Background: an optimization exercise with open tools, aiming at a short achievable clock period and few clock cycles. Do not read the settings as production practice.
Function was checked by simulation only, so behaviour that the tests miss may differ from the original.
Not every run is shown, and edits may drop behaviour that the tests do not exercise.
Power figures rest on the tool's default switching activity, not on a simulated workload.

==> design/flow/constraint.sdc <==
create_clock -name core_clock -period 14.0 [get_ports {clk}]
set_input_delay 2.8000 -clock core_clock [delete_from_list [all_inputs] [get_ports {clk}]]
set_output_delay 2.8000 -clock core_clock [all_outputs]
set_load 0.01 [all_outputs]
==> design/flow/run.sh <==
#!/bin/bash
# synth_recipe.tcl (not shown) runs the flow's synth.tcl, then flattens the netlist and writes it again
# the make line also repeats each setting of config.mk as NAME=value (left out here)
make -C /OpenROAD-flow-scripts/flow DESIGN_CONFIG=/design/flow/config.mk WORK_HOME=/design/flow/orfs CLKGATE_MAP_FILE= SYNTH_SCRIPT=/design/flow/synth_recipe.tcl finish
==> design/flow/config.mk <==
export PLATFORM = sky130hd
export DESIGN_NAME = CPU
export DESIGN_NICKNAME = CPU
export VERILOG_FILES = /design/flow/design.v
export SDC_FILE = /design/flow/constraint.sdc
export NUM_CORES = 4
export LEC_CHECK = 0
export CAP_MARGIN = 20
export CORE_MARGIN = 2
export CORE_UTILIZATION = 30
export SETUP_SLACK_MARGIN = 0.2
export SLEW_MARGIN = 20
==> design/flow/design.v <==
`timescale 1ns / 1ps
module Build_imm(
input[31:0] instruction,
output[31:0] imm32
    );
wire [11:0] imm12_I, imm12_S, imm12_SB;
wire [19:0] imm20_U, imm20_UJ;
wire [31:0] imm_I, imm_S, imm_SB, imm_U, imm_UJ;
assign imm12_I = instruction[31:20];
assign imm_I = {{20{imm12_I[11]}}, imm12_I};
assign imm12_S = {instruction[31:25], instruction[11:7]};
assign imm_S = {{20{imm12_S[11]}}, imm12_S};
assign imm12_SB = {instruction[31], instruction[7], instruction[30:25], instruction[11:8]};
assign imm_SB = {{19{imm12_SB[11]}}, imm12_SB, 1'b0};
assign imm20_U = instruction[31:12];
assign imm_U = {imm20_U, 12'b0};
assign imm20_UJ = {instruction[31], instruction[19:12], instruction[20], instruction[30:21]};
assign imm_UJ = {{11{imm20_UJ[19]}}, imm20_UJ, 1'b0};
assign imm32 = (instruction[6:0] == 7'b0000011 ||  
                instruction[6:0] == 7'b0010011) ? imm_I :
               (instruction[6:0] == 7'b0100011) ? imm_S :
               (instruction[6:0] == 7'b1100011) ? imm_SB :
               (instruction[6:0] == 7'b0010111) ? imm_U :
               (instruction[6:0] == 7'b1101111) ? imm_UJ :
               32'h0000_0000;
endmodule
`timescale 1ns / 1ps
module Controller(
    input[21:0] Alu_resultHigh,  
    input [6:0] opcode,
    output Branch,
    output MemRead,
    output MemtoReg,
    output[1:0] ALUOp,
    output MemWrite,
    output ALUSrc,
    output RegWrite,
    output MemOrIOtoReg,  
    output IORead_singal,  
    output IOWrite_singal  
    );
    parameter LW_OP = 7'b000_0011;
    parameter SW_OP = 7'b010_0011;
    parameter BR_OP = 7'b110_0011;
    parameter JAL_OP = 7'b110_1111;
    parameter JALR_OP = 7'b110_0111;
    parameter R_TYPE_OP = 7'b011_0011;
    parameter I_TYPE_OP = 7'b001_0011;
    parameter HIGH_ADDR = 22'h3fffff;
    assign IORead_singal = (opcode == LW_OP && Alu_resultHigh == HIGH_ADDR) ? 1'b1 : 1'b0; 
    assign IOWrite_singal = (opcode == SW_OP && Alu_resultHigh == HIGH_ADDR) ? 1'b1 : 1'b0;
    assign MemOrIOtoReg = IORead_singal || IOWrite_singal;
    assign Branch = (opcode == BR_OP || opcode == JAL_OP || opcode == JALR_OP) ? 1'b1 : 1'b0;
    assign MemWrite = (opcode == SW_OP && IOWrite_singal == 1'b0) ? 1'b1 : 1'b0;
    assign MemRead = (opcode == LW_OP && IORead_singal == 1'b0) ? 1'b1 : 1'b0;
    assign MemtoReg = (opcode == LW_OP) ? 1'b1 : 1'b0;
    assign RegWrite = (opcode == R_TYPE_OP || opcode == LW_OP || opcode == I_TYPE_OP) ? 1'b1 : 1'b0;
    assign ALUOp = (opcode == R_TYPE_OP || opcode == I_TYPE_OP) ? 2'b10 :
                   (opcode == LW_OP || opcode == SW_OP || opcode == JALR_OP) ? 2'b00 :
                   (opcode == BR_OP) ? 2'b01 : 2'b11;
    assign ALUSrc = (opcode == LW_OP || opcode == I_TYPE_OP || opcode == SW_OP || opcode == JAL_OP || opcode == JALR_OP) ? 1'b1 : 1'b0;
endmodule
`timescale 1ns / 1ps
module Decoder(
    input clk,
    input reset,
    input[31:0] Instruction,
    input RegWrite,
    input[31:0] data_to_reg,
    input[31:0]next_PC_plus_4,
    output[31:0] imm32,
    output[2:0] funct3,
    output[6:0] funct7,
    output[31:0] read_data1,
    output[31:0] read_data2
    );
    integer i;
    parameter SW_OP = 7'b010_0011;
    parameter BR_OP = 7'b110_0011;
    parameter JAL_OP = 7'b110_1111;
    parameter JALR_OP = 7'b110_0111;
    wire [6:0] opcode;
    wire [4:0] register_address1;
    wire [4:0] register_address2;
    wire [4:0] return_address;
    wire [31:0] load_data;
    reg [31:0] register[0:31];
    assign opcode = Instruction[6:0];
    assign return_address = Instruction[11:7];
    assign register_address1 = Instruction[19:15];
    assign register_address2 = Instruction[24:20];
    assign funct3 = Instruction[14:12];
    assign funct7 = Instruction[31:25];
    Build_imm imm(.instruction(Instruction), .imm32(imm32));
    assign read_data1 = register[register_address1];
    assign read_data2 = register[register_address2];
    assign load_data = (opcode == 7'b000_0011 && funct3 == 3'b100) ? {24'h00_0000,data_to_reg[7:0]} :
                        (opcode == 7'b000_0011 && funct3 == 3'b000) ? {{24{data_to_reg[7]}},data_to_reg[7:0]} :
                        (opcode == JAL_OP) ? next_PC_plus_4 : data_to_reg;
    always@(posedge clk, negedge reset)begin
        if(reset == 1'b0) begin
            for(i=0;i<32;i=i+1) register[i] <= 32'h0000_0000;
        end else if(RegWrite == 1'b1) begin
            register[return_address] <= load_data;
        end else if(opcode == JAL_OP && return_address == 5'b00001)begin
            register[return_address] <= load_data;
        end
    end
endmodule
`timescale 1ns / 1ps
module ALU(
input[31:0] read_data1,
input[31:0] read_data2,
input[31:0] imm32,
input[1:0] ALUOp,
input[2:0] funct3,
input[6:0] funct7,
input ALUSrc,
input[6:0] opcode,
output[31:0] ALU_result,
output zero,
output check
    );
    wire func7;
    wire[3:0] ALUControl;
    wire[31:0] operand2;
    wire blt;
    wire bge;
    wire bltu;
    wire bgeu;
    wire signed [31:0] signed_data1;
    wire signed [31:0] signed_data2;
    wire [31:0]ALU_mux;
    assign func7 = funct7[5];
    assign operand2 = (ALUSrc == 1'b1)? imm32 : read_data2;
    assign ALUControl = (ALUOp == 2'b01 || (ALUOp == 2'b10 && funct3 == 3'b000 && func7 == 1'b1)) ? 4'b0110 :
                        (ALUOp == 2'b00 || (ALUOp == 2'b10 && funct3 == 3'b000)) ? 4'b0010 :
                        (ALUOp == 2'b10 && funct3 == 3'b111) ? 4'b0000 : 
                        (ALUOp == 2'b10 && funct3 == 3'b110) ? 4'b0001 : 
                        4'b1111;
     assign ALU_mux = (ALUControl == 4'b0010) ? read_data1 + operand2 :
                    (ALUControl == 4'b0110) ? read_data1 - operand2 :
                    (ALUControl == 4'b0000) ? read_data1 & operand2 :
                    (ALUControl == 4'b0001) ? read_data1 | operand2 :
                    (opcode == 7'b0010011 && funct3 == 3'b001) ? read_data1 << operand2 :
                    (opcode == 7'b0010011 && funct3 == 3'b101) ? read_data1 >> operand2 :
                    32'h00000000;
     assign signed_data1 = $signed(read_data1);
     assign signed_data2 = $signed(read_data2);
     assign blt  = signed_data1 < signed_data2;
     assign bge  = signed_data1 >= signed_data2;
     assign bltu = read_data1 < read_data2;
     assign bgeu = read_data1 >= read_data2;
     assign check = blt || bge || bltu || bgeu;
     assign zero = ((ALUOp == 2'b01 && ((funct3 == 3'b000 && ALU_mux == 32'h0000_0000) ||  
                (funct3 == 3'b001 && ALU_mux != 32'h0000_0000) ||  
                (funct3 == 3'b100 && blt == 1'b1) ||  
                (funct3 == 3'b101 && bge == 1'b1) ||  
                (funct3 == 3'b110 && bltu == 1'b1) ||  
                (funct3 == 3'b111 && bgeu == 1'b1)))) || 
                opcode == 7'b110_1111 || opcode == 7'b110_0111 ? 1'b1 : 1'b0; 
     assign ALU_result = ((ALUOp == 2'b01 && ((funct3 == 3'b000 && ALU_mux == 32'h0000_0000) || 
                        (funct3 == 3'b001 && ALU_mux != 32'h0000_0000) ||  
                        (funct3 == 3'b100 && blt == 1'b1) ||  
                        (funct3 == 3'b101 && bge == 1'b1) ||  
                        (funct3 == 3'b110 && bltu == 1'b1) ||  
                        (funct3 == 3'b111 && bgeu == 1'b1)))) ||  
                        opcode == 7'b110_1111 ? imm32 : ALU_mux;
endmodule
`timescale 1ns / 1ps
module MemOrIO(
    input button_a,
    input button_b,
    input button_model,
    input MemRead,
    input MemWrite,
    input IORead_singal,
    input IOWrite_singal,
    input[31:0] addr_in,  
    output[31:0] addr_out,  
    input[31:0] mem_read_data,  
    input[15:0] io_read_data,  
    output[31:0] rdata,  
    input[31:0] register_read_data,  
    output [31:0] write_data,
    output LEDCtrl,
    output SwitchCtrl,
    output DigitalCtrl,
    output[15:0] led_data,
    output[1:0] ledaddr
    );
    wire[31:0] WD;
    assign rdata = (IORead_singal && addr_in != 32'hffff_fc74 && addr_in != 32'hffff_fc78 && addr_in != 32'hffff_fc88) ? {16'h0000 ,io_read_data} :  
                    (IORead_singal && addr_in == 32'hffff_fc74) ? {31'b0,button_a} : 
                    (IORead_singal && addr_in == 32'hffff_fc78) ? {31'b0,button_b} :
                    (IORead_singal && addr_in == 32'hffff_fc88) ? {31'b0,button_model} : mem_read_data;
    assign WD = (MemWrite == 1'b1 || IOWrite_singal == 1'b1) ? register_read_data : 32'h0000_0000; 
    assign write_data = WD;
    assign led_data = (IOWrite_singal == 1'b1) ? WD[15:0] : 16'h0000;
    assign LEDCtrl = (IOWrite_singal == 1'b1) ? 1'b1 : 1'b0;
    assign SwitchCtrl = (IORead_singal == 1'b1) ? 1'b1 : 1'b0;
    assign DigitalCtrl = (IOWrite_singal == 1'b1) ? 1'b1 : 1'b0;
    assign addr_out = addr_in;
    assign ledaddr = (addr_in == 32'hffff_fc7c) ? 2'b10 :
                    (addr_in == 32'hffff_fc80) ? 2'b01 :
                    (addr_in == 32'hffff_fc84) ? 2'b11 :
                    2'b00;
endmodule
`timescale 1ns / 1ps
module IOread (
    input           reset,               
    input           ior,                 
    input           switchctrl,          
    input   [15:0]  ioread_data_switch,  
    output  [15:0]  ioread_data          
);
    assign ioread_data = (reset == 1'b0) ? 16'h0 : ioread_data_switch;
endmodule
`timescale 1ns / 1ps
module Leds (
    input			ledrst,
    input			led_clk,
    input			ledcs,
    input	[1:0]	ledaddr,	 
    input	[15:0]	ledwdata,	 
    output	[15:0]	ledout		 
);
    reg [15:0] ledout_design;
    assign ledout = ledout_design;
    always @ (posedge led_clk or negedge ledrst) begin
        if (ledrst == 1'b0)begin
            ledout_design <= 16'h0000;
        end
		else if(ledcs == 1'b1) begin
		    case(ledaddr)
		      2'b10: ledout_design[15:0] <= {ledwdata[7:0], ledout_design[7:0]};
		      2'b01: ledout_design[15:0] <= {ledout_design[15:8],ledwdata[7:0]};
		      2'b11: ledout_design[15:0] <= ledwdata[15:0];
		      default : ledout_design <= ledout_design;
		      endcase
		end else begin
		    ledout_design <= ledout_design;
		end
	end
endmodule
`timescale 1ns / 1ps
module DigitalOut(
input IOWrite_singal,
input clk,
input rst,
input[31:0] digital,
output reg [31:0] digital_tube
);
always@(posedge clk, negedge rst) begin
    if (rst == 1'b0) begin
        digital_tube <= 32'h0000_0000;
    end else if(IOWrite_singal == 1'b1) begin 
        digital_tube <= digital;
    end
end
endmodule
`timescale 1ns / 1ps
module Ana_Instruction(
input clk,
input reset,
input Branch,
input zero,
input[6:0] opcode,
input[31:0] ALU_result,
input[31:0] imem_data,
output[13:0] imem_addr,
output[31:0] Instruction,
output[31:0] next_PC_plus_4
    );
    reg[31:0] PC;
    assign next_PC_plus_4 = PC + 32'h0000_0004;
    assign imem_addr = PC[15:2];
    assign Instruction = imem_data;
    always@(posedge clk, negedge reset)begin
        if(reset == 1'b0)begin
            PC <= 32'h0000_0000;
        end else begin
            if(opcode == 7'b110_0111)begin 
                PC <= (Branch && zero) ? ALU_result : 32'h0000_0000;
            end else begin
                PC <= (Branch && zero) ? PC + ALU_result : PC + 32'h0000_0004;
            end
        end
    end
endmodule
`timescale 1ns / 1ps
module CPU(
input clk,
input reset,                     
input[15:0] io_read_dataP5R1,    
input button_a,
input button_b,
input button_model,
output[15:0] ledF6K2,            
output[31:0] digit,              
output[13:0] imem_addr,          
input[31:0] imem_data,           
output[13:0] dmem_addr,          
output[31:0] dmem_wdata,         
output dmem_we,                  
input[31:0] dmem_rdata           
    );
    wire[1:0] ledaddr;
    wire[15:0] led_input;
    wire[31:0] dagital;
    wire[15:0] io_read_data;
    wire[31:0] Instruction;
    wire[31:0] next_PC_plus_4;
    wire[6:0] opcode;
    wire[1:0] ALUOp;
    wire Branch;
    wire MemRead;
    wire MemtoReg;
    wire MemWrite;
    wire ALUSrc;
    wire RegWrite;
    wire MemOrIOtoReg;
    wire IORead_singal;
    wire IOWrite_singal;
    wire[31:0] data_to_reg;
    wire[31:0] imm32;
    wire[2:0] funct3;
    wire[6:0] funct7;
    wire[31:0] read_data1;
    wire[31:0] read_data2;
    wire zero;
    wire check;
    wire[31:0] ALU_result;
    wire[31:0] mem_addr;
    wire[31:0] mem_data_out;
    wire[31:0] rdata;
    wire[31:0] write_data;
    wire LEDCtrl;
    wire SwitchCtrl;
    wire DigitalCtrl;
    wire[15:0] led_data;
    assign dagital = write_data;
    assign led_input = led_data;
    assign opcode = Instruction[6:0];
    assign data_to_reg = (MemRead == 1'b1 || IORead_singal == 1'b1) ? rdata :
                        (opcode == 7'b0110011 || opcode == 7'b0010011) ? ALU_result : 
                        32'h0000_0000;
    Leds leds(.ledrst(reset),.led_clk(clk),
            .ledcs(LEDCtrl),.ledaddr(ledaddr),
            .ledwdata(led_input),.ledout(ledF6K2));
    DigitalOut digital_out(.IOWrite_singal(IOWrite_singal),
                .clk(clk),.rst(reset),
                .digital(dagital),.digital_tube(digit));
    IOread io_read(.reset(reset),.ior(IORead_singal),
                .switchctrl(SwitchCtrl),.ioread_data_switch(io_read_dataP5R1),
                .ioread_data(io_read_data));
    Ana_Instruction instruction(.clk(clk),.reset(reset),.Branch(Branch),
                        .zero(zero),.opcode(opcode),.ALU_result(ALU_result),
                        .imem_data(imem_data),.imem_addr(imem_addr),
                        .Instruction(Instruction),.next_PC_plus_4(next_PC_plus_4));
    Controller con(.Alu_resultHigh({ALU_result[31:10]}),.opcode(opcode),
                    .Branch(Branch),.MemRead(MemRead),
                    .MemtoReg(MemtoReg),.ALUOp(ALUOp),
                    .MemWrite(MemWrite),.ALUSrc(ALUSrc),
                    .RegWrite(RegWrite),.MemOrIOtoReg(MemOrIOtoReg),
                    .IORead_singal(IORead_singal),.IOWrite_singal(IOWrite_singal));
    Decoder decoder(.clk(clk),.reset(reset),.Instruction(Instruction),
                    .RegWrite(RegWrite),.data_to_reg(data_to_reg),.next_PC_plus_4(next_PC_plus_4),
                    .imm32(imm32),.funct3(funct3),.funct7(funct7),
                    .read_data1(read_data1),.read_data2(read_data2));
    ALU alu(.read_data1(read_data1),.read_data2(read_data2),
            .imm32(imm32),.ALUOp(ALUOp),.funct3(funct3),
            .funct7(funct7), .ALUSrc(ALUSrc),.opcode(opcode),
            .ALU_result(ALU_result),.zero(zero),.check(check));
    MemOrIO mem_or_io(.button_a(button_a),.button_b(button_b),.button_model(button_model),.MemRead(MemRead),.MemWrite(MemWrite),
                    .IORead_singal(IORead_singal),.IOWrite_singal(IOWrite_singal),
                    .addr_in(ALU_result),.addr_out(mem_addr),
                    .mem_read_data(mem_data_out),.io_read_data(io_read_data),
                    .rdata(rdata),.register_read_data(read_data2),
                    .write_data(write_data),.LEDCtrl(LEDCtrl),
                    .SwitchCtrl(SwitchCtrl),.DigitalCtrl(DigitalCtrl),.led_data(led_data),.ledaddr(ledaddr));
    assign dmem_addr = mem_addr[13:0];
    assign dmem_wdata = write_data;
    assign dmem_we = MemWrite;
    assign mem_data_out = dmem_rdata;
endmodule
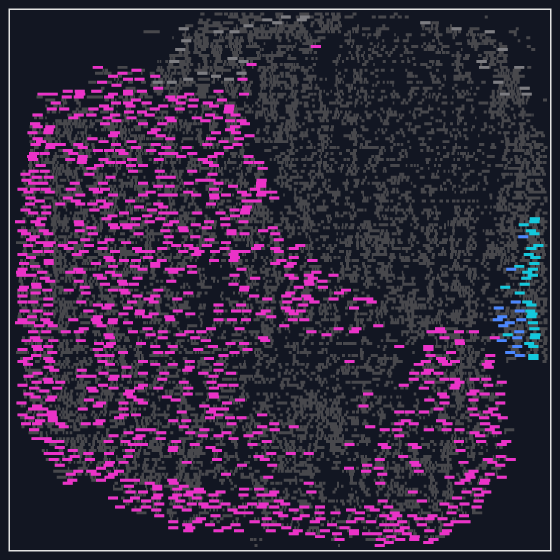
(run_1/blocks.png)
Other sequential cells in the stronger gray, the rest of the logic in the fainter gray.
legend:
  cyan:
    scope: digital_out
    flops: 32
    where: middle right
  blue:
    scope: leds
    flops: 16
    where: middle right
  magenta:
    scope: decoder
    flops: 1,024
    where: widely spread

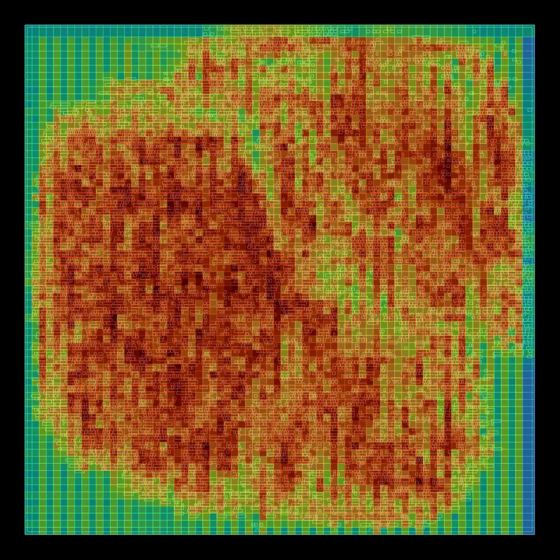
(run_1/congestion_map.png)
WL per Instance: 37.8 um
GR Layer Usage met3: 12.0%

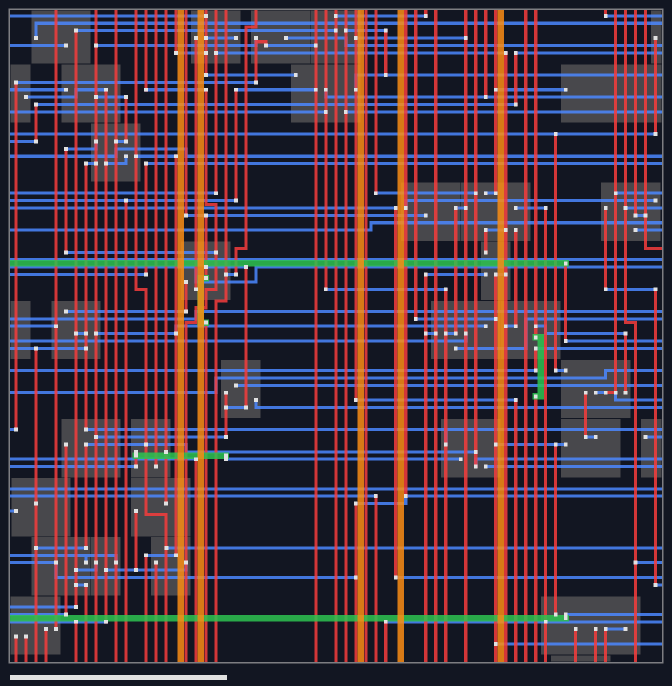
(run_1/closeup.png)
Scale bar: 10 um. Window x 356 to 386, y 356 to 386 um. Cells in gray, sequential cells in the stronger gray; small squares are vias.
legend:
  orange:
    layer: M4
  green:
    layer: M3
  red:
    layer: M2
  blue:
    layer: M1
sequential cells in the window: 0
cells with their middle in the window: 29
most frequent: buf_4 (9), nor4_1 (3), nor2_1 (2)

==> summary.md, run 1 <==
| Metric | Value |
|---|---|
| Seq. pwr | about 3.3 mW |
| Hold Fails Final Rpt | 0 |
| H-tree depth | 4 |
| R2R depth | 56 |
| CTS Buffer Depth | 3 |
| Metal2 WL | 205 mm |
| Avg Vias per Cell | 6.49 |
| Worst reg2reg endpoint | instruction.PC[30]$_DFF_PN0_ |
| Crit end category | output port |
| Core Util, Final | between 30% and 40% |
| Synth area leaders | dfrtp_1, nand2_1, nand3_1, o31ai_1, and3_1 |
| Final WS setup | about 300 ps |
| Max Slew Vio Count | 0 |
| Share of power burned in registers | 39.0% |
| Die area | 0.245 mm2 |
| Total wire length | 506 mm |
| Dpl hpwl | 368 mm |
| Share of layout cells above drive strength 1 | 22.8% |
| Post-synthesis sequential area ratio | 38.3% |
| Dpl ws | -1950 ps |
| Startpoint types | primary input |
| Critical Path Slowest Stage Cell | clkdlybuf4s50_1 |
| RSZ-0062 raised after global routing | yes |
| Max IR drop VDD | 97.0 uV |
| CTS Buf Count | approximately 140 |
| Layout area overhead | 32.1% |
| Psw | 2.60 mW |
| Slew margin rel. | approximately a fifth |
| GR Util All Layers | 40.1% |
| Setup_tns | 0 ps |
| Clk Latency, worst-skew pair | 880 ps |
| First-pass GRT wire length | a little under 700 mm |
| Die X | 495 um |
| Post-Route M1 WL | 200 mm |
| Type of the worst setup path | primary input to output port |
| Sink Count | 1,104 |
| Critical path required time | 11,200 ps |
| Finish-stage setup viols | 0 |
| WL met3 | 58.3 mm |
| Largest family of logic cells by synthesized area | simple AND/OR/NAND/NOR gates |
| 1st-pass router iterations | 6 |
| Max power group | the clock network |
| GRT busiest layer | met2 |
| Adder-Cell Fraction of Synth Area | 2.84% |
| Layout Cells excl Fill | between 10,000 and 15,000 |
| Most frequent CP cell | buf_4 |
| Cell variety after synth | 109 |
| Vias in the first global route | 80,852 |
| GR Util met1 | 52.3% |
| Drt drc | 0 |
| Top sig layer | met5 |
| Worst-Margin Slew | 1210 ps |
| Hold worst-path end | digital_out.digital_tube[7]$_DFFE_PN0N_ |
| Ys async rst share | 100% |
| Crit. Startpoint | imem_data[17] |
| Routability cong. | approximately 1.1 |
| Crit path to | dmem_addr[6] |
| P_clk | 3.77 mW |
| Initial core utilization | 30.1% |
| Max-Cap Viols | 0 |
| Period utilization | roughly 100% |
| Complex-gate fraction of the synthesized area | 24.2% |
| IO Count | 194 |
| Mean Syn Cell Area | 8.13 um2 |
| CTS tree | done |
| Vias | 86,787 |
| Critical Path Max Stage Delay | 550 ps |
| Pint | between 5 and 6 mW |
| Critical R2R Launch | decoder.register[3][0]$_DFFE_PN0P_ |
| Pwr/cell area | 89.4 mW/mm2 |
| Post-Synth XOR/XNOR Area | 0.752% |
| EDFF count, synth | 0 |
| Synth Warn # | 5 |
| Hold Path Depth | 1 |
| Sw Ratio | 30.5% |
| Synth top area share | 38.3% |
| Simple-gate share of the synthesized area | about a quarter |
| Max Fclk | 73.0 MHz |
| Power share of the combinational group | 16.8% |
| Clock period minus worst slack | 13,710 ps |
| Post-DP Area | just under 0.09 mm2 |
| Area leader, netlist | dfrtp_1 |
| Hold Crit Start | digital_out.digital_tube[7]$_DFFE_PN0N_ |
| Main flop type after synthesis | dfrtp_1 |
| Gr ovfl total | 0 |
| Initial DRC Count | 13,895 |
| Crit-path max FO | 18 |
| Antenna violations before repair | 55 |
| Layout Nets | 10,296 |
| Crit path DAT | approximately 11,000 ps |
| Power, Total | ~8.5 mW |
| Final instance area | 0.0954 mm2 |
| Hold Path Class | flip-flop to flip-flop |
| Hold_ws | around 470 ps |
| Clk slew on worst S/H paths | 60 ps |
| Post-route ant nets | 0 |
| Comb. pwr | 1.44 mW |
| Cells after Synth | 8,882 |
| # rows | 180 |
| R2R Setup Slk | between 2000 and 3000 ps |
| Clock Skews | 71.0 ps |
| GR Util met2 | a little under three fifths |
| Die Y | 495 um |
| Dpl cells | between 10,000 and 15,000 |
| Post-synthesis mux area share | around 1.3% |
| Power share of the clock group | 44.2% |
| Netlist Area Pre-Place | between 0.07 and 0.08 mm2 |
| Synthesis-stage register bit count | 1,104 |
| Synth Net Count | 9,129 |
| Leakage | 43.1 nW |
| CTS root buffer | clkbuf_16 |
| PortBufs | 193 |
| Pin count of the biggest net entering global routing | 139 |
| Core area | about 0.24 mm2 |
| Status | complete, no violations |
Testbench counts for the RTL of run 1, summed over its fixed seeds: cycles 130,013.
run 1: cell type report:
class | count | area, um2
well taps | 3185 | 3990
multi-input cells | 6729 | 41500
fillers | 24407 | 144000
repair buffers | 1929 | 17000
inverters | 147 | 552
clock inverters | 63 | 788
clock buffers | 182 | 3830
diodes | 41 | 103
flip-flops and latches | 1104 | 27600
run 1: cell usage after synthesis (21+ instances only):
cell type and n:
nand3_1 759, o22a_1 23, nand2b_1 35, o22ai_1 49, o21bai_1 21, a21o_1 57, a221o_1 22, mux2i_1 67
buf_2 187, nor2b_1 30, o21a_1 26, and2_1 22, inv_1 137, or3_1 40, a211oi_1 77, nor4_1 73
buf_1 25, ha_1 159, a221oi_1 88, or2_2 22, xor2_1 21, dfrtp_1 1104, a2111oi_0 160, a22oi_1 187
xnor2_1 41, clkbuf_1 587, a31oi_1 57, a21oi_1 306, o21ai_1 67, nand3b_1 43, o31ai_1 487, o211ai_1 40
a222oi_1 22, o21ai_0 641, a22o_1 32, buf_4 76, and3_1 544, nand2_1 1292, mux2_2 26, nor2_1 492
nand4_1 286, nor3_1 92
run 1: sequential cells by signal, summed over array words and instances, names as in the netlist:
name,cells
decoder.register,1024
digital_out.digital_tube,32
instruction.PC,32
leds.ledout_design,16
run 1: repair_timing:
item | CTS | global route
hold buffers | 0 | 0
resized for setup | 109 | 164
pin swaps | 16 | 37
setup buffers | 17 | 22
gates cloned | 3 | 0
setup endpoints to repair | 31 | 25
run 1: cells in the final DEF (no fill, tap or decap), drive strengths merged, types with 35 or more instances in the layout:
master         Yosys  final
a2111oi          162    162
a211oi            78     78
a21o              57     57
a21oi            308    308
a221oi            91     91
a22oi            187    187
a31oi             57     57
and3             544    544
buf              313   1745
clkbuf           587    185
clkdlybuf4s50      0    175
clkinv             0     35
dfrtp           1104   1104
diode              0     41
ha               159    159
inv              147    158
mux2i             67     67
nand2           1294   1294
nand2b            35     35
nand3            760    760
nand3b            43     43
nand4            286    286
nor2             497    498
nor3              95     95
nor4              75     75
o211ai            41     41
o21ai            713    713
o22ai             49     49
o31ai            487    487
or3               40     40
xnor2             41     41
run 1: critical path, delay by kind of cell:
family,cells,cell delay [ps]
AO/OA/AOI/OAI,15,3410
adder cells (fa/ha/maj),1,280
buffers and inverters,12,2750
AND/OR/NAND/NOR,10,1620
==> run_1/class_map.png <==
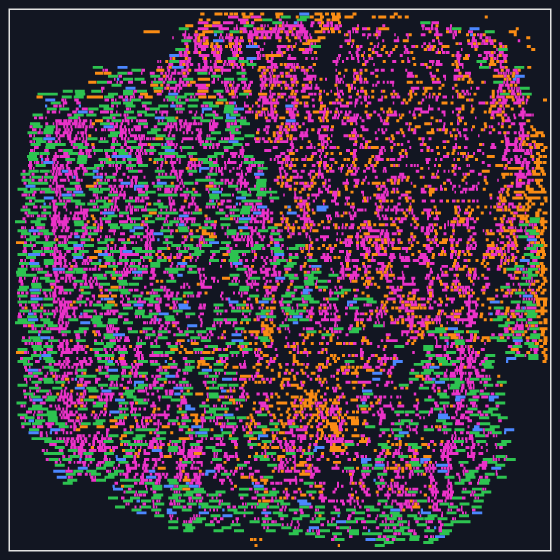

--- run 2 (changed files replaced; the others as in run 1) ---
==> design/flow/design.v <==
`timescale 1ns / 1ps
module CPU(
input clk,
input reset,                     
input[15:0] io_read_dataP5R1,    
input button_a,
input button_b,
input button_model,
output[15:0] ledF6K2,            
output[31:0] digit,              
output[13:0] imem_addr,          
input[31:0] imem_data,           
output[13:0] dmem_addr,          
output[31:0] dmem_wdata,         
output dmem_we,                  
input[31:0] dmem_rdata           
    );
    localparam OP_LOAD  = 7'b000_0011;
    localparam OP_STORE = 7'b010_0011;
    localparam OP_BR    = 7'b110_0011;
    localparam OP_JAL   = 7'b110_1111;
    localparam OP_JALR  = 7'b110_0111;
    localparam OP_R     = 7'b011_0011;
    localparam OP_I     = 7'b001_0011;
    integer i;
    reg [31:0] pcF;              
    reg        vX;               
    reg [31:0] irX, pcX;
    reg [31:0] linkX;            
    reg [31:0] altX;             
    reg        predTX;           
    reg        hzX;              
    reg [31:0] oh1X, oh2X;       
    reg [31:0] ras;              
    reg [1023:0] rf;             
    reg        mLoad;
    reg [4:0]  mRd;
    reg [2:0]  mF3;
    reg        mIo;
    reg [31:0] mIoVal;
    reg [13:0] dAddr;
    reg [31:0] dWdata;
    reg        dWe;
    reg        ioW;
    reg [1:0]  ioLed;            
    reg [31:0] ioData;
    reg [15:0] led;
    reg [31:0] dig;
    assign imem_addr  = pcF[15:2];
    assign dmem_addr  = dAddr;
    assign dmem_wdata = dWdata;
    assign dmem_we    = dWe;
    assign ledF6K2    = led;
    assign digit      = dig;
    wire [31:0] insF  = imem_data;
    wire [6:0]  opF   = insF[6:0];
    wire isJalF  = opF == OP_JAL;
    wire isJalrF = opF == OP_JALR;
    wire isBrF   = opF == OP_BR;
    wire [31:0] immJF = {{12{insF[31]}}, insF[19:12], insF[20], insF[30:21], 1'b0};
    wire [31:0] immBF = {{20{insF[31]}}, insF[7], insF[30:25], insF[11:8], 1'b0};
    wire [31:0] pc4F  = pcF + 32'd4;
    wire [31:0] tgtJF = pcF + immJF;
    wire [31:0] tgtBF = pcF + immBF;
    wire brTakeF = isBrF & insF[31];
    wire [31:0] predF = isJalF ? tgtJF : brTakeF ? tgtBF : isJalrF ? ras : pc4F;
    wire use1F = opF != OP_JAL;
    wire use2F = (opF == OP_R) | (opF == OP_STORE) | (opF == OP_BR);
    wire [6:0] opX = irX[6:0];
    wire [4:0] rdX = irX[11:7];
    wire [2:0] f3X = irX[14:12];
    wire isLoadX  = opX == OP_LOAD;
    wire isStoreX = opX == OP_STORE;
    wire isBrX    = opX == OP_BR;
    wire isJalX   = opX == OP_JAL;
    wire isJalrX  = opX == OP_JALR;
    wire isRX     = opX == OP_R;
    wire isIX     = opX == OP_I;
    wire stallX = vX & hzX;
    wire exX    = vX & ~hzX;
    reg [31:0] a, b;
    always @* begin
        a = 32'd0;
        b = 32'd0;
        for (i = 0; i < 32; i = i + 1) begin
            a = a | (rf[i*32 +: 32] & {32{oh1X[i]}});
            b = b | (rf[i*32 +: 32] & {32{oh2X[i]}});
        end
    end
    wire [31:0] immIX = {{20{irX[31]}}, irX[31:20]};
    wire [31:0] immSX = {{20{irX[31]}}, irX[31:25], irX[11:7]};
    wire [31:0] op2X = isRX ? b : immIX;
    wire        subX = irX[30];
    wire [31:0] addX = subX ? a - op2X : a + op2X;
    wire        shBig = |irX[31:25];
    wire [31:0] sllX = shBig ? 32'd0 : a << irX[24:20];
    wire [31:0] srlX = shBig ? 32'd0 : a >> irX[24:20];
    reg  [31:0] aluX;
    always @* begin
        case (f3X)
            3'b000: aluX = addX;
            3'b111: aluX = a & op2X;
            3'b110: aluX = a | op2X;
            3'b001: aluX = isIX ? sllX : 32'd0;
            3'b101: aluX = isIX ? srlX : 32'd0;
            default: aluX = 32'd0;
        endcase
    end
    wire [31:0] resX = isJalX ? linkX : aluX;
    wire weX = exX & (isRX | isIX | (isJalX & rdX == 5'd1));
    wire eqX  = a == b;
    wire ltuX = a < b;
    wire ltX  = (a[31] ^ b[31]) ? a[31] : ltuX;
    reg takeX;
    always @* begin
        case (f3X)
            3'b000: takeX = eqX;
            3'b001: takeX = ~eqX;
            3'b100: takeX = ltX;
            3'b101: takeX = ~ltX;
            3'b110: takeX = ltuX;
            3'b111: takeX = ~ltuX;
            default: takeX = 1'b0;
        endcase
    end
    wire redirX = exX & ((isBrX & (takeX ^ predTX)) | (isJalrX & (a != pcF)));
    wire [31:0] redirTgt = isJalrX ? a : altX;
    wire [31:0] memA = a + (isStoreX ? immSX : immIX);
    wire ioA = &memA[31:10];
    wire [31:0] rdM = mIo ? mIoVal : dmem_rdata;
    wire [31:0] ldM = (mF3 == 3'b100) ? {24'd0, rdM[7:0]} :
                      (mF3 == 3'b000) ? {{24{rdM[7]}}, rdM[7:0]} : rdM;
    always @(posedge clk or negedge reset) begin
        if (reset == 1'b0) begin
            pcF <= 32'd0;
            vX <= 1'b0;
            irX <= 32'd0;
            pcX <= 32'd0;
            linkX <= 32'd0;
            altX <= 32'd0;
            predTX <= 1'b0;
            hzX <= 1'b0;
            oh1X <= 32'd0;
            oh2X <= 32'd0;
            ras <= 32'd0;
        end else begin
            if (redirX) begin
                pcF <= redirTgt;
                vX <= 1'b0;
                hzX <= 1'b0;
            end else if (stallX) begin
                hzX <= 1'b0;
            end else begin
                pcF <= predF;
                vX <= 1'b1;
                irX <= insF;
                pcX <= pcF;
                linkX <= pc4F;
                altX <= insF[31] ? pc4F : tgtBF;
                predTX <= insF[31];
                hzX <= exX & isLoadX &
                       ((use1F & insF[19:15] == rdX) | (use2F & insF[24:20] == rdX));
                for (i = 0; i < 32; i = i + 1) begin
                    oh1X[i] <= insF[19:15] == i;
                    oh2X[i] <= insF[24:20] == i;
                end
            end
            if (exX & isJalX & rdX == 5'd1) ras <= linkX;
        end
    end
    always @(posedge clk or negedge reset) begin
        if (reset == 1'b0) begin
            rf <= 1024'd0;
        end else begin
            for (i = 0; i < 32; i = i + 1) begin
                if (weX && rdX == i)
                    rf[i*32 +: 32] <= resX;
                else if (mLoad && mRd == i)
                    rf[i*32 +: 32] <= ldM;
            end
        end
    end
    always @(posedge clk or negedge reset) begin
        if (reset == 1'b0) begin
            mLoad <= 1'b0;
            mRd <= 5'd0;
            mF3 <= 3'd0;
            mIo <= 1'b0;
            mIoVal <= 32'd0;
            dAddr <= 14'd0;
            dWdata <= 32'd0;
            dWe <= 1'b0;
            ioW <= 1'b0;
            ioLed <= 2'd0;
            ioData <= 32'd0;
        end else begin
            mLoad <= exX & isLoadX;
            mRd <= rdX;
            mF3 <= f3X;
            mIo <= ioA;
            mIoVal <= (memA == 32'hffff_fc74) ? {31'd0, button_a} :
                      (memA == 32'hffff_fc78) ? {31'd0, button_b} :
                      (memA == 32'hffff_fc88) ? {31'd0, button_model} :
                      {16'd0, io_read_dataP5R1};
            dAddr <= memA[13:0];
            dWdata <= b;
            dWe <= exX & isStoreX & ~ioA;
            ioW <= exX & isStoreX & ioA;
            ioLed <= (memA == 32'hffff_fc7c) ? 2'b10 :
                     (memA == 32'hffff_fc80) ? 2'b01 :
                     (memA == 32'hffff_fc84) ? 2'b11 : 2'b00;
            ioData <= b;
        end
    end
    always @(posedge clk or negedge reset) begin
        if (reset == 1'b0) begin
            led <= 16'd0;
            dig <= 32'd0;
        end else if (ioW) begin
            dig <= ioData;
            case (ioLed)
                2'b10: led <= {ioData[7:0], led[7:0]};
                2'b01: led <= {led[15:8], ioData[7:0]};
                2'b11: led <= ioData[15:0];
                default: led <= led;
            endcase
        end
    end
endmodule
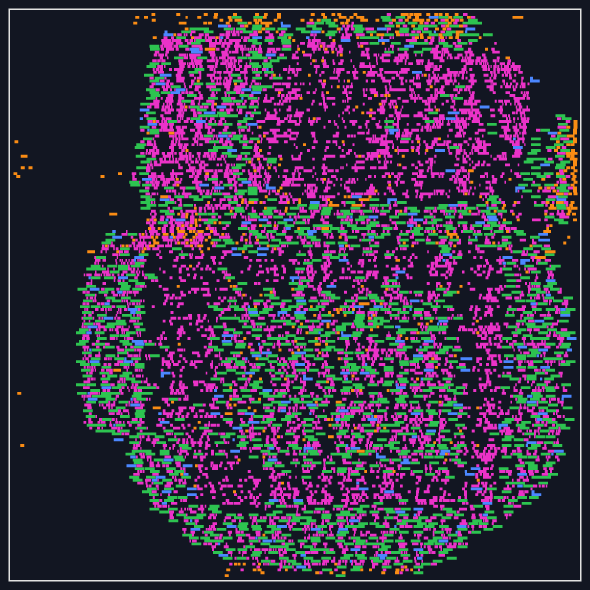
(run_2/class_map.png)
legend:
  magenta:
    class: remaining logic cells
    cells: 7,422
    share_of_their_area: 51%
  blue:
    class: clock drivers and dummy loads
    cells: 301
    share_of_their_area: 6.1%
  green:
    class: registers
    cells: 1,368
    share_of_their_area: 37%
  orange:
    class: remaining buffers and delay cells
    cells: 553
    share_of_their_area: 5.3%
core area: 0.282 mm2
# rows: 195
Core Util, Final: 34.5%

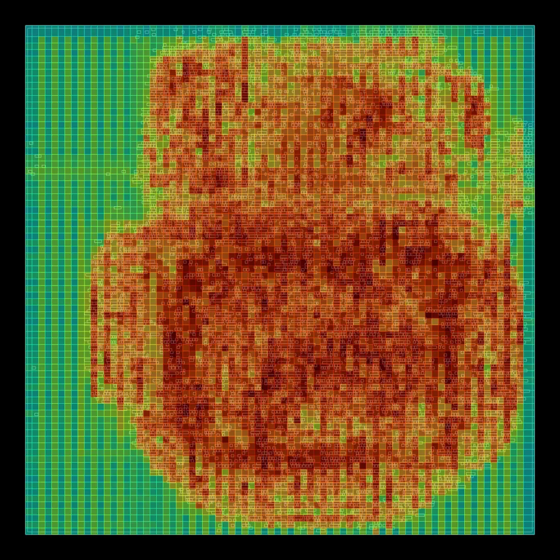
(run_2/congestion_map.png)
WL per Instance: 41.3 um
GR Util met1: 48.4%
GR Util All Layers: 37.1%
GR Util met2: 50.3%
GRT busiest layer: met2

==> summary.md, run 2 <==
| Metric | Value |
|---|---|
| Status | complete, no violations |
| # fillers | 28,545 (+17%) |
| Mean Syn Cell Area | 8.67 um2 (+6.7%) |
| Pin count of the biggest net entering global routing | 175 (+26%) |
| Crit end category | flip-flop |
| Ys async rst share | 100% (unchanged) |
| CTS root buffer | clkbuf_16 |
| Type of the worst setup path | flip-flop to flip-flop |
| Synth Net Count | 10,017 (+9.7%) |
| Synth top area share | 40.3% (+2.1 points) |
| Dpl hpwl | 355 mm (-3.5%) |
| Synthesis-stage register bit count | 1,368 (+24%) |
| Initial DRC Count | 18,878 (+36%) |
| Startpoint types | flip-flop |
| Netlist Area Pre-Place | 0.0849 mm2 (+18%) |
| H-tree depth | 4 (unchanged) |
| Area leader, netlist | dfrtp_1 |
| CTS tree | done |
| Drt drc | 0 (unchanged) |
| Sink Count | 1,368 (+24%) |
| Hold Fails Final Rpt | 0 (unchanged) |
| Commonest non-fill, non-tap cell in the layout | nand2_1 |
| Resized Gates After CTS | 0 (-100%) |
| PortBufs | 193 (unchanged) |
| Layout area overhead | 14.7% |
| Critical R2R Launch | oh1X[2]$_DFFE_PN0P_ |
| Hold Path Class | flip-flop to flip-flop |
| Max IR drop VDD | 107 uV (+10%) |
| 1st-pass router iterations | 14 (+8) |
| Hold Crit Start | altX[9]$_DFFE_PN0P_ |
| Crit path DAT | 9610 ps (-1300 ps) |
| Die X | 536 um (+8.4%) |
| Pwr/cell area | 133 mW/mm2 (+49%) |
| Max Slew Vio Count | 0 (unchanged) |
| Crit. Startpoint | oh1X[2]$_DFFE_PN0P_ |
| Clk slew on worst S/H paths | 70 ps (about the same) |
| Slew margin rel. | 3.98% (-15 points) |
| CTS Hold Bufs | 0 (unchanged) |
| Setup Fix Bufs, Post-CTS | 0 (-17) |
| Vias in the first global route | 84,977 (+5.1%) |
| Max Fclk | 112 MHz (+54%) |
| Clock Skews | 128 ps (+57.0 ps) |
| Finish-stage setup viols | 0 (unchanged) |
| Cells after Synth | 9,788 (+10%) |
| Crit-path max FO | 73 (+55) |
| Post-route ant nets | 0 (unchanged) |
| Synth cell count leaders | nand2_1, dfrtp_1, o21ai_0, a22oi_1, o211ai_1 |
| CTS Buffer Depth | 4 (+1) |
| Dpl ws | 5510 ps (+7460 ps) |
| Die area | 0.287 mm2 (+17%) |
| Worst-Margin Slew | 1440 ps (+229 ps) |
| Synth area leaders | dfrtp_1, a22oi_1, o21ai_0, o211ai_1, nand2_1 |
| Antenna violations before repair | 40 (-27%) |
| RSZ-0062 raised after global routing | no |
| Register with the most flip-flops | rf |
| Post-synthesis sequential area ratio | 40.3% (+2.1 points) |
| Share of layout cells above drive strength 1 | 12.3% (-11 points) |
| Clock period minus worst slack | 8900 ps (-4810 ps) |
| Initial core utilization | 30.1% (about the same) |
| Final WS setup | 5100 ps (+4810 ps) |
| Die Y | 536 um (+8.4%) |
| Synth Warn # | 1 (-4) |
| Setup_tns | 0 ps (unchanged) |
| Max-Cap Viols | 0 (unchanged) |
| Period utilization | 63.5% (-34 points) |
| Total wire length | 554 mm (+9.6%) |
| Critical path required time | 14,720 ps (+3520 ps) |
| Leakage | 32.5 nW (-25%) |
| EDFF count, synth | 0 (unchanged) |
| First-pass GRT wire length | 743 mm (+8.2%) |
| Vias | 93,962 (+8.3%) |
| Layout Nets | 9,744 (-5.4%) |
| Cell variety after synth | 96 (-12%) |
| Max reg flops | 1,024 (unchanged) |
| CTS Buf Count | 170 (+23%) |
| Main flop type after synthesis | dfrtp_1 |
| FF+latch area | 0.0343 mm2 (+24%) |
| IO Count | 194 (unchanged) |
| Commonest non-fill, non-tap cells in the layout | nand2_1, o21ai_0, dfrtp_1 |
| Routability cong. | 1.04 (-2.1%) |
| Gr ovfl total | 0 (unchanged) |
| Clk Latency, worst-skew pair | 920 ps (+40 ps) |
| Count leader, synth | nand2_1 |
| Avg Vias per Cell | 7.00 (+8.0%) |
| Multi-input logic area | 0.0472 mm2 (+14%) |
Testbench counts for the RTL of run 2, summed over its fixed seeds: cycles 135,709.
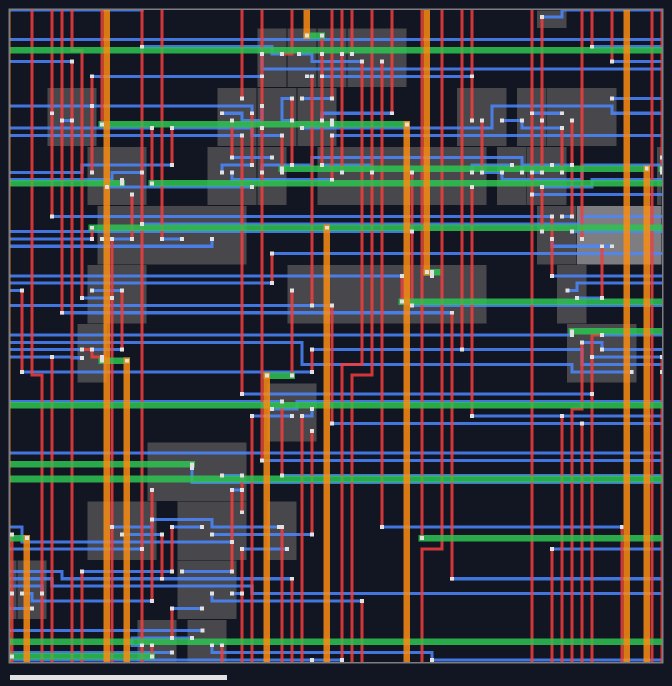
(run_2/closeup.png)
Scale bar: 10 um. Window x 387 to 417, y 387 to 417 um. Cells in gray, sequential cells in the stronger gray; small squares are vias.
legend:
  red:
    layer: M2
  blue:
    layer: M1
  green:
    layer: M3
  orange:
    layer: M4
cells with their middle in the window: 33
sequential cells in the window: 0
most frequent: a21oi_1 (4), nor2_1 (4)

-- run 2: per-stage QoR --
| step | cells | area [um2] | hold slack (ps) | utilization [%] | power, mW |
|---|---|---|---|---|---|
| floorplan | 9788 | 84900 | 352 | - | 6.58 |
| global placement | 13069 | 91200 | 456 | 32.4 | 8.17 |
| detailed placement | 13076 | 91400 | 465 | 32.4 | 8.19 |
| CTS | 13377 | 97100 | 478 | 34.4 | 12.8 |
| global route | 13390 | 97300 | 501 | 34.5 | 13.3 |
| finish | 13415 | 97400 | 472 | 34.5 | 13.0 |
-- run 2: logic make-up after synthesis --
logic type,synth area share (%)
xor+xnor,1.79
simple gates,13.9
fa+ha+maj,2.45
buf+inv,5.47
compound gates,31.8
mux,4.28
flops,40.3
-- run 2: power by group --
part | switching, mW | internal [mW]
clock network | 1.96 | 2.68
registers | 0.522 | 4.24
logic | 2.33 | 1.25
-- run 2: per-layer routing --
layer / share of wire [%] / vias to the layer above / GRT usage (%) / wire, um
met5: 0.033 / - / 0.0833 / 184
met4: 8.3 / 24 / 23.5 / 45800
met3: 15 / 2326 / 15.3 / 82800
met2: 39 / 8979 / 50.3 / 214000
met1: 38 / 46333 / 48.4 / 211000
li1: - / 36300 / - / -
-- run 2: critical path, stage by stage, from the launching register on --
cell and delay, ps:
dfrtp_2 740, buf_4 510, a22oi_1 310, nand4_1 120, nor2_1 920, and2_1 520, inv_1 420, ha_1 440
nand4_1 170, nor2_1 280, o211ai_1 150, a41oi_1 300, nor4_1 110, nor3b_2 610, buf_4 240, mux2i_1 120
o221ai_4 680, buf_4 690, buf_4 760, mux2_2 420
-- run 2: worst paths after layout --
kind	to	slack [ps]	depth (start not counted)
max in group asynchronous	rf[508]$_DFFE_PN0P_	9270	4
max reg2reg	linkX[4]$_DFFE_PN0P_	5100	19
min in group asynchronous	dig[14]$_DFFE_PN0P_	1910	1
min	altX[9]$_DFFE_PN0P_	470	2
max	linkX[4]$_DFFE_PN0P_	5100	19
min reg2reg	altX[9]$_DFFE_PN0P_	470	2
-- run 2: layout make-up --
cell class                      instances  area share [%]
Antenna cell                           28          0.0720
Clock buffer                          232            5.00
Clock inverter                         69           0.799
Inverter                              123           0.474
Multi-Input combinational cell       7299            48.5
Sequential cell                      1368            35.3
Tap cell                             3743            4.81
Timing Repair Buffer                  553            5.08
==> run_2/clock_wires.png <==
Scale bar: 200 um.
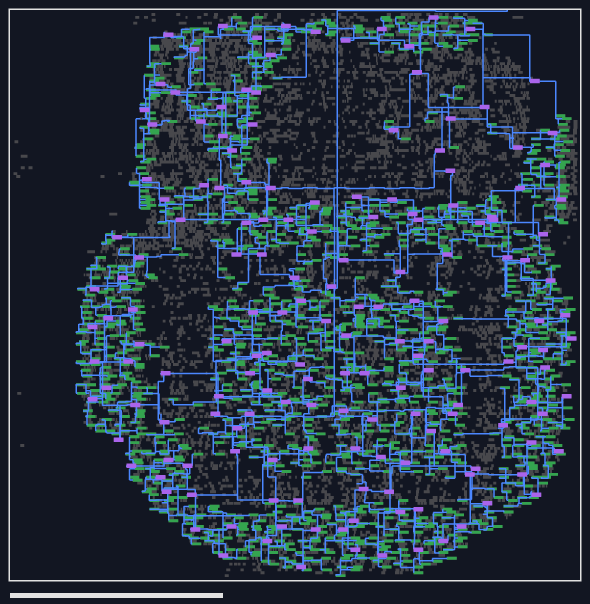

## Run 3: files that changed since run 2, shown whole
==> design/flow/design.v <==
`timescale 1ns / 1ps
module CPU(
input clk,
input reset,                     
input[15:0] io_read_dataP5R1,    
input button_a,
input button_b,
input button_model,
output[15:0] ledF6K2,            
output[31:0] digit,              
output[13:0] imem_addr,          
input[31:0] imem_data,           
output[13:0] dmem_addr,          
output[31:0] dmem_wdata,         
output dmem_we,                  
input[31:0] dmem_rdata           
    );
    localparam OP_LOAD  = 7'b000_0011;
    localparam OP_STORE = 7'b010_0011;
    localparam OP_BR    = 7'b110_0011;
    localparam OP_JAL   = 7'b110_1111;
    localparam OP_JALR  = 7'b110_0111;
    localparam OP_R     = 7'b011_0011;
    localparam OP_I     = 7'b001_0011;
    integer i;
    reg [31:0] pcF;              
    reg        vX;               
    reg [31:0] irX, pcX;
    reg [31:0] aX, bX;           
    reg [31:0] linkX;            
    reg [31:0] altX;             
    reg        predTX;           
    reg        hz1X, hz2X;       
    reg [31:0] ras;              
    reg [1023:0] rf;             
    reg        mLoad;
    reg [4:0]  mRd;
    reg [2:0]  mF3;
    reg        mIo;
    reg [31:0] mIoVal;
    reg [13:0] dAddr;
    reg [31:0] dWdata;
    reg        dWe;
    reg        ioW;
    reg [1:0]  ioLed;            
    reg [31:0] ioData;
    reg [15:0] led;
    reg [31:0] dig;
    assign imem_addr  = pcF[15:2];
    assign dmem_addr  = dAddr;
    assign dmem_wdata = dWdata;
    assign dmem_we    = dWe;
    assign ledF6K2    = led;
    assign digit      = dig;
    wire [6:0] opX = irX[6:0];
    wire [4:0] rdX = irX[11:7];
    wire [2:0] f3X = irX[14:12];
    wire isLoadX  = opX == OP_LOAD;
    wire isStoreX = opX == OP_STORE;
    wire isBrX    = opX == OP_BR;
    wire isJalX   = opX == OP_JAL;
    wire isJalrX  = opX == OP_JALR;
    wire isRX     = opX == OP_R;
    wire isIX     = opX == OP_I;
    wire stallX = vX & (hz1X | hz2X);
    wire exX    = vX & ~(hz1X | hz2X);
    wire [31:0] a = aX;
    wire [31:0] b = bX;
    wire [31:0] immIX = {{20{irX[31]}}, irX[31:20]};
    wire [31:0] immSX = {{20{irX[31]}}, irX[31:25], irX[11:7]};
    wire [31:0] op2X = isRX ? b : immIX;
    wire        subX = irX[30];
    wire [31:0] addX = subX ? a - op2X : a + op2X;
    wire        shBig = |irX[31:25];
    wire [31:0] sllX = shBig ? 32'd0 : a << irX[24:20];
    wire [31:0] srlX = shBig ? 32'd0 : a >> irX[24:20];
    reg  [31:0] aluX;
    always @* begin
        case (f3X)
            3'b000: aluX = addX;
            3'b111: aluX = a & op2X;
            3'b110: aluX = a | op2X;
            3'b001: aluX = isIX ? sllX : 32'd0;
            3'b101: aluX = isIX ? srlX : 32'd0;
            default: aluX = 32'd0;
        endcase
    end
    wire [31:0] resX = isJalX ? linkX : aluX;
    wire weX = exX & (isRX | isIX | (isJalX & rdX == 5'd1));
    wire eqX  = a == b;
    wire ltuX = a < b;
    wire ltX  = (a[31] ^ b[31]) ? a[31] : ltuX;
    reg takeX;
    always @* begin
        case (f3X)
            3'b000: takeX = eqX;
            3'b001: takeX = ~eqX;
            3'b100: takeX = ltX;
            3'b101: takeX = ~ltX;
            3'b110: takeX = ltuX;
            3'b111: takeX = ~ltuX;
            default: takeX = 1'b0;
        endcase
    end
    wire redirX = exX & ((isBrX & (takeX ^ predTX)) | (isJalrX & (a != pcF)));
    wire [31:0] redirTgt = isJalrX ? a : altX;
    wire [31:0] memA = a + (isStoreX ? immSX : immIX);
    wire ioA = &memA[31:10];
    wire [31:0] rdM = mIo ? mIoVal : dmem_rdata;
    wire [31:0] ldM = (mF3 == 3'b100) ? {24'd0, rdM[7:0]} :
                      (mF3 == 3'b000) ? {{24{rdM[7]}}, rdM[7:0]} : rdM;
    wire [31:0] insF  = imem_data;
    wire [6:0]  opF   = insF[6:0];
    wire [4:0]  rs1F  = insF[19:15];
    wire [4:0]  rs2F  = insF[24:20];
    wire isJalF  = opF == OP_JAL;
    wire isJalrF = opF == OP_JALR;
    wire isBrF   = opF == OP_BR;
    wire [31:0] immJF = {{12{insF[31]}}, insF[19:12], insF[20], insF[30:21], 1'b0};
    wire [31:0] immBF = {{20{insF[31]}}, insF[7], insF[30:25], insF[11:8], 1'b0};
    wire [31:0] pc4F  = pcF + 32'd4;
    wire [31:0] tgtJF = pcF + immJF;
    wire [31:0] tgtBF = pcF + immBF;
    wire brTakeF = isBrF & insF[31];
    wire [31:0] predF = isJalF ? tgtJF : brTakeF ? tgtBF : isJalrF ? ras : pc4F;
    wire use1F = opF != OP_JAL;
    wire use2F = (opF == OP_R) | (opF == OP_STORE) | (opF == OP_BR);
    reg [31:0] rf1F, rf2F;
    always @* begin
        rf1F = 32'd0;
        rf2F = 32'd0;
        for (i = 0; i < 32; i = i + 1) begin
            rf1F = rf1F | (rf[i*32 +: 32] & {32{rs1F == i}});
            rf2F = rf2F | (rf[i*32 +: 32] & {32{rs2F == i}});
        end
    end
    wire fx1 = weX & (rdX == rs1F);
    wire fx2 = weX & (rdX == rs2F);
    wire fm1 = mLoad & (mRd == rs1F);
    wire fm2 = mLoad & (mRd == rs2F);
    wire [31:0] aF = fx1 ? resX : fm1 ? ldM : rf1F;
    wire [31:0] bF = fx2 ? resX : fm2 ? ldM : rf2F;
    wire ldX = exX & isLoadX;
    always @(posedge clk or negedge reset) begin
        if (reset == 1'b0) begin
            pcF <= 32'd0;
            vX <= 1'b0;
            irX <= 32'd0;
            pcX <= 32'd0;
            aX <= 32'd0;
            bX <= 32'd0;
            linkX <= 32'd0;
            altX <= 32'd0;
            predTX <= 1'b0;
            hz1X <= 1'b0;
            hz2X <= 1'b0;
            ras <= 32'd0;
        end else begin
            if (redirX)
                pcF <= redirTgt;
            else if (!stallX)
                pcF <= predF;
            if (stallX) begin
                if (hz1X) aX <= ldM;
                if (hz2X) bX <= ldM;
                hz1X <= 1'b0;
                hz2X <= 1'b0;
            end else begin
                vX <= ~redirX;
                irX <= insF;
                pcX <= pcF;
                aX <= aF;
                bX <= bF;
                linkX <= pc4F;
                altX <= insF[31] ? pc4F : tgtBF;
                predTX <= insF[31];
                hz1X <= ldX & use1F & (rs1F == rdX);
                hz2X <= ldX & use2F & (rs2F == rdX);
            end
            if (exX & isJalX & rdX == 5'd1) ras <= linkX;
        end
    end
    always @(posedge clk or negedge reset) begin
        if (reset == 1'b0) begin
            rf <= 1024'd0;
        end else begin
            for (i = 0; i < 32; i = i + 1) begin
                if (weX && rdX == i)
                    rf[i*32 +: 32] <= resX;
                else if (mLoad && mRd == i)
                    rf[i*32 +: 32] <= ldM;
            end
        end
    end
    always @(posedge clk or negedge reset) begin
        if (reset == 1'b0) begin
            mLoad <= 1'b0;
            mRd <= 5'd0;
            mF3 <= 3'd0;
            mIo <= 1'b0;
            mIoVal <= 32'd0;
            dAddr <= 14'd0;
            dWdata <= 32'd0;
            dWe <= 1'b0;
            ioW <= 1'b0;
            ioLed <= 2'd0;
            ioData <= 32'd0;
        end else begin
            mLoad <= ldX;
            mRd <= rdX;
            mF3 <= f3X;
            mIo <= ioA;
            mIoVal <= (memA == 32'hffff_fc74) ? {31'd0, button_a} :
                      (memA == 32'hffff_fc78) ? {31'd0, button_b} :
                      (memA == 32'hffff_fc88) ? {31'd0, button_model} :
                      {16'd0, io_read_dataP5R1};
            dAddr <= memA[13:0];
            dWdata <= b;
            dWe <= exX & isStoreX & ~ioA;
            ioW <= exX & isStoreX & ioA;
            ioLed <= (memA == 32'hffff_fc7c) ? 2'b10 :
                     (memA == 32'hffff_fc80) ? 2'b01 :
                     (memA == 32'hffff_fc84) ? 2'b11 : 2'b00;
            ioData <= b;
        end
    end
    always @(posedge clk or negedge reset) begin
        if (reset == 1'b0) begin
            led <= 16'd0;
            dig <= 32'd0;
        end else if (ioW) begin
            dig <= ioData;
            case (ioLed)
                2'b10: led <= {ioData[7:0], led[7:0]};
                2'b01: led <= {led[15:8], ioData[7:0]};
                2'b11: led <= ioData[15:0];
                default: led <= led;
            endcase
        end
    end
endmodule
==> design/flow/config.mk <==
export PLATFORM = sky130hd
export DESIGN_NAME = CPU
export DESIGN_NICKNAME = CPU
export VERILOG_FILES = /design/flow/design.v
export SDC_FILE = /design/flow/constraint.sdc
export NUM_CORES = 4
export LEC_CHECK = 0
export ABC_CLOCK_PERIOD_IN_PS = 3000
export CAP_MARGIN = 20
export CORE_MARGIN = 2
export CORE_UTILIZATION = 40
export SETUP_SLACK_MARGIN = 5
export SLEW_MARGIN = 20
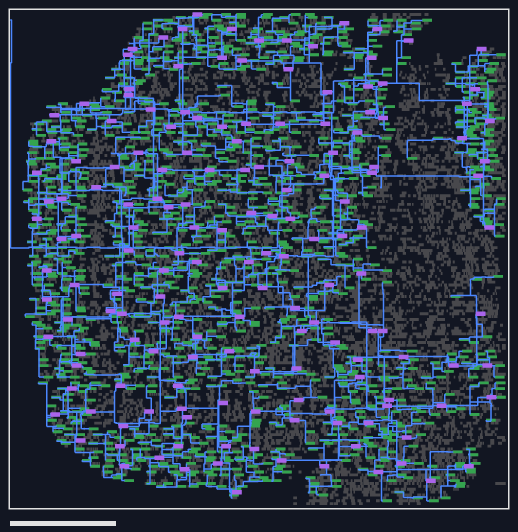
(run_3/clock_wires.png)
Scale bar: 100 um.
legend:
  blue:
    item: clock wires
    length: 21.1 mm
  green:
    item: flip-flops
    count: 1,369
  purple:
    item: clock-net drivers
    count: 163
flops lie: widely spread
Clk Latency, worst-skew pair: 920 ps
P_clk: 4.74 mW
Clock Skews: 80.3 ps

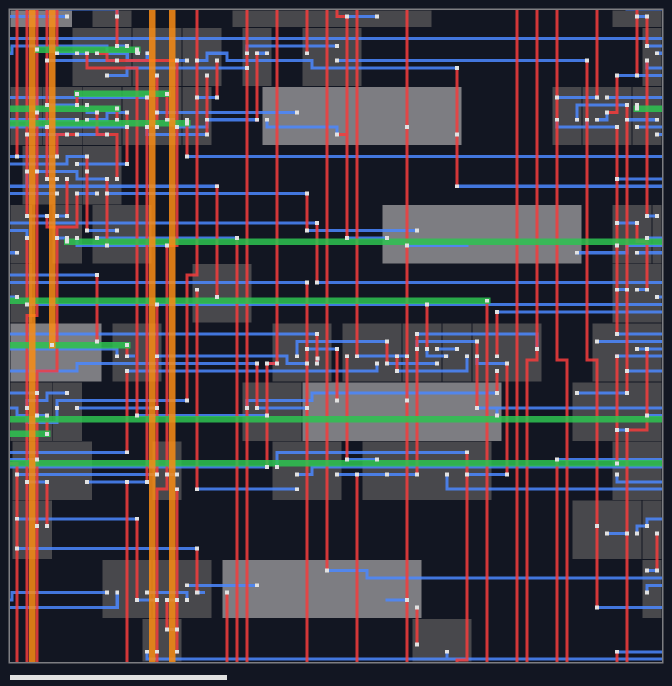
(run_3/closeup.png)
Scale bar: 10 um. Window x 338 to 368, y 338 to 368 um. Cells in gray, sequential cells in the stronger gray; small squares are vias.
legend:
  orange:
    layer: M4
  red:
    layer: M2
  blue:
    layer: M1
  green:
    layer: M3
cells with their middle in the window: 47
netlist names of flops here include: aX (3), bX (1)
most frequent: buf_4 (6), a21oi_1 (5), nand2_1 (5)
sequential cells in the window: 4

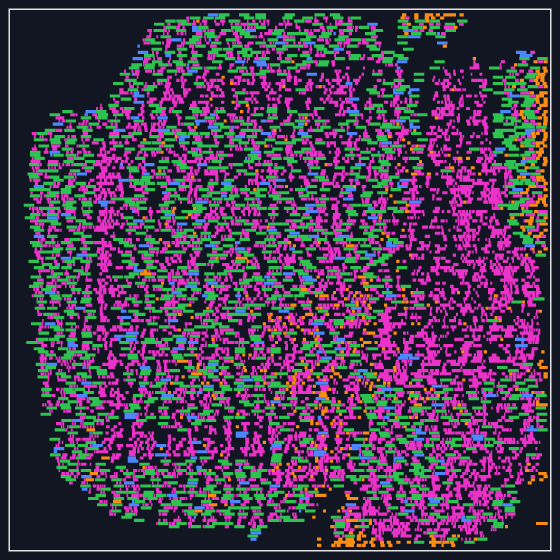
(run_3/class_map.png)
Seq area share: 34.6%
final instance area: 0.0989 mm2

==> summary.md, run 3 <==
| Metric | Value |
|---|---|
| FF+latch area | 0.0343 mm2 (-0.15%) |
| Setup Fix Bufs, Post-CTS | 0 (unchanged) |
| WP depth | 23 (+4) |
| Worst path top cell family by delay | simple AND/OR/NAND/NOR gates |
| Slew margin rel. | 12.9% (+9.0 points) |
| Post-route ant nets | 0 (unchanged) |
| CTS Buf Count | 163 (-4.1%) |
| 1st-pass router iterations | 14 (unchanged) |
| Period utilization | 50.4% (-13 points) |
| Commonest non-fill, non-tap cell in the layout | nand2_1 |
| Commonest non-fill, non-tap cells in the layout | nand2_1, dfrtp_1, o21ai_0 |
| Resized Gates After CTS | 0 (unchanged) |
| Die X | 471 um (-12%) |
| EDFF count, synth | 0 (unchanged) |
| Vias in the first global route | 88,531 (+4.2%) |
| Crit path to | rf[345]$_DFFE_PN0P_ |
| Crit. Startpoint | irX[6]$_DFFE_PN0N_ |
| Gr ovfl total | 0 (unchanged) |
| Worst-Margin Slew | 1310 ps (-129 ps) |
| Cell variety after synth | 106 (+10%) |
| Pin count of the biggest net entering global routing | 163 (-6.9%) |
| Finish-stage setup viols | 0 (unchanged) |
| Power, Total | 13.2 mW (+1.7%) |
| Max-Cap Viols | 0 (unchanged) |
| Avg Vias per Cell | 7.46 (+6.5%) |
| Antenna violations before repair | 52 (+30%) |
| Startpoint types | flip-flop |
| Type of the worst setup path | flip-flop to flip-flop |
| Critical Path Slowest Stage Cell | and3_4 |
| CTS root buffer | clkbuf_16 |
| R2R Setup Slk | 6940 ps (+1830 ps) |
| CTS Hold Bufs | 0 (unchanged) |
| Synth Warn # | 1 (unchanged) |
| Layout Nets | 10,257 (+5.3%) |
| IO Count | 194 (unchanged) |
| Drt drc | 0 (unchanged) |
| Netlist Area Pre-Place | 0.0871 mm2 (+2.6%) |
| Synthesis-stage register bit count | 1,369 (+0.073%) |
| Register with the most flip-flops | rf |
| H-tree depth | 4 (unchanged) |
| Dpl hpwl | 320 mm (-9.8%) |
| Max IR drop VDD | 113 uV (+5.7%) |
| CTS Buffer Depth | 3 (-1) |
| CP cell instances | and4b_1 > and3_4 > mux2i_1 > ha_1 > o2111a_2 > and3_1 > and2_1 > nor3b_2 > o21ai_1 > nand2_1 > a21boi_1 > ha_1 > nand2_1 > nor2_1 > a2111oi_0 > o21ai_0 > a211oi_1 > o21bai_1 > xnor2_1 > o211ai_1 > buf_4 > nand2_1 > o21ai_0 |
| Status | complete, no violations |
| Pwr/cell area | 133 mW/mm2 (+0.13%) |
| Worst reg2reg endpoint | rf[345]$_DFFE_PN0P_ |
| WL per Instance | 39.9 um (-3.4%) |
| Post-synthesis sequential area ratio | 39.3% (-1.0 points) |
| Critical Path Max Stage Delay | 650 ps (-270 ps) |
| Vias | 97,458 (+3.7%) |
| Layout area overhead | 13.5% |
| Crit path DAT | 7760 ps (-1850 ps) |
| Synth Net Count | 10,606 (+5.9%) |
| Leakage | 34.2 nW (+5.2%) |
| Main flop type after synthesis | dfrtp_1 |
| Most frequent CP cell | nand2_1 |
| Die area | 0.222 mm2 (-23%) |
| Core area | 0.217 mm2 (-23%) |
| # rows | 171 (-12%) |
| Critical R2R Launch | irX[6]$_DFFE_PN0N_ |
| # fillers | 20,803 (-27%) |
| Clk slew on worst S/H paths | 60 ps (about the same) |
| Crit-path max FO | 51 (-30%) |
| GR Util All Layers | 45.6% (+8.5 points) |
| Total wire length | 521 mm (-6.0%) |
| Mean Syn Cell Area | 8.40 um2 (-3.2%) |
| Max Fclk | 142 MHz (+26%) |
| Synth area leaders | dfrtp_1, nand2_1, o211ai_1, o21ai_0, a22oi_1 |
| Crit end category | flip-flop |
| Max Slew Vio Count | 0 (unchanged) |
| Cells after Synth | 10,376 (+6.0%) |
| Hold Path Class | flip-flop to flip-flop |
| Critical path required time | 14,700 ps (-20 ps) |
| Area leader, netlist | dfrtp_1 |
| Setup_tns | 0 ps (unchanged) |
| Share of layout cells above drive strength 1 | 11.4% (-0.91 points) |
| CTS tree | done |
| Clock period minus worst slack | 7060 ps (-1830 ps) |
| Multi-input logic area | 0.0497 mm2 (+5.1%) |
| Hold Fails Final Rpt | 0 (unchanged) |
| Hold Path Depth | 2 (unchanged) |
| Synth cell count leaders | nand2_1, dfrtp_1, o21ai_0, clkbuf_1, o211ai_1 |
| First-pass GRT wire length | 718 mm (-3.4%) |
| Initial DRC Count | 21,167 (+12%) |
| Synth top area share | 39.3% (-1.0 points) |
| Initial core utilization | 40.2% (+10 points) |
| R2R depth | 23 (+4) |
| Buffers and inverters on the worst path | 1 (-4) |
| Sink Count | 1,369 (+0.073%) |
| PortBufs | 193 (unchanged) |
| Die Y | 471 um (-12%) |
| Count leader, synth | nand2_1 |
| RSZ-0062 raised after global routing | no |
| Routability cong. | 1.06 (+1.1%) |
| Max reg flops | 1,024 (unchanged) |
| Ys async rst share | 100% (unchanged) |
Testbench counts for the RTL of run 3, summed over its fixed seeds: cycles 135,709.
[run 3: cell families after synthesis]
logic type / after synthesis / synth area share, %
AOI/OAI and AO/OA: 4165 / 31.3
xor gates and xnor gates: 204 / 2.06
adders and majority gates: 161 / 2.30
buffers and inverters: 1184 / 5.49
DFF: 1369 / 39.3
muxes: 340 / 5.08
and+or+nand+nor: 2953 / 14.5
[run 3: layer usage]
metal	vias up	global-route usage, %	wire length (um)
met5	-	4.56	1230
met4	46	33.7	52100
met3	3231	23.5	86100
met2	9881	61.0	200000
met1	46481	54.9	182000
li1	37819	-	-
[run 3: cell type report]
cell class / count / area share (%)
antenna: 52 / 0.132
clock buffer: 229 / 4.81
clock inverter: 65 / 1.05
inverter: 94 / 0.357
multi-input combinational: 7823 / 50.2
sequential: 1369 / 34.6
tap: 2854 / 3.61
timing repair buffer: 576 / 5.18
[run 3: metrics by stage]
stage	hold WS (ps)	setup WS (ps)	cell area (um2)	utilization, %	cells
final	467	6940	98900	45.6	13062
after global routing	499	6610	98800	45.5	13022
after CTS	469	7180	98600	45.4	13002
after detailed placement	456	6960	92800	42.8	12708
after global placement	449	6990	92600	42.7	12700
after floorplan	369	8260	87100	-	10376
[run 3: worst min-delay path by stage]
stage / start / to / slack [ps]
6_report: altX[9]$_DFFE_PN0N_ / altX[9]$_DFFE_PN0N_ / 470
5_1_grt: altX[9]$_DFFE_PN0N_ / altX[9]$_DFFE_PN0N_ / 500
4_1_cts: altX[9]$_DFFE_PN0N_ / altX[9]$_DFFE_PN0N_ / 470
3_5_place_dp: altX[9]$_DFFE_PN0N_ / altX[9]$_DFFE_PN0N_ / 460
3_3_place_gp: altX[9]$_DFFE_PN0N_ / altX[9]$_DFFE_PN0N_ / 450
2_1_floorplan: irX[12]$_DFFE_PN0N_ / mF3[0]$_DFF_PN0_ / 370
[run 3: worst min-delay path: stages, from the launching register on]
cell     delay [ps]
dfrtp_1         340
nand2_1          50
nand2_1          50
[run 3: report_power, final]
group / switching [mW] / total [mW] / leakage [nW] / internal (mW)
Combinational: 2.33 / 3.65 / 18.0 / 1.33
Clock: 1.97 / 4.74 / 2.83 / 2.77
Sequential: 0.538 / 4.81 / 13.3 / 4.27
Total: 4.83 / 13.2 / 34.2 / 8.37
==> run_3/layers.png <==
Only two layers are drawn.
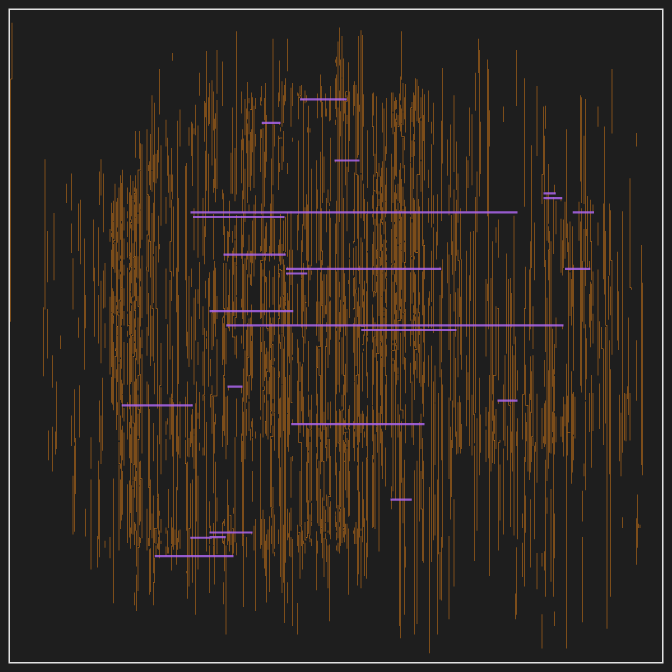

--- run 4 (changed files replaced; the others as in run 3) ---
removed: design/flow/run.sh
==> design/flow/design.v <==
`timescale 1ns / 1ps
module CPU(
input clk,
input reset,                     
input[15:0] io_read_dataP5R1,    
input button_a,
input button_b,
input button_model,
output[15:0] ledF6K2,            
output[31:0] digit,              
output[13:0] imem_addr,          
input[31:0] imem_data,           
output[13:0] dmem_addr,          
output[31:0] dmem_wdata,         
output dmem_we,                  
input[31:0] dmem_rdata           
    );
    localparam OP_LOAD  = 7'b000_0011;
    localparam OP_STORE = 7'b010_0011;
    localparam OP_BR    = 7'b110_0011;
    localparam OP_JAL   = 7'b110_1111;
    localparam OP_JALR  = 7'b110_0111;
    localparam OP_R     = 7'b011_0011;
    localparam OP_I     = 7'b001_0011;
    integer i;
    reg [31:0] pcF;              
    reg [31:0] ras;              
    reg [1023:0] rf;             
    reg        vX;               
    reg [31:0] irX, pcX;
    reg [31:0] aX, bX;           
    reg [31:0] opbX;             
    reg        cinX;             
    reg        sAddX, sAndX, sOrX, sSllX, sSrlX, sLinkX;  
    reg        weXr;             
    reg [31:0] immMX;            
    reg        ldXr, stXr, brXr, jalXr, jalrXr;
    reg [31:0] linkX;            
    reg        hz1X, hz2X;       
    reg        mLoad;            
    reg        mAlu;             
    reg [31:0] mRes;
    reg [4:0]  mRd;
    reg [2:0]  mF3;
    reg        mIo;
    reg [31:0] mIoVal;
    reg [13:0] dAddr;
    reg [31:0] dWdata;
    reg        dWe;
    reg        ioW;
    reg [1:0]  ioLed;            
    reg [31:0] ioData;
    reg [15:0] led;
    reg [31:0] dig;
    assign imem_addr  = pcF[15:2];
    assign dmem_addr  = dAddr;
    assign dmem_wdata = dWdata;
    assign dmem_we    = dWe;
    assign ledF6K2    = led;
    assign digit      = dig;
    wire [4:0] rdX = irX[11:7];
    wire [2:0] f3X = irX[14:12];
    wire stallX = vX & (hz1X | hz2X);
    wire exX    = vX & ~(hz1X | hz2X);
    wire [31:0] a = aX;
    wire [31:0] b = bX;
    wire [31:0] addX = a + opbX + {31'd0, cinX};
    wire [31:0] sllX = a << irX[24:20];
    wire [31:0] srlX = a >> irX[24:20];
    wire [31:0] resX = ({32{sAddX}} & addX) | ({32{sAndX}} & (a & opbX)) |
                       ({32{sOrX}} & (a | opbX)) | ({32{sSllX}} & sllX) |
                       ({32{sSrlX}} & srlX) | ({32{sLinkX}} & linkX);
    wire weX = exX & weXr;
    wire eqX  = a == b;
    wire ltuX = a < b;
    wire ltX  = (a[31] ^ b[31]) ? a[31] : ltuX;
    reg takeX;
    always @* begin
        case (f3X)
            3'b000: takeX = eqX;
            3'b001: takeX = ~eqX;
            3'b100: takeX = ltX;
            3'b101: takeX = ~ltX;
            3'b110: takeX = ltuX;
            3'b111: takeX = ~ltuX;
            default: takeX = 1'b0;
        endcase
    end
    wire [31:0] immBX = {{20{irX[31]}}, irX[7], irX[30:25], irX[11:8], 1'b0};
    wire [31:0] immJX = {{12{irX[31]}}, irX[19:12], irX[20], irX[30:21], 1'b0};
    wire [31:0] tgtX  = pcX + (jalXr ? immJX : immBX);
    wire tgtOk  = tgtX == pcF;
    wire fallOk = linkX == pcF;
    wire jrOk   = a == pcF;
    wire nextOk = jalrXr ? jrOk :
                  jalXr  ? tgtOk :
                  brXr   ? (takeX ? tgtOk : fallOk) : fallOk;
    wire redirX = exX & ~nextOk;
    wire [31:0] redirTgt = jalrXr ? a : (jalXr | (brXr & takeX)) ? tgtX : linkX;
    wire [31:0] memA = a + immMX;
    wire [10:0] lowA = {1'b0, a[9:0]} + {1'b0, immMX[9:0]};
    wire [21:0] hx = a[31:10];
    wire [21:0] hy = immMX[31:10];
    wire [21:0] hk = 22'h3ffffe;     
    wire [21:0] hg = (hx & hy) | ((hx | hy) & ~hk);
    wire ioA0 = &(hx ^ hy);
    wire ioA1 = &((hx ^ hy ^ hk) ~^ {hg[20:0], 1'b0});
    wire ioA  = lowA[10] ? ioA1 : ioA0;
    wire [31:0] rdM = mIo ? mIoVal : dmem_rdata;
    wire [31:0] ldM = (mF3 == 3'b100) ? {24'd0, rdM[7:0]} :
                      (mF3 == 3'b000) ? {{24{rdM[7]}}, rdM[7:0]} : rdM;
    wire        weM = mLoad | mAlu;
    wire [31:0] valM = mLoad ? ldM : mRes;
    wire [31:0] insF  = imem_data;
    wire [6:0]  opF   = insF[6:0];
    wire [4:0]  rs1F  = insF[19:15];
    wire [4:0]  rs2F  = insF[24:20];
    wire [2:0]  f3F   = insF[14:12];
    wire isJalF  = opF == OP_JAL;
    wire isJalrF = opF == OP_JALR;
    wire isBrF   = opF == OP_BR;
    wire isRF    = opF == OP_R;
    wire isIF    = opF == OP_I;
    wire isLdF   = opF == OP_LOAD;
    wire isStF   = opF == OP_STORE;
    wire [15:0] immJF = {insF[15:12], insF[20], insF[30:21], 1'b0};
    wire [15:0] immBF = {{4{insF[31]}}, insF[7], insF[30:25], insF[11:8], 1'b0};
    wire [31:0] pc4F  = pcF + 32'd4;
    wire [15:0] tgtJF = pcF[15:0] + immJF;
    wire [15:0] tgtBF = pcF[15:0] + immBF;
    wire [31:0] predF = isJalF ? {pcF[31:16], tgtJF} :
                        (isBrF & insF[31]) ? {pcF[31:16], tgtBF} :
                        isJalrF ? ras : pc4F;
    wire use1F = opF != OP_JAL;
    wire use2F = isRF | isStF | isBrF;
    reg [31:0] rf1F, rf2F;
    always @* begin
        rf1F = 32'd0;
        rf2F = 32'd0;
        for (i = 0; i < 32; i = i + 1) begin
            rf1F = rf1F | (rf[i*32 +: 32] & {32{rs1F == i}});
            rf2F = rf2F | (rf[i*32 +: 32] & {32{rs2F == i}});
        end
    end
    wire fx1 = weX & (rdX == rs1F);
    wire fx2 = weX & (rdX == rs2F);
    wire fm1 = weM & (mRd == rs1F);
    wire fm2 = weM & (mRd == rs2F);
    wire [31:0] aF = fx1 ? resX : fm1 ? valM : rf1F;
    wire [31:0] bF = fx2 ? resX : fm2 ? valM : rf2F;
    wire subF = (isRF | isIF) & (f3F == 3'b000) & insF[30];
    wire [31:0] immIF = {{20{insF[31]}}, insF[31:20]};
    wire [31:0] immSF = {{20{insF[31]}}, insF[31:25], insF[11:7]};
    wire [31:0] sx = {32{subF}};
    wire [31:0] opbF = ~isRF ? (immIF ^ sx) :
                       fx2 ? (resX ^ sx) : fm2 ? (valM ^ sx) : (rf2F ^ sx);
    wire ldX = exX & ldXr;
    always @(posedge clk or negedge reset) begin
        if (reset == 1'b0) begin
            pcF <= 32'd0;
            ras <= 32'd0;
            vX <= 1'b0;
            irX <= 32'd0;
            pcX <= 32'd0;
            aX <= 32'd0;
            bX <= 32'd0;
            opbX <= 32'd0;
            cinX <= 1'b0;
            sAddX <= 1'b0;
            sAndX <= 1'b0;
            sOrX <= 1'b0;
            sSllX <= 1'b0;
            sSrlX <= 1'b0;
            sLinkX <= 1'b0;
            weXr <= 1'b0;
            immMX <= 32'd0;
            ldXr <= 1'b0;
            stXr <= 1'b0;
            brXr <= 1'b0;
            jalXr <= 1'b0;
            jalrXr <= 1'b0;
            linkX <= 32'd0;
            hz1X <= 1'b0;
            hz2X <= 1'b0;
        end else begin
            if (redirX)
                pcF <= redirTgt;
            else if (!stallX)
                pcF <= predF;
            if (exX & jalXr & rdX == 5'd1) ras <= linkX;
            if (stallX) begin
                if (hz1X) aX <= ldM;
                if (hz2X) bX <= ldM;
                if (hz2X) opbX <= cinX ? ~ldM : ldM;
                hz1X <= 1'b0;
                hz2X <= 1'b0;
            end else begin
                vX <= ~redirX;
                irX <= insF;
                pcX <= pcF;
                aX <= aF;
                bX <= bF;
                opbX <= opbF;
                cinX <= subF;
                sAddX <= (isRF | isIF) & (f3F == 3'b000);
                sAndX <= (isRF | isIF) & (f3F == 3'b111);
                sOrX <= (isRF | isIF) & (f3F == 3'b110);
                sSllX <= isIF & (f3F == 3'b001) & (insF[31:25] == 7'd0);
                sSrlX <= isIF & (f3F == 3'b101) & (insF[31:25] == 7'd0);
                sLinkX <= isJalF;
                weXr <= isRF | isIF | (isJalF & insF[11:7] == 5'd1);
                immMX <= isStF ? immSF : immIF;
                ldXr <= isLdF;
                stXr <= isStF;
                brXr <= isBrF;
                jalXr <= isJalF;
                jalrXr <= isJalrF;
                linkX <= pc4F;
                hz1X <= ldX & use1F & (rs1F == rdX);
                hz2X <= ldX & use2F & (rs2F == rdX);
            end
        end
    end
    always @(posedge clk or negedge reset) begin
        if (reset == 1'b0) begin
            rf <= 1024'd0;
        end else begin
            for (i = 0; i < 32; i = i + 1)
                if (weM && mRd == i)
                    rf[i*32 +: 32] <= valM;
        end
    end
    always @(posedge clk or negedge reset) begin
        if (reset == 1'b0) begin
            mLoad <= 1'b0;
            mAlu <= 1'b0;
            mRes <= 32'd0;
            mRd <= 5'd0;
            mF3 <= 3'd0;
            mIo <= 1'b0;
            mIoVal <= 32'd0;
            dAddr <= 14'd0;
            dWdata <= 32'd0;
            dWe <= 1'b0;
            ioW <= 1'b0;
            ioLed <= 2'd0;
            ioData <= 32'd0;
        end else begin
            mLoad <= ldX;
            mAlu <= weX;
            mRes <= resX;
            mRd <= rdX;
            mF3 <= f3X;
            mIo <= ioA;
            mIoVal <= (lowA[9:0] == 10'h074) ? {31'd0, button_a} :
                      (lowA[9:0] == 10'h078) ? {31'd0, button_b} :
                      (lowA[9:0] == 10'h088) ? {31'd0, button_model} :
                      {16'd0, io_read_dataP5R1};
            dAddr <= memA[13:0];
            dWdata <= b;
            dWe <= exX & stXr & ~ioA;
            ioW <= exX & stXr & ioA;
            ioLed <= (lowA[9:0] == 10'h07c) ? 2'b10 :
                     (lowA[9:0] == 10'h080) ? 2'b01 :
                     (lowA[9:0] == 10'h084) ? 2'b11 : 2'b00;
            ioData <= b;
        end
    end
    always @(posedge clk or negedge reset) begin
        if (reset == 1'b0) begin
            led <= 16'd0;
            dig <= 32'd0;
        end else if (ioW) begin
            dig <= ioData;
            case (ioLed)
                2'b10: led <= {ioData[7:0], led[7:0]};
                2'b01: led <= {led[15:8], ioData[7:0]};
                2'b11: led <= ioData[15:0];
                default: led <= led;
            endcase
        end
    end
endmodule
==> design/flow/flow/run.sh <==
#!/bin/bash
# Layout flow: the standard ORFS flow (standard.sh, with the standard
# synthesis unchanged), with timing repair asked to reach a 10 ns setup
# margin at the design's clock period, and without the footprint limit on
# resizing. Each step's output goes to its own log file here.
set -euo pipefail
cd "$(dirname "$0")/.."
bash standard.sh synth > flow_synth.log 2>&1
bash standard.sh SETUP_SLACK_MARGIN=10 MATCH_CELL_FOOTPRINT=0 finish > flow_layout.log 2>&1
==> design/flow/standard.sh <==
#!/bin/bash
# synth_recipe.tcl (not shown) runs the flow's synth.tcl, then flattens the netlist and writes it again
# the make line also repeats each setting of config.mk as NAME=value (left out here)
make -C /OpenROAD-flow-scripts/flow DESIGN_CONFIG=/design/flow/config.mk WORK_HOME=/design/flow/orfs CLKGATE_MAP_FILE= SYNTH_SCRIPT=/design/flow/synth_recipe.tcl "${@:-finish}"
==> design/flow/config.mk <==
export PLATFORM = sky130hd
export DESIGN_NAME = CPU
export DESIGN_NICKNAME = CPU
export VERILOG_FILES = /design/flow/design.v
export SDC_FILE = /design/flow/constraint.sdc
export NUM_CORES = 4
export LEC_CHECK = 0
export ABC_CLOCK_PERIOD_IN_PS = 3000
export CAP_MARGIN = 20
export CORE_MARGIN = 2
export CORE_UTILIZATION = 40
export SLEW_MARGIN = 20
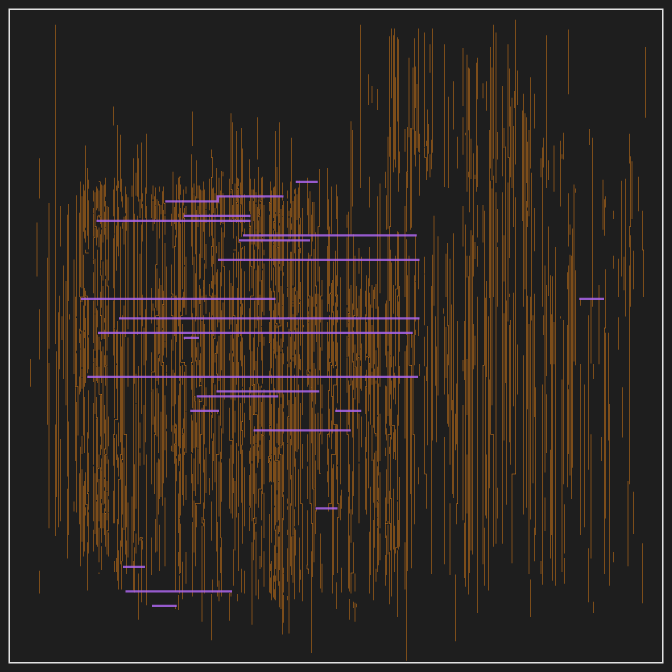
(run_4/layers.png)
Only two layers are drawn.
legend:
  purple:
    layer: M5
    wire_length: 1,710 um
  orange:
    layer: M4
    wire_length: 54.3 mm
GR Util All Layers: 46.4%
Vias: 88,023
total wire length: 493 mm
WL per Instance: 39.2 um

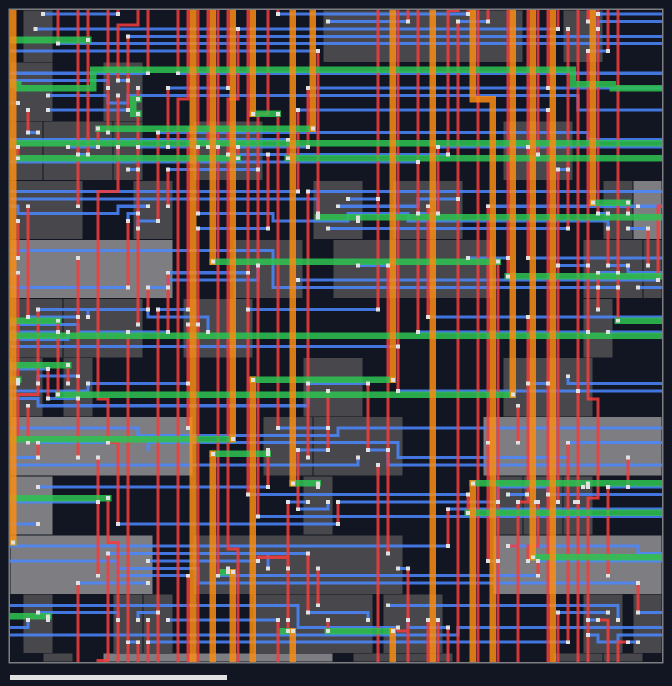
(run_4/closeup.png)
Scale bar: 10 um. Window x 326 to 356, y 326 to 356 um. Cells in gray, sequential cells in the stronger gray; small squares are vias.
legend:
  red:
    layer: M2
  orange:
    layer: M4
  green:
    layer: M3
  blue:
    layer: M1
most frequent: nand2_1 (10), dfrtp_1 (5), xor2_1 (4)
sequential cells in the window: 5
cells with their middle in the window: 44

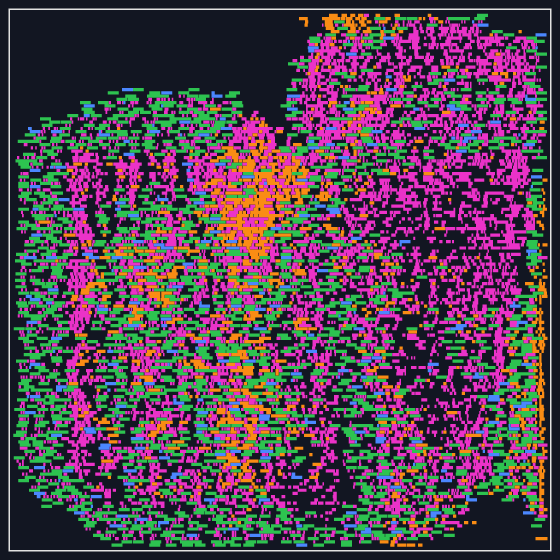
(run_4/class_map.png)
legend:
  orange:
    class: remaining buffers and delay cells
    cells: 1,186
    share_of_their_area: 14%
  magenta:
    class: remaining logic cells
    cells: 6,952
    share_of_their_area: 46%
  green:
    class: registers
    cells: 1,448
    share_of_their_area: 35%
  blue:
    class: clock drivers and dummy loads
    cells: 300
    share_of_their_area: 5.4%

==> summary.md, run 4 <==
| Metric | Value |
|---|---|
| Power share of the combinational group | 30.7% (+3.0 points) |
| H-tree depth | 4 (unchanged) |
| Max Fclk | 204 MHz (+44%) |
| Critical path required time | 14,680 ps (-20 ps) |
| Buffers and inverters on the worst path | 7 (+6) |
| R2R depth | 16 (-30%) |
| Initial core utilization | 40.2% (+0.042 points) |
| Dpl ws | 6130 ps (-834 ps) |
| Type of the worst setup path | primary input to flip-flop |
| RSZ-0062 raised after global routing | yes |
| Antenna violations before repair | 33 (-37%) |
| Post-DP Area | 0.0882 mm2 (-4.9%) |
| Register with the most flip-flops | rf |
| CTS Buf Count | 167 (+2.5%) |
| GRT busiest layer | met2 |
| Die Y | 455 um (-3.4%) |
| GR Layer Usage met3 | 21.8% (-1.8 points) |
| Post-route ant nets | 0 (unchanged) |
| First-pass GRT wire length | 670 mm (-6.8%) |
| Pint | 8.83 mW (+5.5%) |
| Layout area overhead | 32.8% |
| Worst path top cell family by delay | simple AND/OR/NAND/NOR gates |
| Synth cell count leaders | nand2_1, dfrtp_1, o21ai_0, a22oi_1, clkbuf_1 |
| Critical Path Max Stage Delay | 290 ps (-360 ps) |
| Post-synthesis sequential area ratio | 44.6% (+5.3 points) |
| Core Util, Final | 53.4% (+7.8 points) |
| Max IR drop VDD | 146 uV (+29%) |
| Hold worst-path end | ioData[23]$_DFF_PN0_ |
| Cells after Synth | 9,204 (-11%) |
| Sw Ratio | 36.5% (-0.12 points) |
| Clk Latency, worst-skew pair | 880 ps (-40 ps) |
| Power share of the clock group | 33.4% (-2.5 points) |
| Dpl cells | 11,511 (-9.4%) |
| Final WS setup | 9090 ps (+2150 ps) |
| # rows | 165 (-3.5%) |
| Synthesis-stage register bit count | 1,448 (+5.8%) |
| Crit path DAT | 5590 ps (-2170 ps) |
| Pwr/cell area | 129 mW/mm2 (-3.5%) |
| Cell variety after synth | 112 (+5.7%) |
| Adder-Cell Fraction of Synth Area | 2.96% (+0.66 points) |
| Routability cong. | 1.05 (-0.85%) |
| Dpl hpwl | 282 mm (-12%) |
| Drt drc | 0 (unchanged) |
| Slew margin rel. | 10.1% (-2.8 points) |
| Mean Syn Cell Area | 8.83 um2 (+5.1%) |
| Psw | 5.07 mW (+5.0%) |
| Power, Total | 13.9 mW (+5.3%) |
| Netlist Area Pre-Place | 0.0813 mm2 (-6.7%) |
| Period utilization | 35.1% (-15 points) |
| CTS root buffer | clkbuf_16 |
| CP cell instances | buf_6 > buf_12 > buf_12 > or3b_4 > buf_4 > nor2_4 > buf_12 > buf_4 > clkbuf_16 > a22oi_2 > nand2_2 > nor4_4 > nand3_4 > nand3_4 > nor2b_1 > nand4_1 > o2111ai_1 > a21oi_1 |
| GR Util met1 | 54.6% (-0.25 points) |
| Core area | 0.202 mm2 (-6.8%) |
| Hold Fails Final Rpt | 0 (unchanged) |
| Complex-gate fraction of the synthesized area | 24.4% (-6.8 points) |
| Most frequent CP cell | buf_12 |
| Layout Nets | 10,028 (-2.2%) |
| Layout Cells excl Fill | 12,589 (-3.6%) |
| Post-Synth XOR/XNOR Area | 2.97% (+0.91 points) |
| Share of power burned in registers | 35.9% (-0.5 points) |
| Area leader, netlist | dfrtp_1 |
| Count leader, synth | nand2_1 |
| IO Count | 194 (unchanged) |
| Gr ovfl total | 0 (unchanged) |
| EDFF count, synth | 0 (unchanged) |
| Clock Skews | 48.4 ps (-31.9 ps) |
| Max-Cap Viols | 0 (unchanged) |
| Sink Count | 1,448 (+5.8%) |
| Setup_tns | 0 ps (unchanged) |
| Synth top area share | 44.6% (+5.3 points) |
| CTS tree | done |
| Max Slew Vio Count | 0 (unchanged) |
| Hold Crit Start | bX[23]$_DFFE_PN0P_ |
| Avg Vias per Cell | 6.99 (-6.3%) |
| PortBufs | 193 (unchanged) |
| CTS Buffer Depth | 3 (unchanged) |
| GR Util met2 | 63.6% (+2.6 points) |
| Die area | 0.207 mm2 (-6.7%) |
| Largest family of logic cells by synthesized area | compound AO/OA/AOI/OAI gates |
| Leakage | 47.7 nW (+40%) |
| Critical R2R Launch | jalXr$_DFFE_PN0N_ |
| Status | complete, no violations |
| Worst reg2reg endpoint | pcF[2]$_DFFE_PN0P_ |
| Synth Net Count | 9,477 (-11%) |
| 1st-pass router iterations | 17 (+3) |
| Share of layout cells above drive strength 1 | 25.6% (+14 points) |
| Pin count of the biggest net entering global routing | 157 (-3.7%) |
| Critical Path Slowest Stage Cell | or3b_4 |
| Post-synthesis mux area share | 5.10% (+0.015 points) |
| Startpoint types | primary input |
| Crit-path max FO | 6 (-88%) |
| Ys async rst share | 100% (unchanged) |
| Finish-stage setup viols | 0 (unchanged) |
| R2R Setup Slk | 9360 ps (+2420 ps) |
| Clock period minus worst slack | 4910 ps (-2150 ps) |
Testbench counts for the RTL of run 4, summed over its fixed seeds: cycles 135,709.
==> run 4: cell count changes in the layout (fill, tap and decap cells not counted), sizes merged, moves of 42 or more <==
cell / change
a22o: -116
a22oi: +212
buf: +611
a221oi: -109
dfrtp: +79
clkbuf: +132
nor3: +42
nand2: -154
o21ai: -282
inv: +84
o211ai: -652
clkdlybuf4s50: -138
==> run 4: layout make-up <==
type                    instances  area [um2]
repair buffers               1186       14300
fillers                     17892       94200
inverters                     177         688
well taps                    2672        3340
clock inverters                65         865
clock buffers                 235        4830
diodes                         31        77.6
flip-flops and latches       1448       36300
multi-input cells            6775       47600
==> run 4: power groups by stage <==
stage	clock, mW	combinational, mW	sequential [mW]
after global routing	4.81	4.47	4.99
after detailed placement	0	3.50	5.07
after floorplan	0	2.38	4.78
after CTS	4.64	3.97	4.96
after global placement	0	3.46	5.07
final	4.64	4.26	4.99
==> run 4: repair_timing <==
action,CTS,global route
setup buffers,532,133
cloned,65,11
endpoints found under the setup margin,1671,1172
hold buffers,0,0
resized for setup,1441,392
pin swaps,373,333
==> run 4: worst max path at each step <==
stage                  start                    to  slack, ps  depth (start not counted)
4_1_cts        dmem_rdata[1]   opbX[1]$_DFFE_PN0P_       9270                         12
2_1_floorplan   imem_data[8]   pcF[15]$_DFFE_PN0P_       8940                         14
3_5_place_dp   imem_data[21]   opbX[1]$_DFFE_PN0P_       6130                         14
3_3_place_gp   imem_data[21]   opbX[1]$_DFFE_PN0P_       6060                         14
6_report       imem_data[23]  opbX[15]$_DFFE_PN0P_       9090                         18
5_1_grt        imem_data[23]   opbX[8]$_DFFE_PN0P_       9030                         19
==> run 4: cell families (layout without fill, tap and decap cells) <==
family | count (synthesis) | after routing
AOI/OAI and AO/OA | 3122 | 3141
and+or+nand+nor | 2852 | 2854
DFF | 1448 | 1448
buffers and inverters | 1002 | 1663
muxes | 329 | 329
xor gates and xnor gates | 263 | 263
adders and majority gates | 188 | 188
other | 0 | 31
==> run 4: layer usage <==
layer | wire length [um] | up-vias | share of wire, %
met1 | 172000 | 42438 | 35
met4 | 54300 | 44 | 11
met3 | 72100 | 2879 | 15
met5 | 1710 | - | 0.35
met2 | 193000 | 8121 | 39
li1 | - | 34541 | -
==> run_4/congestion_map.png <==
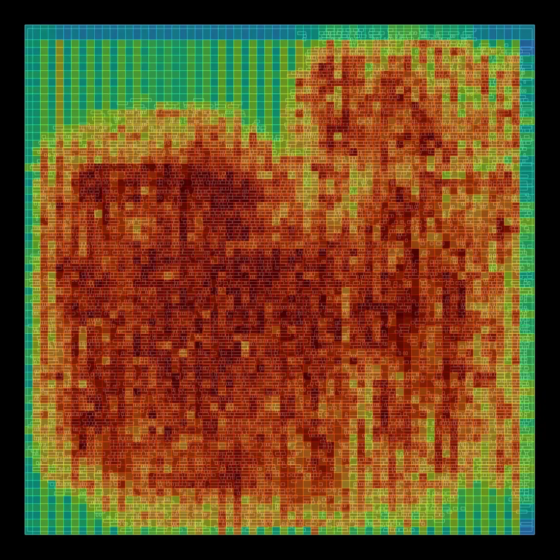

==> run 5, diff against run 4 <==
--- a/design/flow/design.v
+++ b/design/flow/design.v
@@ -36,6 +36,7 @@
     reg [31:0] immMX;            
     reg        ldXr, stXr, brXr, jalXr, jalrXr;
     reg [31:0] linkX;            
+    reg [31:0] immX;             
     reg        hz1X, hz2X;       
     reg        mLoad;            
     reg        mAlu;             
@@ -86,10 +87,9 @@
             default: takeX = 1'b0;
         endcase
     end
-    wire [31:0] immBX = {{20{irX[31]}}, irX[7], irX[30:25], irX[11:8], 1'b0};
-    wire [31:0] immJX = {{12{irX[31]}}, irX[19:12], irX[20], irX[30:21], 1'b0};
-    wire [31:0] tgtX  = pcX + (jalXr ? immJX : immBX);
-    wire tgtOk  = tgtX == pcF;
+    wire [31:0] tgtX  = pcX + immX;
+    wire [31:0] tg = (pcX & immX) | ((pcX | immX) & ~pcF);
+    wire tgtOk  = &((pcX ^ immX ^ pcF) ~^ {tg[30:0], 1'b0});
     wire fallOk = linkX == pcF;
     wire jrOk   = a == pcF;
     wire nextOk = jalrXr ? jrOk :
@@ -126,6 +126,8 @@
     wire [15:0] immJF = {insF[15:12], insF[20], insF[30:21], 1'b0};
     wire [15:0] immBF = {{4{insF[31]}}, insF[7], insF[30:25], insF[11:8], 1'b0};
     wire [31:0] pc4F  = pcF + 32'd4;
+    wire [31:0] immJ32 = {{12{insF[31]}}, insF[19:12], insF[20], insF[30:21], 1'b0};
+    wire [31:0] immB32 = {{20{insF[31]}}, insF[7], insF[30:25], insF[11:8], 1'b0};
     wire [15:0] tgtJF = pcF[15:0] + immJF;
     wire [15:0] tgtBF = pcF[15:0] + immBF;
     wire [31:0] predF = isJalF ? {pcF[31:16], tgtJF} :
@@ -146,14 +148,15 @@
     wire fx2 = weX & (rdX == rs2F);
     wire fm1 = weM & (mRd == rs1F);
     wire fm2 = weM & (mRd == rs2F);
-    wire [31:0] aF = fx1 ? resX : fm1 ? valM : rf1F;
-    wire [31:0] bF = fx2 ? resX : fm2 ? valM : rf2F;
+    wire [31:0] aF = (fx1 | fm1) ? (fx1 ? resX : valM) : rf1F;
+    wire [31:0] bF = (fx2 | fm2) ? (fx2 ? resX : valM) : rf2F;
     wire subF = (isRF | isIF) & (f3F == 3'b000) & insF[30];
     wire [31:0] immIF = {{20{insF[31]}}, insF[31:20]};
     wire [31:0] immSF = {{20{insF[31]}}, insF[31:25], insF[11:7]};
     wire [31:0] sx = {32{subF}};
-    wire [31:0] opbF = ~isRF ? (immIF ^ sx) :
-                       fx2 ? (resX ^ sx) : fm2 ? (valM ^ sx) : (rf2F ^ sx);
+    wire selRf2 = isRF & ~fx2 & ~fm2;
+    wire [31:0] opbF = selRf2 ? (rf2F ^ sx) :
+                       ~isRF ? (immIF ^ sx) : fx2 ? (resX ^ sx) : (valM ^ sx);
     wire ldX = exX & ldXr;
     always @(posedge clk or negedge reset) begin
         if (reset == 1'b0) begin
@@ -180,12 +183,13 @@
             jalXr <= 1'b0;
             jalrXr <= 1'b0;
             linkX <= 32'd0;
+            immX <= 32'd0;
             hz1X <= 1'b0;
             hz2X <= 1'b0;
         end else begin
-            if (redirX)
-                pcF <= redirTgt;
-            else if (!stallX)
+            if (redirX | stallX)
+                pcF <= redirX ? redirTgt : pcF;
+            else
                 pcF <= predF;
             if (exX & jalXr & rdX == 5'd1) ras <= linkX;
             if (stallX) begin
@@ -216,6 +220,7 @@
                 jalXr <= isJalF;
                 jalrXr <= isJalrF;
                 linkX <= pc4F;
+                immX <= isJalF ? immJ32 : immB32;
                 hz1X <= ldX & use1F & (rs1F == rdX);
                 hz2X <= ldX & use2F & (rs2F == rdX);
             end
==> design/flow/flow/run.sh (replaced) <==
#!/bin/bash
# Layout flow: the standard ORFS flow (standard.sh, with the standard
# synthesis unchanged) with these changes to how the layout is made:
#  - timing repair aims at a 10 ns setup margin at the design's clock
#    period (that is, as much speed as it can find);
#  - resizing may change a cell's footprint;
#  - the buffer on each input and output port is a buf_8.
# Each step's output goes to its own log file here.
set -euo pipefail
cd "$(dirname "$0")/.."
bash standard.sh synth > flow_synth.log 2>&1
bash standard.sh SETUP_SLACK_MARGIN=10 MATCH_CELL_FOOTPRINT=0 \
  "BUFFER_PORTS_ARGS=-buffer_cell sky130_fd_sc_hd__buf_8" finish > flow_layout.log 2>&1
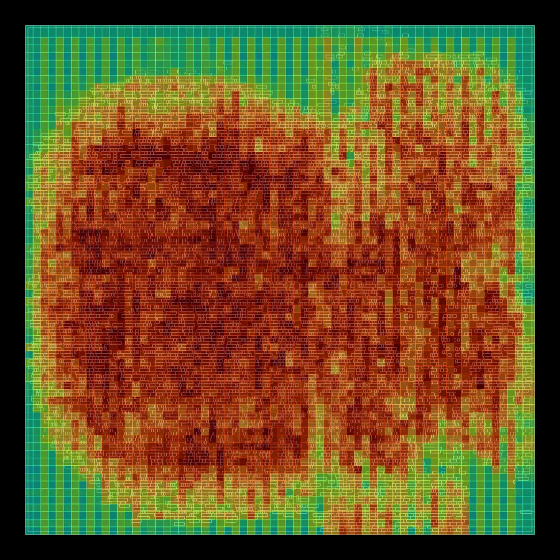
(run_5/congestion_map.png)
WL per Instance: 38.1 um
Core Util, Final: 52.0%
GR Util met2: 60.9%
GR Util met1: 51.3%

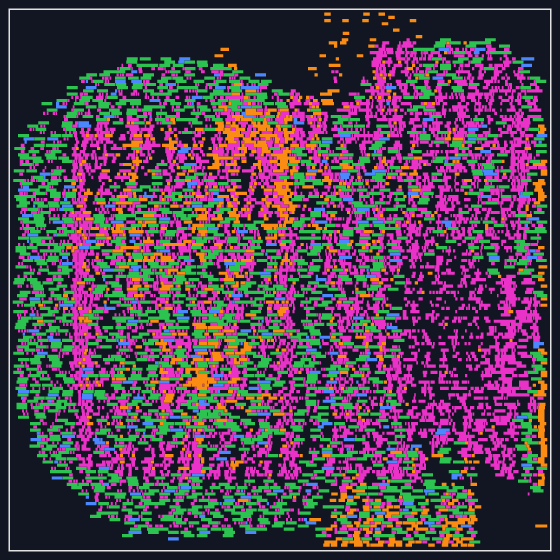
(run_5/class_map.png)
legend:
  magenta:
    class: remaining logic cells
    cells: 7,058
    share_of_their_area: 46%
  green:
    class: registers
    cells: 1,456
    share_of_their_area: 35%
  blue:
    class: clock drivers and dummy loads
    cells: 294
    share_of_their_area: 5.5%
  orange:
    class: remaining buffers and delay cells
    cells: 1,089
    share_of_their_area: 13%
Seq area share: 34.0%
core area: 0.206 mm2
# rows: 167

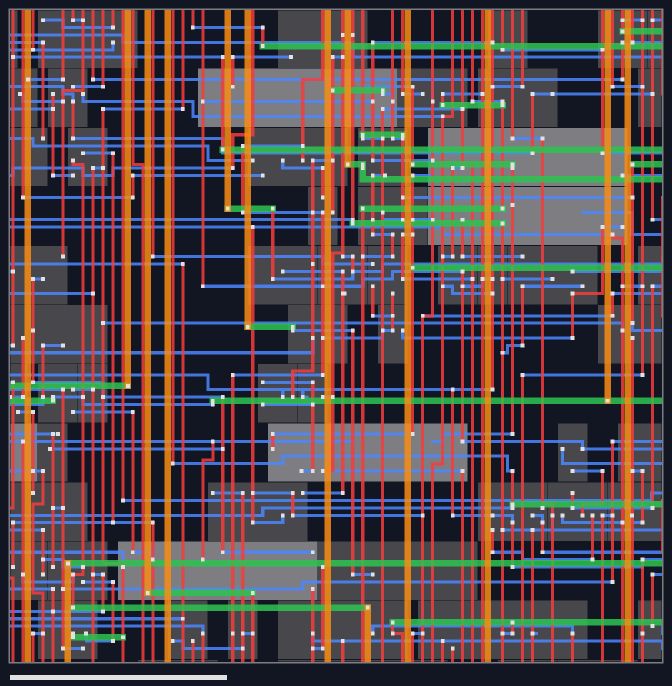
(run_5/closeup.png)
Scale bar: 10 um. Window x 329 to 359, y 329 to 359 um. Cells in gray, sequential cells in the stronger gray; small squares are vias.

==> summary.md, run 5 <==
| Metric | Value |
|---|---|
| Status | complete, no violations |
| R2R depth | 13 (-3) |
| Pin count of the biggest net entering global routing | 166 (+5.7%) |
| H-tree depth | 4 (unchanged) |
| Synth top area share | 44.0% (-0.61 points) |
| Register with the most flip-flops | rf |
| Cell variety after synth | 95 (-15%) |
| Dpl hpwl | 277 mm (-2.0%) |
| Initial core utilization | 40.1% (-0.076 points) |
| Hold Path Class | flip-flop to flip-flop |
| CTS Buf Count | 161 (-3.6%) |
| Gr ovfl total | 0 (unchanged) |
| Critical path required time | 14,760 ps (+80 ps) |
| Routability cong. | 1.02 (-2.6%) |
| R2R Setup Slk | 9470 ps (+110 ps) |
| EDFF count, synth | 0 (unchanged) |
| Synth Net Count | 9,660 (+1.9%) |
| Largest family of logic cells by synthesized area | compound AO/OA/AOI/OAI gates |
| Buffers and inverters on the worst path | 5 (-2) |
| Max Fclk | 208 MHz (+2.0%) |
| Main flop type after synthesis | dfrtp_1 |
| Avg Vias per Cell | 6.98 (-0.15%) |
| Hold Crit Start | bX[19]$_DFFE_PN0P_ |
| Mean Syn Cell Area | 8.88 um2 (+0.62%) |
| Synth cell count leaders | nand2_1, dfrtp_1, o21ai_0, a22oi_1, clkbuf_1 |
| Leakage | 47.5 nW (-0.42%) |
| Startpoint types | primary input |
| Antenna violations before repair | 37 (+12%) |
| CTS Hold Bufs | 0 (unchanged) |
| Netlist Area Pre-Place | 0.0829 mm2 (+2.0%) |
| IO Count | 194 (unchanged) |
| Synthesis-stage register bit count | 1,456 (+0.55%) |
| Ys async rst share | 100% (unchanged) |
| Clk Latency, worst-skew pair | 890 ps (about the same) |
| Drt drc | 0 (unchanged) |
| Layout area overhead | 29.6% |
| CTS root buffer | clkbuf_16 |
| Sink Count | 1,456 (+0.55%) |
| RSZ-0062 raised after global routing | yes |
| Final WS setup | 9190 ps (+98.4 ps) |
| Worst path top cell family by delay | simple AND/OR/NAND/NOR gates |
| 1st-pass router iterations | 14 (-3) |
| Final instance area | approximately 0.11 mm2 |
| Max IR drop VDD | 139 uV (-4.7%) |
| Complex-gate fraction of the synthesized area | 24.0% (-0.40 points) |
| Post-Synth XOR/XNOR Area | 3.02% (+0.052 points) |
| Adder-Cell Fraction of Synth Area | 4.10% (+1.1 points) |
| Post-synthesis mux area share | 4.76% (-0.34 points) |
| Total wire length | 482 mm (-2.4%) |
| CTS Buffer Depth | 3 (unchanged) |
| Share of layout cells above drive strength 1 | 23.5% (-2.2 points) |
| Post-route ant nets | 0 (unchanged) |
| Hold worst-path end | dWdata[19]$_DFF_PN0_ |
| Hold Fails Final Rpt | 0 (unchanged) |
| Max Slew Vio Count | 0 (unchanged) |
| GR Util All Layers | 44.0% (-2.3 points) |
| Cells after Synth | 9,326 (+1.3%) |
| Power, Total | 13.6 mW (-2.2%) |
| Pwr/cell area | 127 mW/mm2 (-1.7%) |
| Setup_tns | 0 ps (unchanged) |
| Crit path DAT | 5580 ps (about the same) |
| Critical Path Max Stage Delay | 360 ps (+70 ps) |
| Critical Path Slowest Stage Cell | nor4_4 |
| Period utilization | 34.4% (-0.70 points) |
| Max-Cap Viols | 0 (unchanged) |
| Layout Nets | 10,100 (+0.72%) |
| First-pass GRT wire length | 653 mm (-2.5%) |
| CP cell instances | buf_16 > nor3b_4 > buf_6 > and2_4 > buf_12 > buf_12 > buf_6 > a22oi_2 > nand4_1 > nor4_4 > nand3_2 > o211ai_1 > o21ai_2 > mux2i_1 > a22oi_1 |
| Vias | 88,215 (+0.22%) |
| CTS tree | done |
| Post-synthesis sequential area ratio | 44.0% (-0.61 points) |
| Critical R2R Launch | aX[11]$_DFFE_PN0P_ |
| PortBufs | 193 (unchanged) |
| Dpl ws | 7220 ps (+1090 ps) |
| Crit-path max FO | 7 (+1) |
| Worst reg2reg endpoint | opbX[18]$_DFFE_PN0P_ |
| Finish-stage setup viols | 0 (unchanged) |
| Post-DP Area | 0.0899 mm2 (+1.9%) |
| Slew margin rel. | 13.4% (+3.3 points) |
| Area leader, netlist | dfrtp_1 |
| # fillers | 18,506 (+3.4%) |
| Count leader, synth | nand2_1 |
Testbench counts for the RTL of run 5, summed over its fixed seeds: cycles 135,709.
run 5: changes by cell type in the layout (fill, tap and decap cells not counted), moves of 73 or more:
cell	change
a22oi_1	+184
inv_1	+73
buf_8	+171
a221oi_2	-83
a22o_1	-102
xnor2_1	+76
run 5: through the flow:
stage / hold slack, ps / cells
2_1_floorplan: 369 / 9326
3_3_place_gp: 419 / 11658
3_5_place_dp: 413 / 11659
4_1_cts: 437 / 12448
5_1_grt: 454 / 12612
6_report: 440 / 12636
run 5: per-layer routing:
layer | GRT usage, % | vias to the layer above | routed length, um
li1 | - | 34639 | -
met1 | 51.3 | 42330 | 163000
met2 | 60.9 | 8099 | 190000
met3 | 21.1 | 3114 | 73800
met4 | 36.1 | 33 | 54000
met5 | 1.33 | - | 881
run 5: report_power, final:
part           internal (mW)  switching [mW]  leakage [nW]
combinational           1.61            2.33          30.5
sequential              4.51           0.509          14.3
clock                   2.67            1.96          2.78
run 5: timing repair:
item	in CTS	in global routing
resized for setup	882	300
pin swaps	339	251
setup buffers	439	136
endpoints found under the setup margin	1074	941
cloned	56	11
run 5: cell type report:
type | count | area, um2 | area share [%]
multi-input combinational | 6808 | 47000 | 43.7
sequential | 1456 | 36500 | 34.0
timing repair buffer | 1089 | 13800 | 12.9
clock buffer | 220 | 4630 | 4.31
tap | 2704 | 3380 | 3.15
clock inverter | 74 | 1040 | 0.969
inverter | 250 | 952 | 0.886
antenna | 35 | 87.6 | 0.0815
run 5: worst max path at each step:
stage	from	to	slack, ps
6_report	imem_data[23]	opbX[13]$_DFFE_PN0P_	9190
3_3_place_gp	imem_data[21]	opbX[27]$_DFFE_PN0P_	7180
2_1_floorplan	imem_data[21]	opbX[11]$_DFFE_PN0P_	8930
5_1_grt	imem_data[22]	opbX[13]$_DFFE_PN0P_	9240
4_1_cts	imem_data[23]	opbX[1]$_DFFE_PN0P_	9410
3_5_place_dp	imem_data[21]	opbX[27]$_DFFE_PN0P_	7220
run 5: cell families (layout without fill, tap and decap cells):
family / Yosys count / in the layout
AOI/OAI and AO/OA: 3162 / 3167
xor gates and xnor gates: 286 / 286
adders and majority gates: 249 / 249
buffers and inverters: 1075 / 1633
DFF: 1456 / 1456
muxes: 278 / 279
other: 0 / 35
and+or+nand+nor: 2820 / 2827
==> run 6, diff against run 5 <==
--- a/design/flow/design.v
+++ b/design/flow/design.v
@@ -38,9 +38,11 @@
     reg [31:0] linkX;            
     reg [31:0] immX;             
     reg        hz1X, hz2X;       
+    reg        fwdAX, fwdBX;     
     reg        mLoad;            
     reg        mAlu;             
     reg [31:0] mRes;
+    reg [31:0] mResN;            
     reg [4:0]  mRd;
     reg [2:0]  mF3;
     reg        mIo;
@@ -63,13 +65,14 @@
     wire [2:0] f3X = irX[14:12];
     wire stallX = vX & (hz1X | hz2X);
     wire exX    = vX & ~(hz1X | hz2X);
-    wire [31:0] a = aX;
-    wire [31:0] b = bX;
-    wire [31:0] addX = a + opbX + {31'd0, cinX};
+    wire [31:0] a = fwdAX ? mRes : aX;
+    wire [31:0] b = fwdBX ? mRes : bX;
+    wire [31:0] opb = fwdBX ? (cinX ? mResN : mRes) : opbX;
+    wire [31:0] addX = a + opb + {31'd0, cinX};
     wire [31:0] sllX = a << irX[24:20];
     wire [31:0] srlX = a >> irX[24:20];
-    wire [31:0] resX = ({32{sAddX}} & addX) | ({32{sAndX}} & (a & opbX)) |
-                       ({32{sOrX}} & (a | opbX)) | ({32{sSllX}} & sllX) |
+    wire [31:0] resX = ({32{sAddX}} & addX) | ({32{sAndX}} & (a & opb)) |
+                       ({32{sOrX}} & (a | opb)) | ({32{sSllX}} & sllX) |
                        ({32{sSrlX}} & srlX) | ({32{sLinkX}} & linkX);
     wire weX = exX & weXr;
     wire eqX  = a == b;
@@ -148,15 +151,13 @@
     wire fx2 = weX & (rdX == rs2F);
     wire fm1 = weM & (mRd == rs1F);
     wire fm2 = weM & (mRd == rs2F);
-    wire [31:0] aF = (fx1 | fm1) ? (fx1 ? resX : valM) : rf1F;
-    wire [31:0] bF = (fx2 | fm2) ? (fx2 ? resX : valM) : rf2F;
+    wire [31:0] aF = fm1 ? valM : rf1F;
+    wire [31:0] bF = fm2 ? valM : rf2F;
     wire subF = (isRF | isIF) & (f3F == 3'b000) & insF[30];
     wire [31:0] immIF = {{20{insF[31]}}, insF[31:20]};
     wire [31:0] immSF = {{20{insF[31]}}, insF[31:25], insF[11:7]};
     wire [31:0] sx = {32{subF}};
-    wire selRf2 = isRF & ~fx2 & ~fm2;
-    wire [31:0] opbF = selRf2 ? (rf2F ^ sx) :
-                       ~isRF ? (immIF ^ sx) : fx2 ? (resX ^ sx) : (valM ^ sx);
+    wire [31:0] opbF = ~isRF ? (immIF ^ sx) : fm2 ? (valM ^ sx) : (rf2F ^ sx);
     wire ldX = exX & ldXr;
     always @(posedge clk or negedge reset) begin
         if (reset == 1'b0) begin
@@ -186,6 +187,8 @@
             immX <= 32'd0;
             hz1X <= 1'b0;
             hz2X <= 1'b0;
+            fwdAX <= 1'b0;
+            fwdBX <= 1'b0;
         end else begin
             if (redirX | stallX)
                 pcF <= redirX ? redirTgt : pcF;
@@ -198,6 +201,8 @@
                 if (hz2X) opbX <= cinX ? ~ldM : ldM;
                 hz1X <= 1'b0;
                 hz2X <= 1'b0;
+                fwdAX <= 1'b0;
+                fwdBX <= 1'b0;
             end else begin
                 vX <= ~redirX;
                 irX <= insF;
@@ -223,6 +228,8 @@
                 immX <= isJalF ? immJ32 : immB32;
                 hz1X <= ldX & use1F & (rs1F == rdX);
                 hz2X <= ldX & use2F & (rs2F == rdX);
+                fwdAX <= fx1;
+                fwdBX <= fx2 & use2F;
             end
         end
     end
@@ -240,6 +247,7 @@
             mLoad <= 1'b0;
             mAlu <= 1'b0;
             mRes <= 32'd0;
+            mResN <= 32'd0;
             mRd <= 5'd0;
             mF3 <= 3'd0;
             mIo <= 1'b0;
@@ -254,6 +262,7 @@
             mLoad <= ldX;
             mAlu <= weX;
             mRes <= resX;
+            mResN <= ~resX;
             mRd <= rdX;
             mF3 <= f3X;
             mIo <= ioA;
==> summary.md, run 6 <==
| Metric | Value |
|---|---|
| Status | aborted with a tool error |
| Stop stage | global routing |
| Tool error message | [ERROR GRT-0232] Routing congestion too high. Check the congestion heatmap in the GUI. |
| Synth Net Count | 9,622 (-0.39%) |
| # rows | 167 (unchanged) |
| EDFF count, synth | 0 (unchanged) |
| Synth cell count leaders | nand2_1, dfrtp_1, o21ai_0, a22oi_1, clkbuf_1 |
| Die Y | 460 um |
| Netlist Area Pre-Place | 0.0832 mm2 (+0.43%) |
| CTS root buffer | clkbuf_16 |
| Die X | 460 um |
| Synth top area share | 44.8% (+0.83 points) |
| Initial core utilization | 40.2% (+0.091 points) |
| PortBufs | 193 (unchanged) |
| Count leader, synth | nand2_1 |
| Pin count of the biggest net entering global routing | 181 |
| IO Count | 194 (unchanged) |
| CTS Buf Count | 167 (+3.7%) |
| Routability cong. | 1.15 (+12%) |
| Mean Syn Cell Area | 8.96 um2 (+0.84%) |
| H-tree depth | 4 (unchanged) |
| Gr ovfl total | 2 |
| Dpl hpwl | 284 mm (+2.7%) |
| Area leader, netlist | dfrtp_1 |
| Sink Count | 1,490 (+2.3%) |
| Synth Warn # | 1 |
| Main flop type after synthesis | dfrtp_1 |
| Cell variety after synth | 88 (-7.4%) |
| Post-synthesis sequential area ratio | 44.8% (+0.83 points) |
| Cells after Synth | 9,288 (-0.41%) |
| CTS Buffer Depth | 3 (unchanged) |
| GR Util All Layers | 48.4% |
| Ys async rst share | 100% (unchanged) |
| Synthesis-stage register bit count | 1,490 (+2.3%) |
| Synth area leaders | dfrtp_1, o21ai_0, nand2_1, a22oi_1, clkbuf_1 |
Testbench counts for the RTL of run 6, summed over its fixed seeds: cycles 135,709.
==> run 6: cell types whose count changed after synthesis, moves of 51 or more <==
cell,change
clkbuf_1,+63
a22oi_1,-158
o21ai_0,+95
a221oi_1,+91
a22o_1,+96
buf_2,-51
nand3_1,-60
a21oi_1,-55
and3_1,-71
mux2i_1,+107
==> run 6: kinds of logic after synthesis <==
| kind of cell | Yosys count | synth area share, % |
|---|---|---|
| DFF | 1490 | 44.8 |
| buffers and inverters | 1047 | 4.84 |
| adders and majority gates | 249 | 4.08 |
| AOI/OAI and AO/OA | 3182 | 24.3 |
| xor gates and xnor gates | 293 | 3.08 |
| and+or+nand+nor | 2648 | 13.7 |
| muxes | 379 | 5.15 |
==> run 6: worst min path at each step <==
| stage | start | to | slack, ps | cells past startpoint |
|---|---|---|---|---|
| 3_5_place_dp | ras[1]$_DFFE_PN0P_ | ras[1]$_DFFE_PN0P_ | 480 | 2 |
| 4_1_cts | ras[1]$_DFFE_PN0P_ | ras[1]$_DFFE_PN0P_ | 490 | 2 |
| 3_3_place_gp | ras[1]$_DFFE_PN0P_ | ras[1]$_DFFE_PN0P_ | 460 | 2 |
| 2_1_floorplan | irX[14]$_DFFE_PN0N_ | mF3[2]$_DFF_PN0_ | 420 | 0 |
==> run 6: power by group through the flow <==
stage / Sequential [mW] / Combinational [mW] / Clock (mW)
3_3_place_gp: 5.26 / 3.43 / 0
4_1_cts: 5.14 / 4.11 / 4.93
2_1_floorplan: 4.93 / 2.15 / 0
3_5_place_dp: 5.27 / 3.46 / 0
==> run 6: layer usage <==
| layer | overflow | global-route usage, % |
|---|---|---|
| met1 | 0 | 52.2 |
| met2 | 2 | 63.9 |
| met3 | 0 | 29.1 |
| met4 | 0 | 43.7 |
| met5 | 0 | 15.7 |
==> run 6: timing repair <==
item / in CTS
endpoints found under the setup margin: 1983
setup buffers: 490
hold endpoints to repair: 0
pin swaps: 354
hold buffers: 0
gates resized for setup: 1040
cloned: 78
==> run 6: stage by stage <==
stage / hold WS, ps / instances / cell area, um2 / worst slack, ps
global placement: 464 / 11588 / 90100 / 7490
detailed placement: 476 / 11590 / 90100 / 7410
floorplan: 415 / 9288 / 86300 / 9370
CTS: 488 / 12465 / 107000 / 9600

==> screenshots <==
Metal layers overlaid.
Only two layers are drawn.
panel A
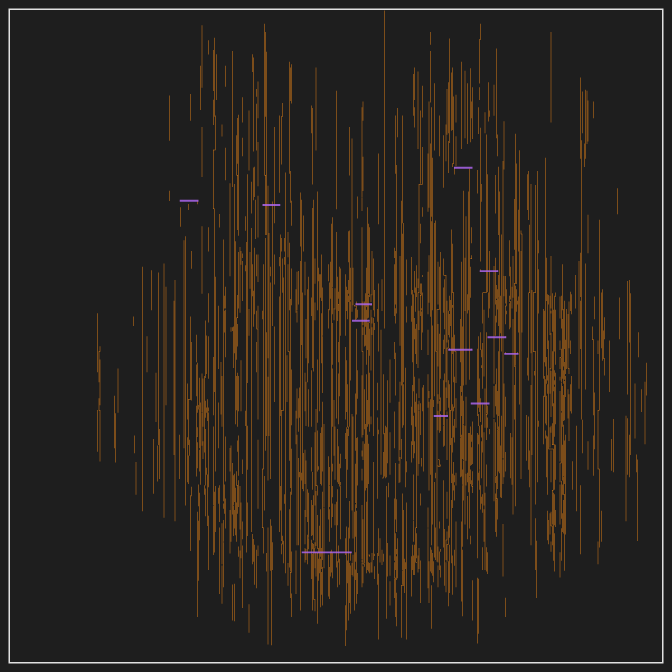
panel B
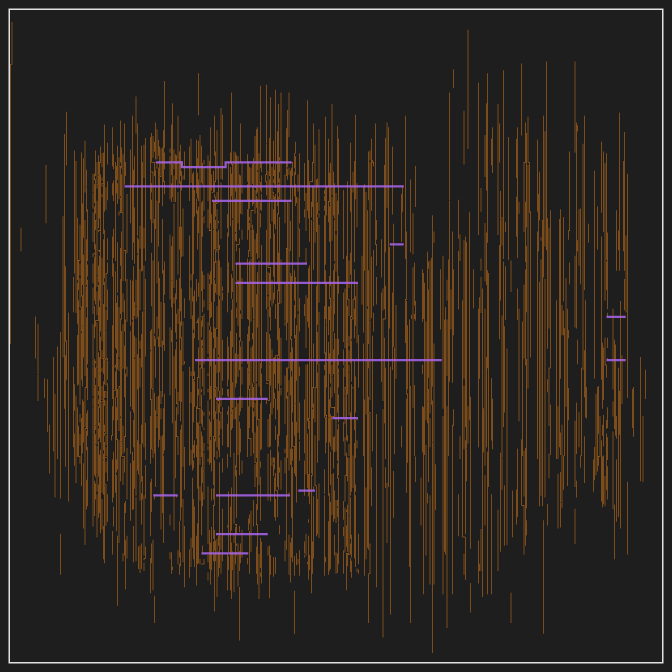
panel C
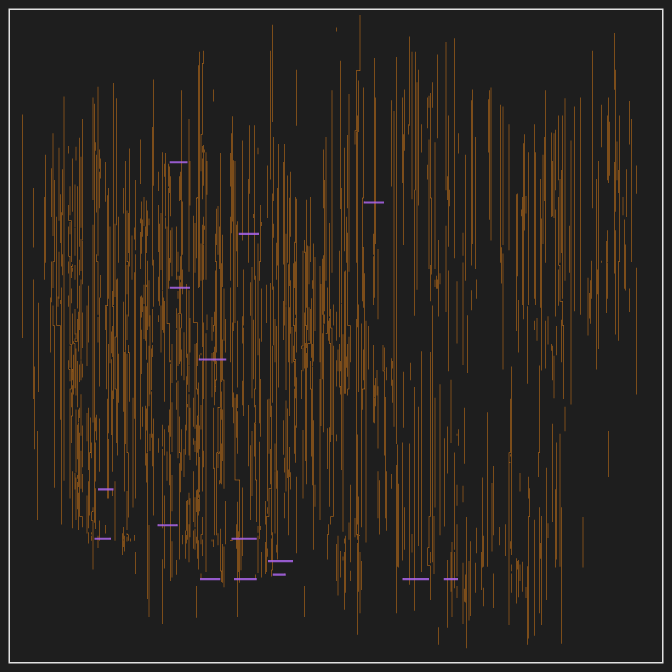
For run 2, see panel A.
For run 1, see panel C.
For run 5, see panel B.

## re-timing with driven ports
Ports are ideal in the flow. The routed layouts listed here were re-timed in OpenROAD.
Step 1 (the two cells are an assumption about what drives the block):
set clk [get_ports {clk}]
set_driving_cell -lib_cell sky130_fd_sc_hd__clkbuf_16 $clk
set_driving_cell -lib_cell sky130_fd_sc_hd__buf_2 [delete_from_list [all_inputs] $clk]
Step 2 also shifts input and output timing later by t, the mid clock arrival at the registers, as if the neighbouring blocks saw the same clock.
Three values: ideal, step 1, step 2; two values: the first two.
| run | shift t [ns] | slack for setup (ns) | hold slack, ns |
|---|---|---|---|
| run 1 | 0.946 | 0.294 / 0.240 / -0.444 | 0.473 / 0.473 / 0.473 |
| run 2 | 0.956 | 5.103 / 5.103 / 5.103 | 0.472 / 0.472 / 0.472 |
| run 3 | 0.972 | 6.938 / 6.938 / 6.402 | 0.467 / 0.467 / 0.467 |
| run 4 | 0.961 | 9.090 / 8.976 / 8.015 | 0.416 / 0.416 / 0.416 |
| run 5 | 0.956 | 9.188 / 9.047 / 8.091 | 0.440 / 0.440 / 0.440 |
Met with ideal ports but missed after step 2: setup timing in run 1. The setup slack of run 5, which loses most, moves by -0.141 ns with the drivers and by -1.097 ns with both steps.
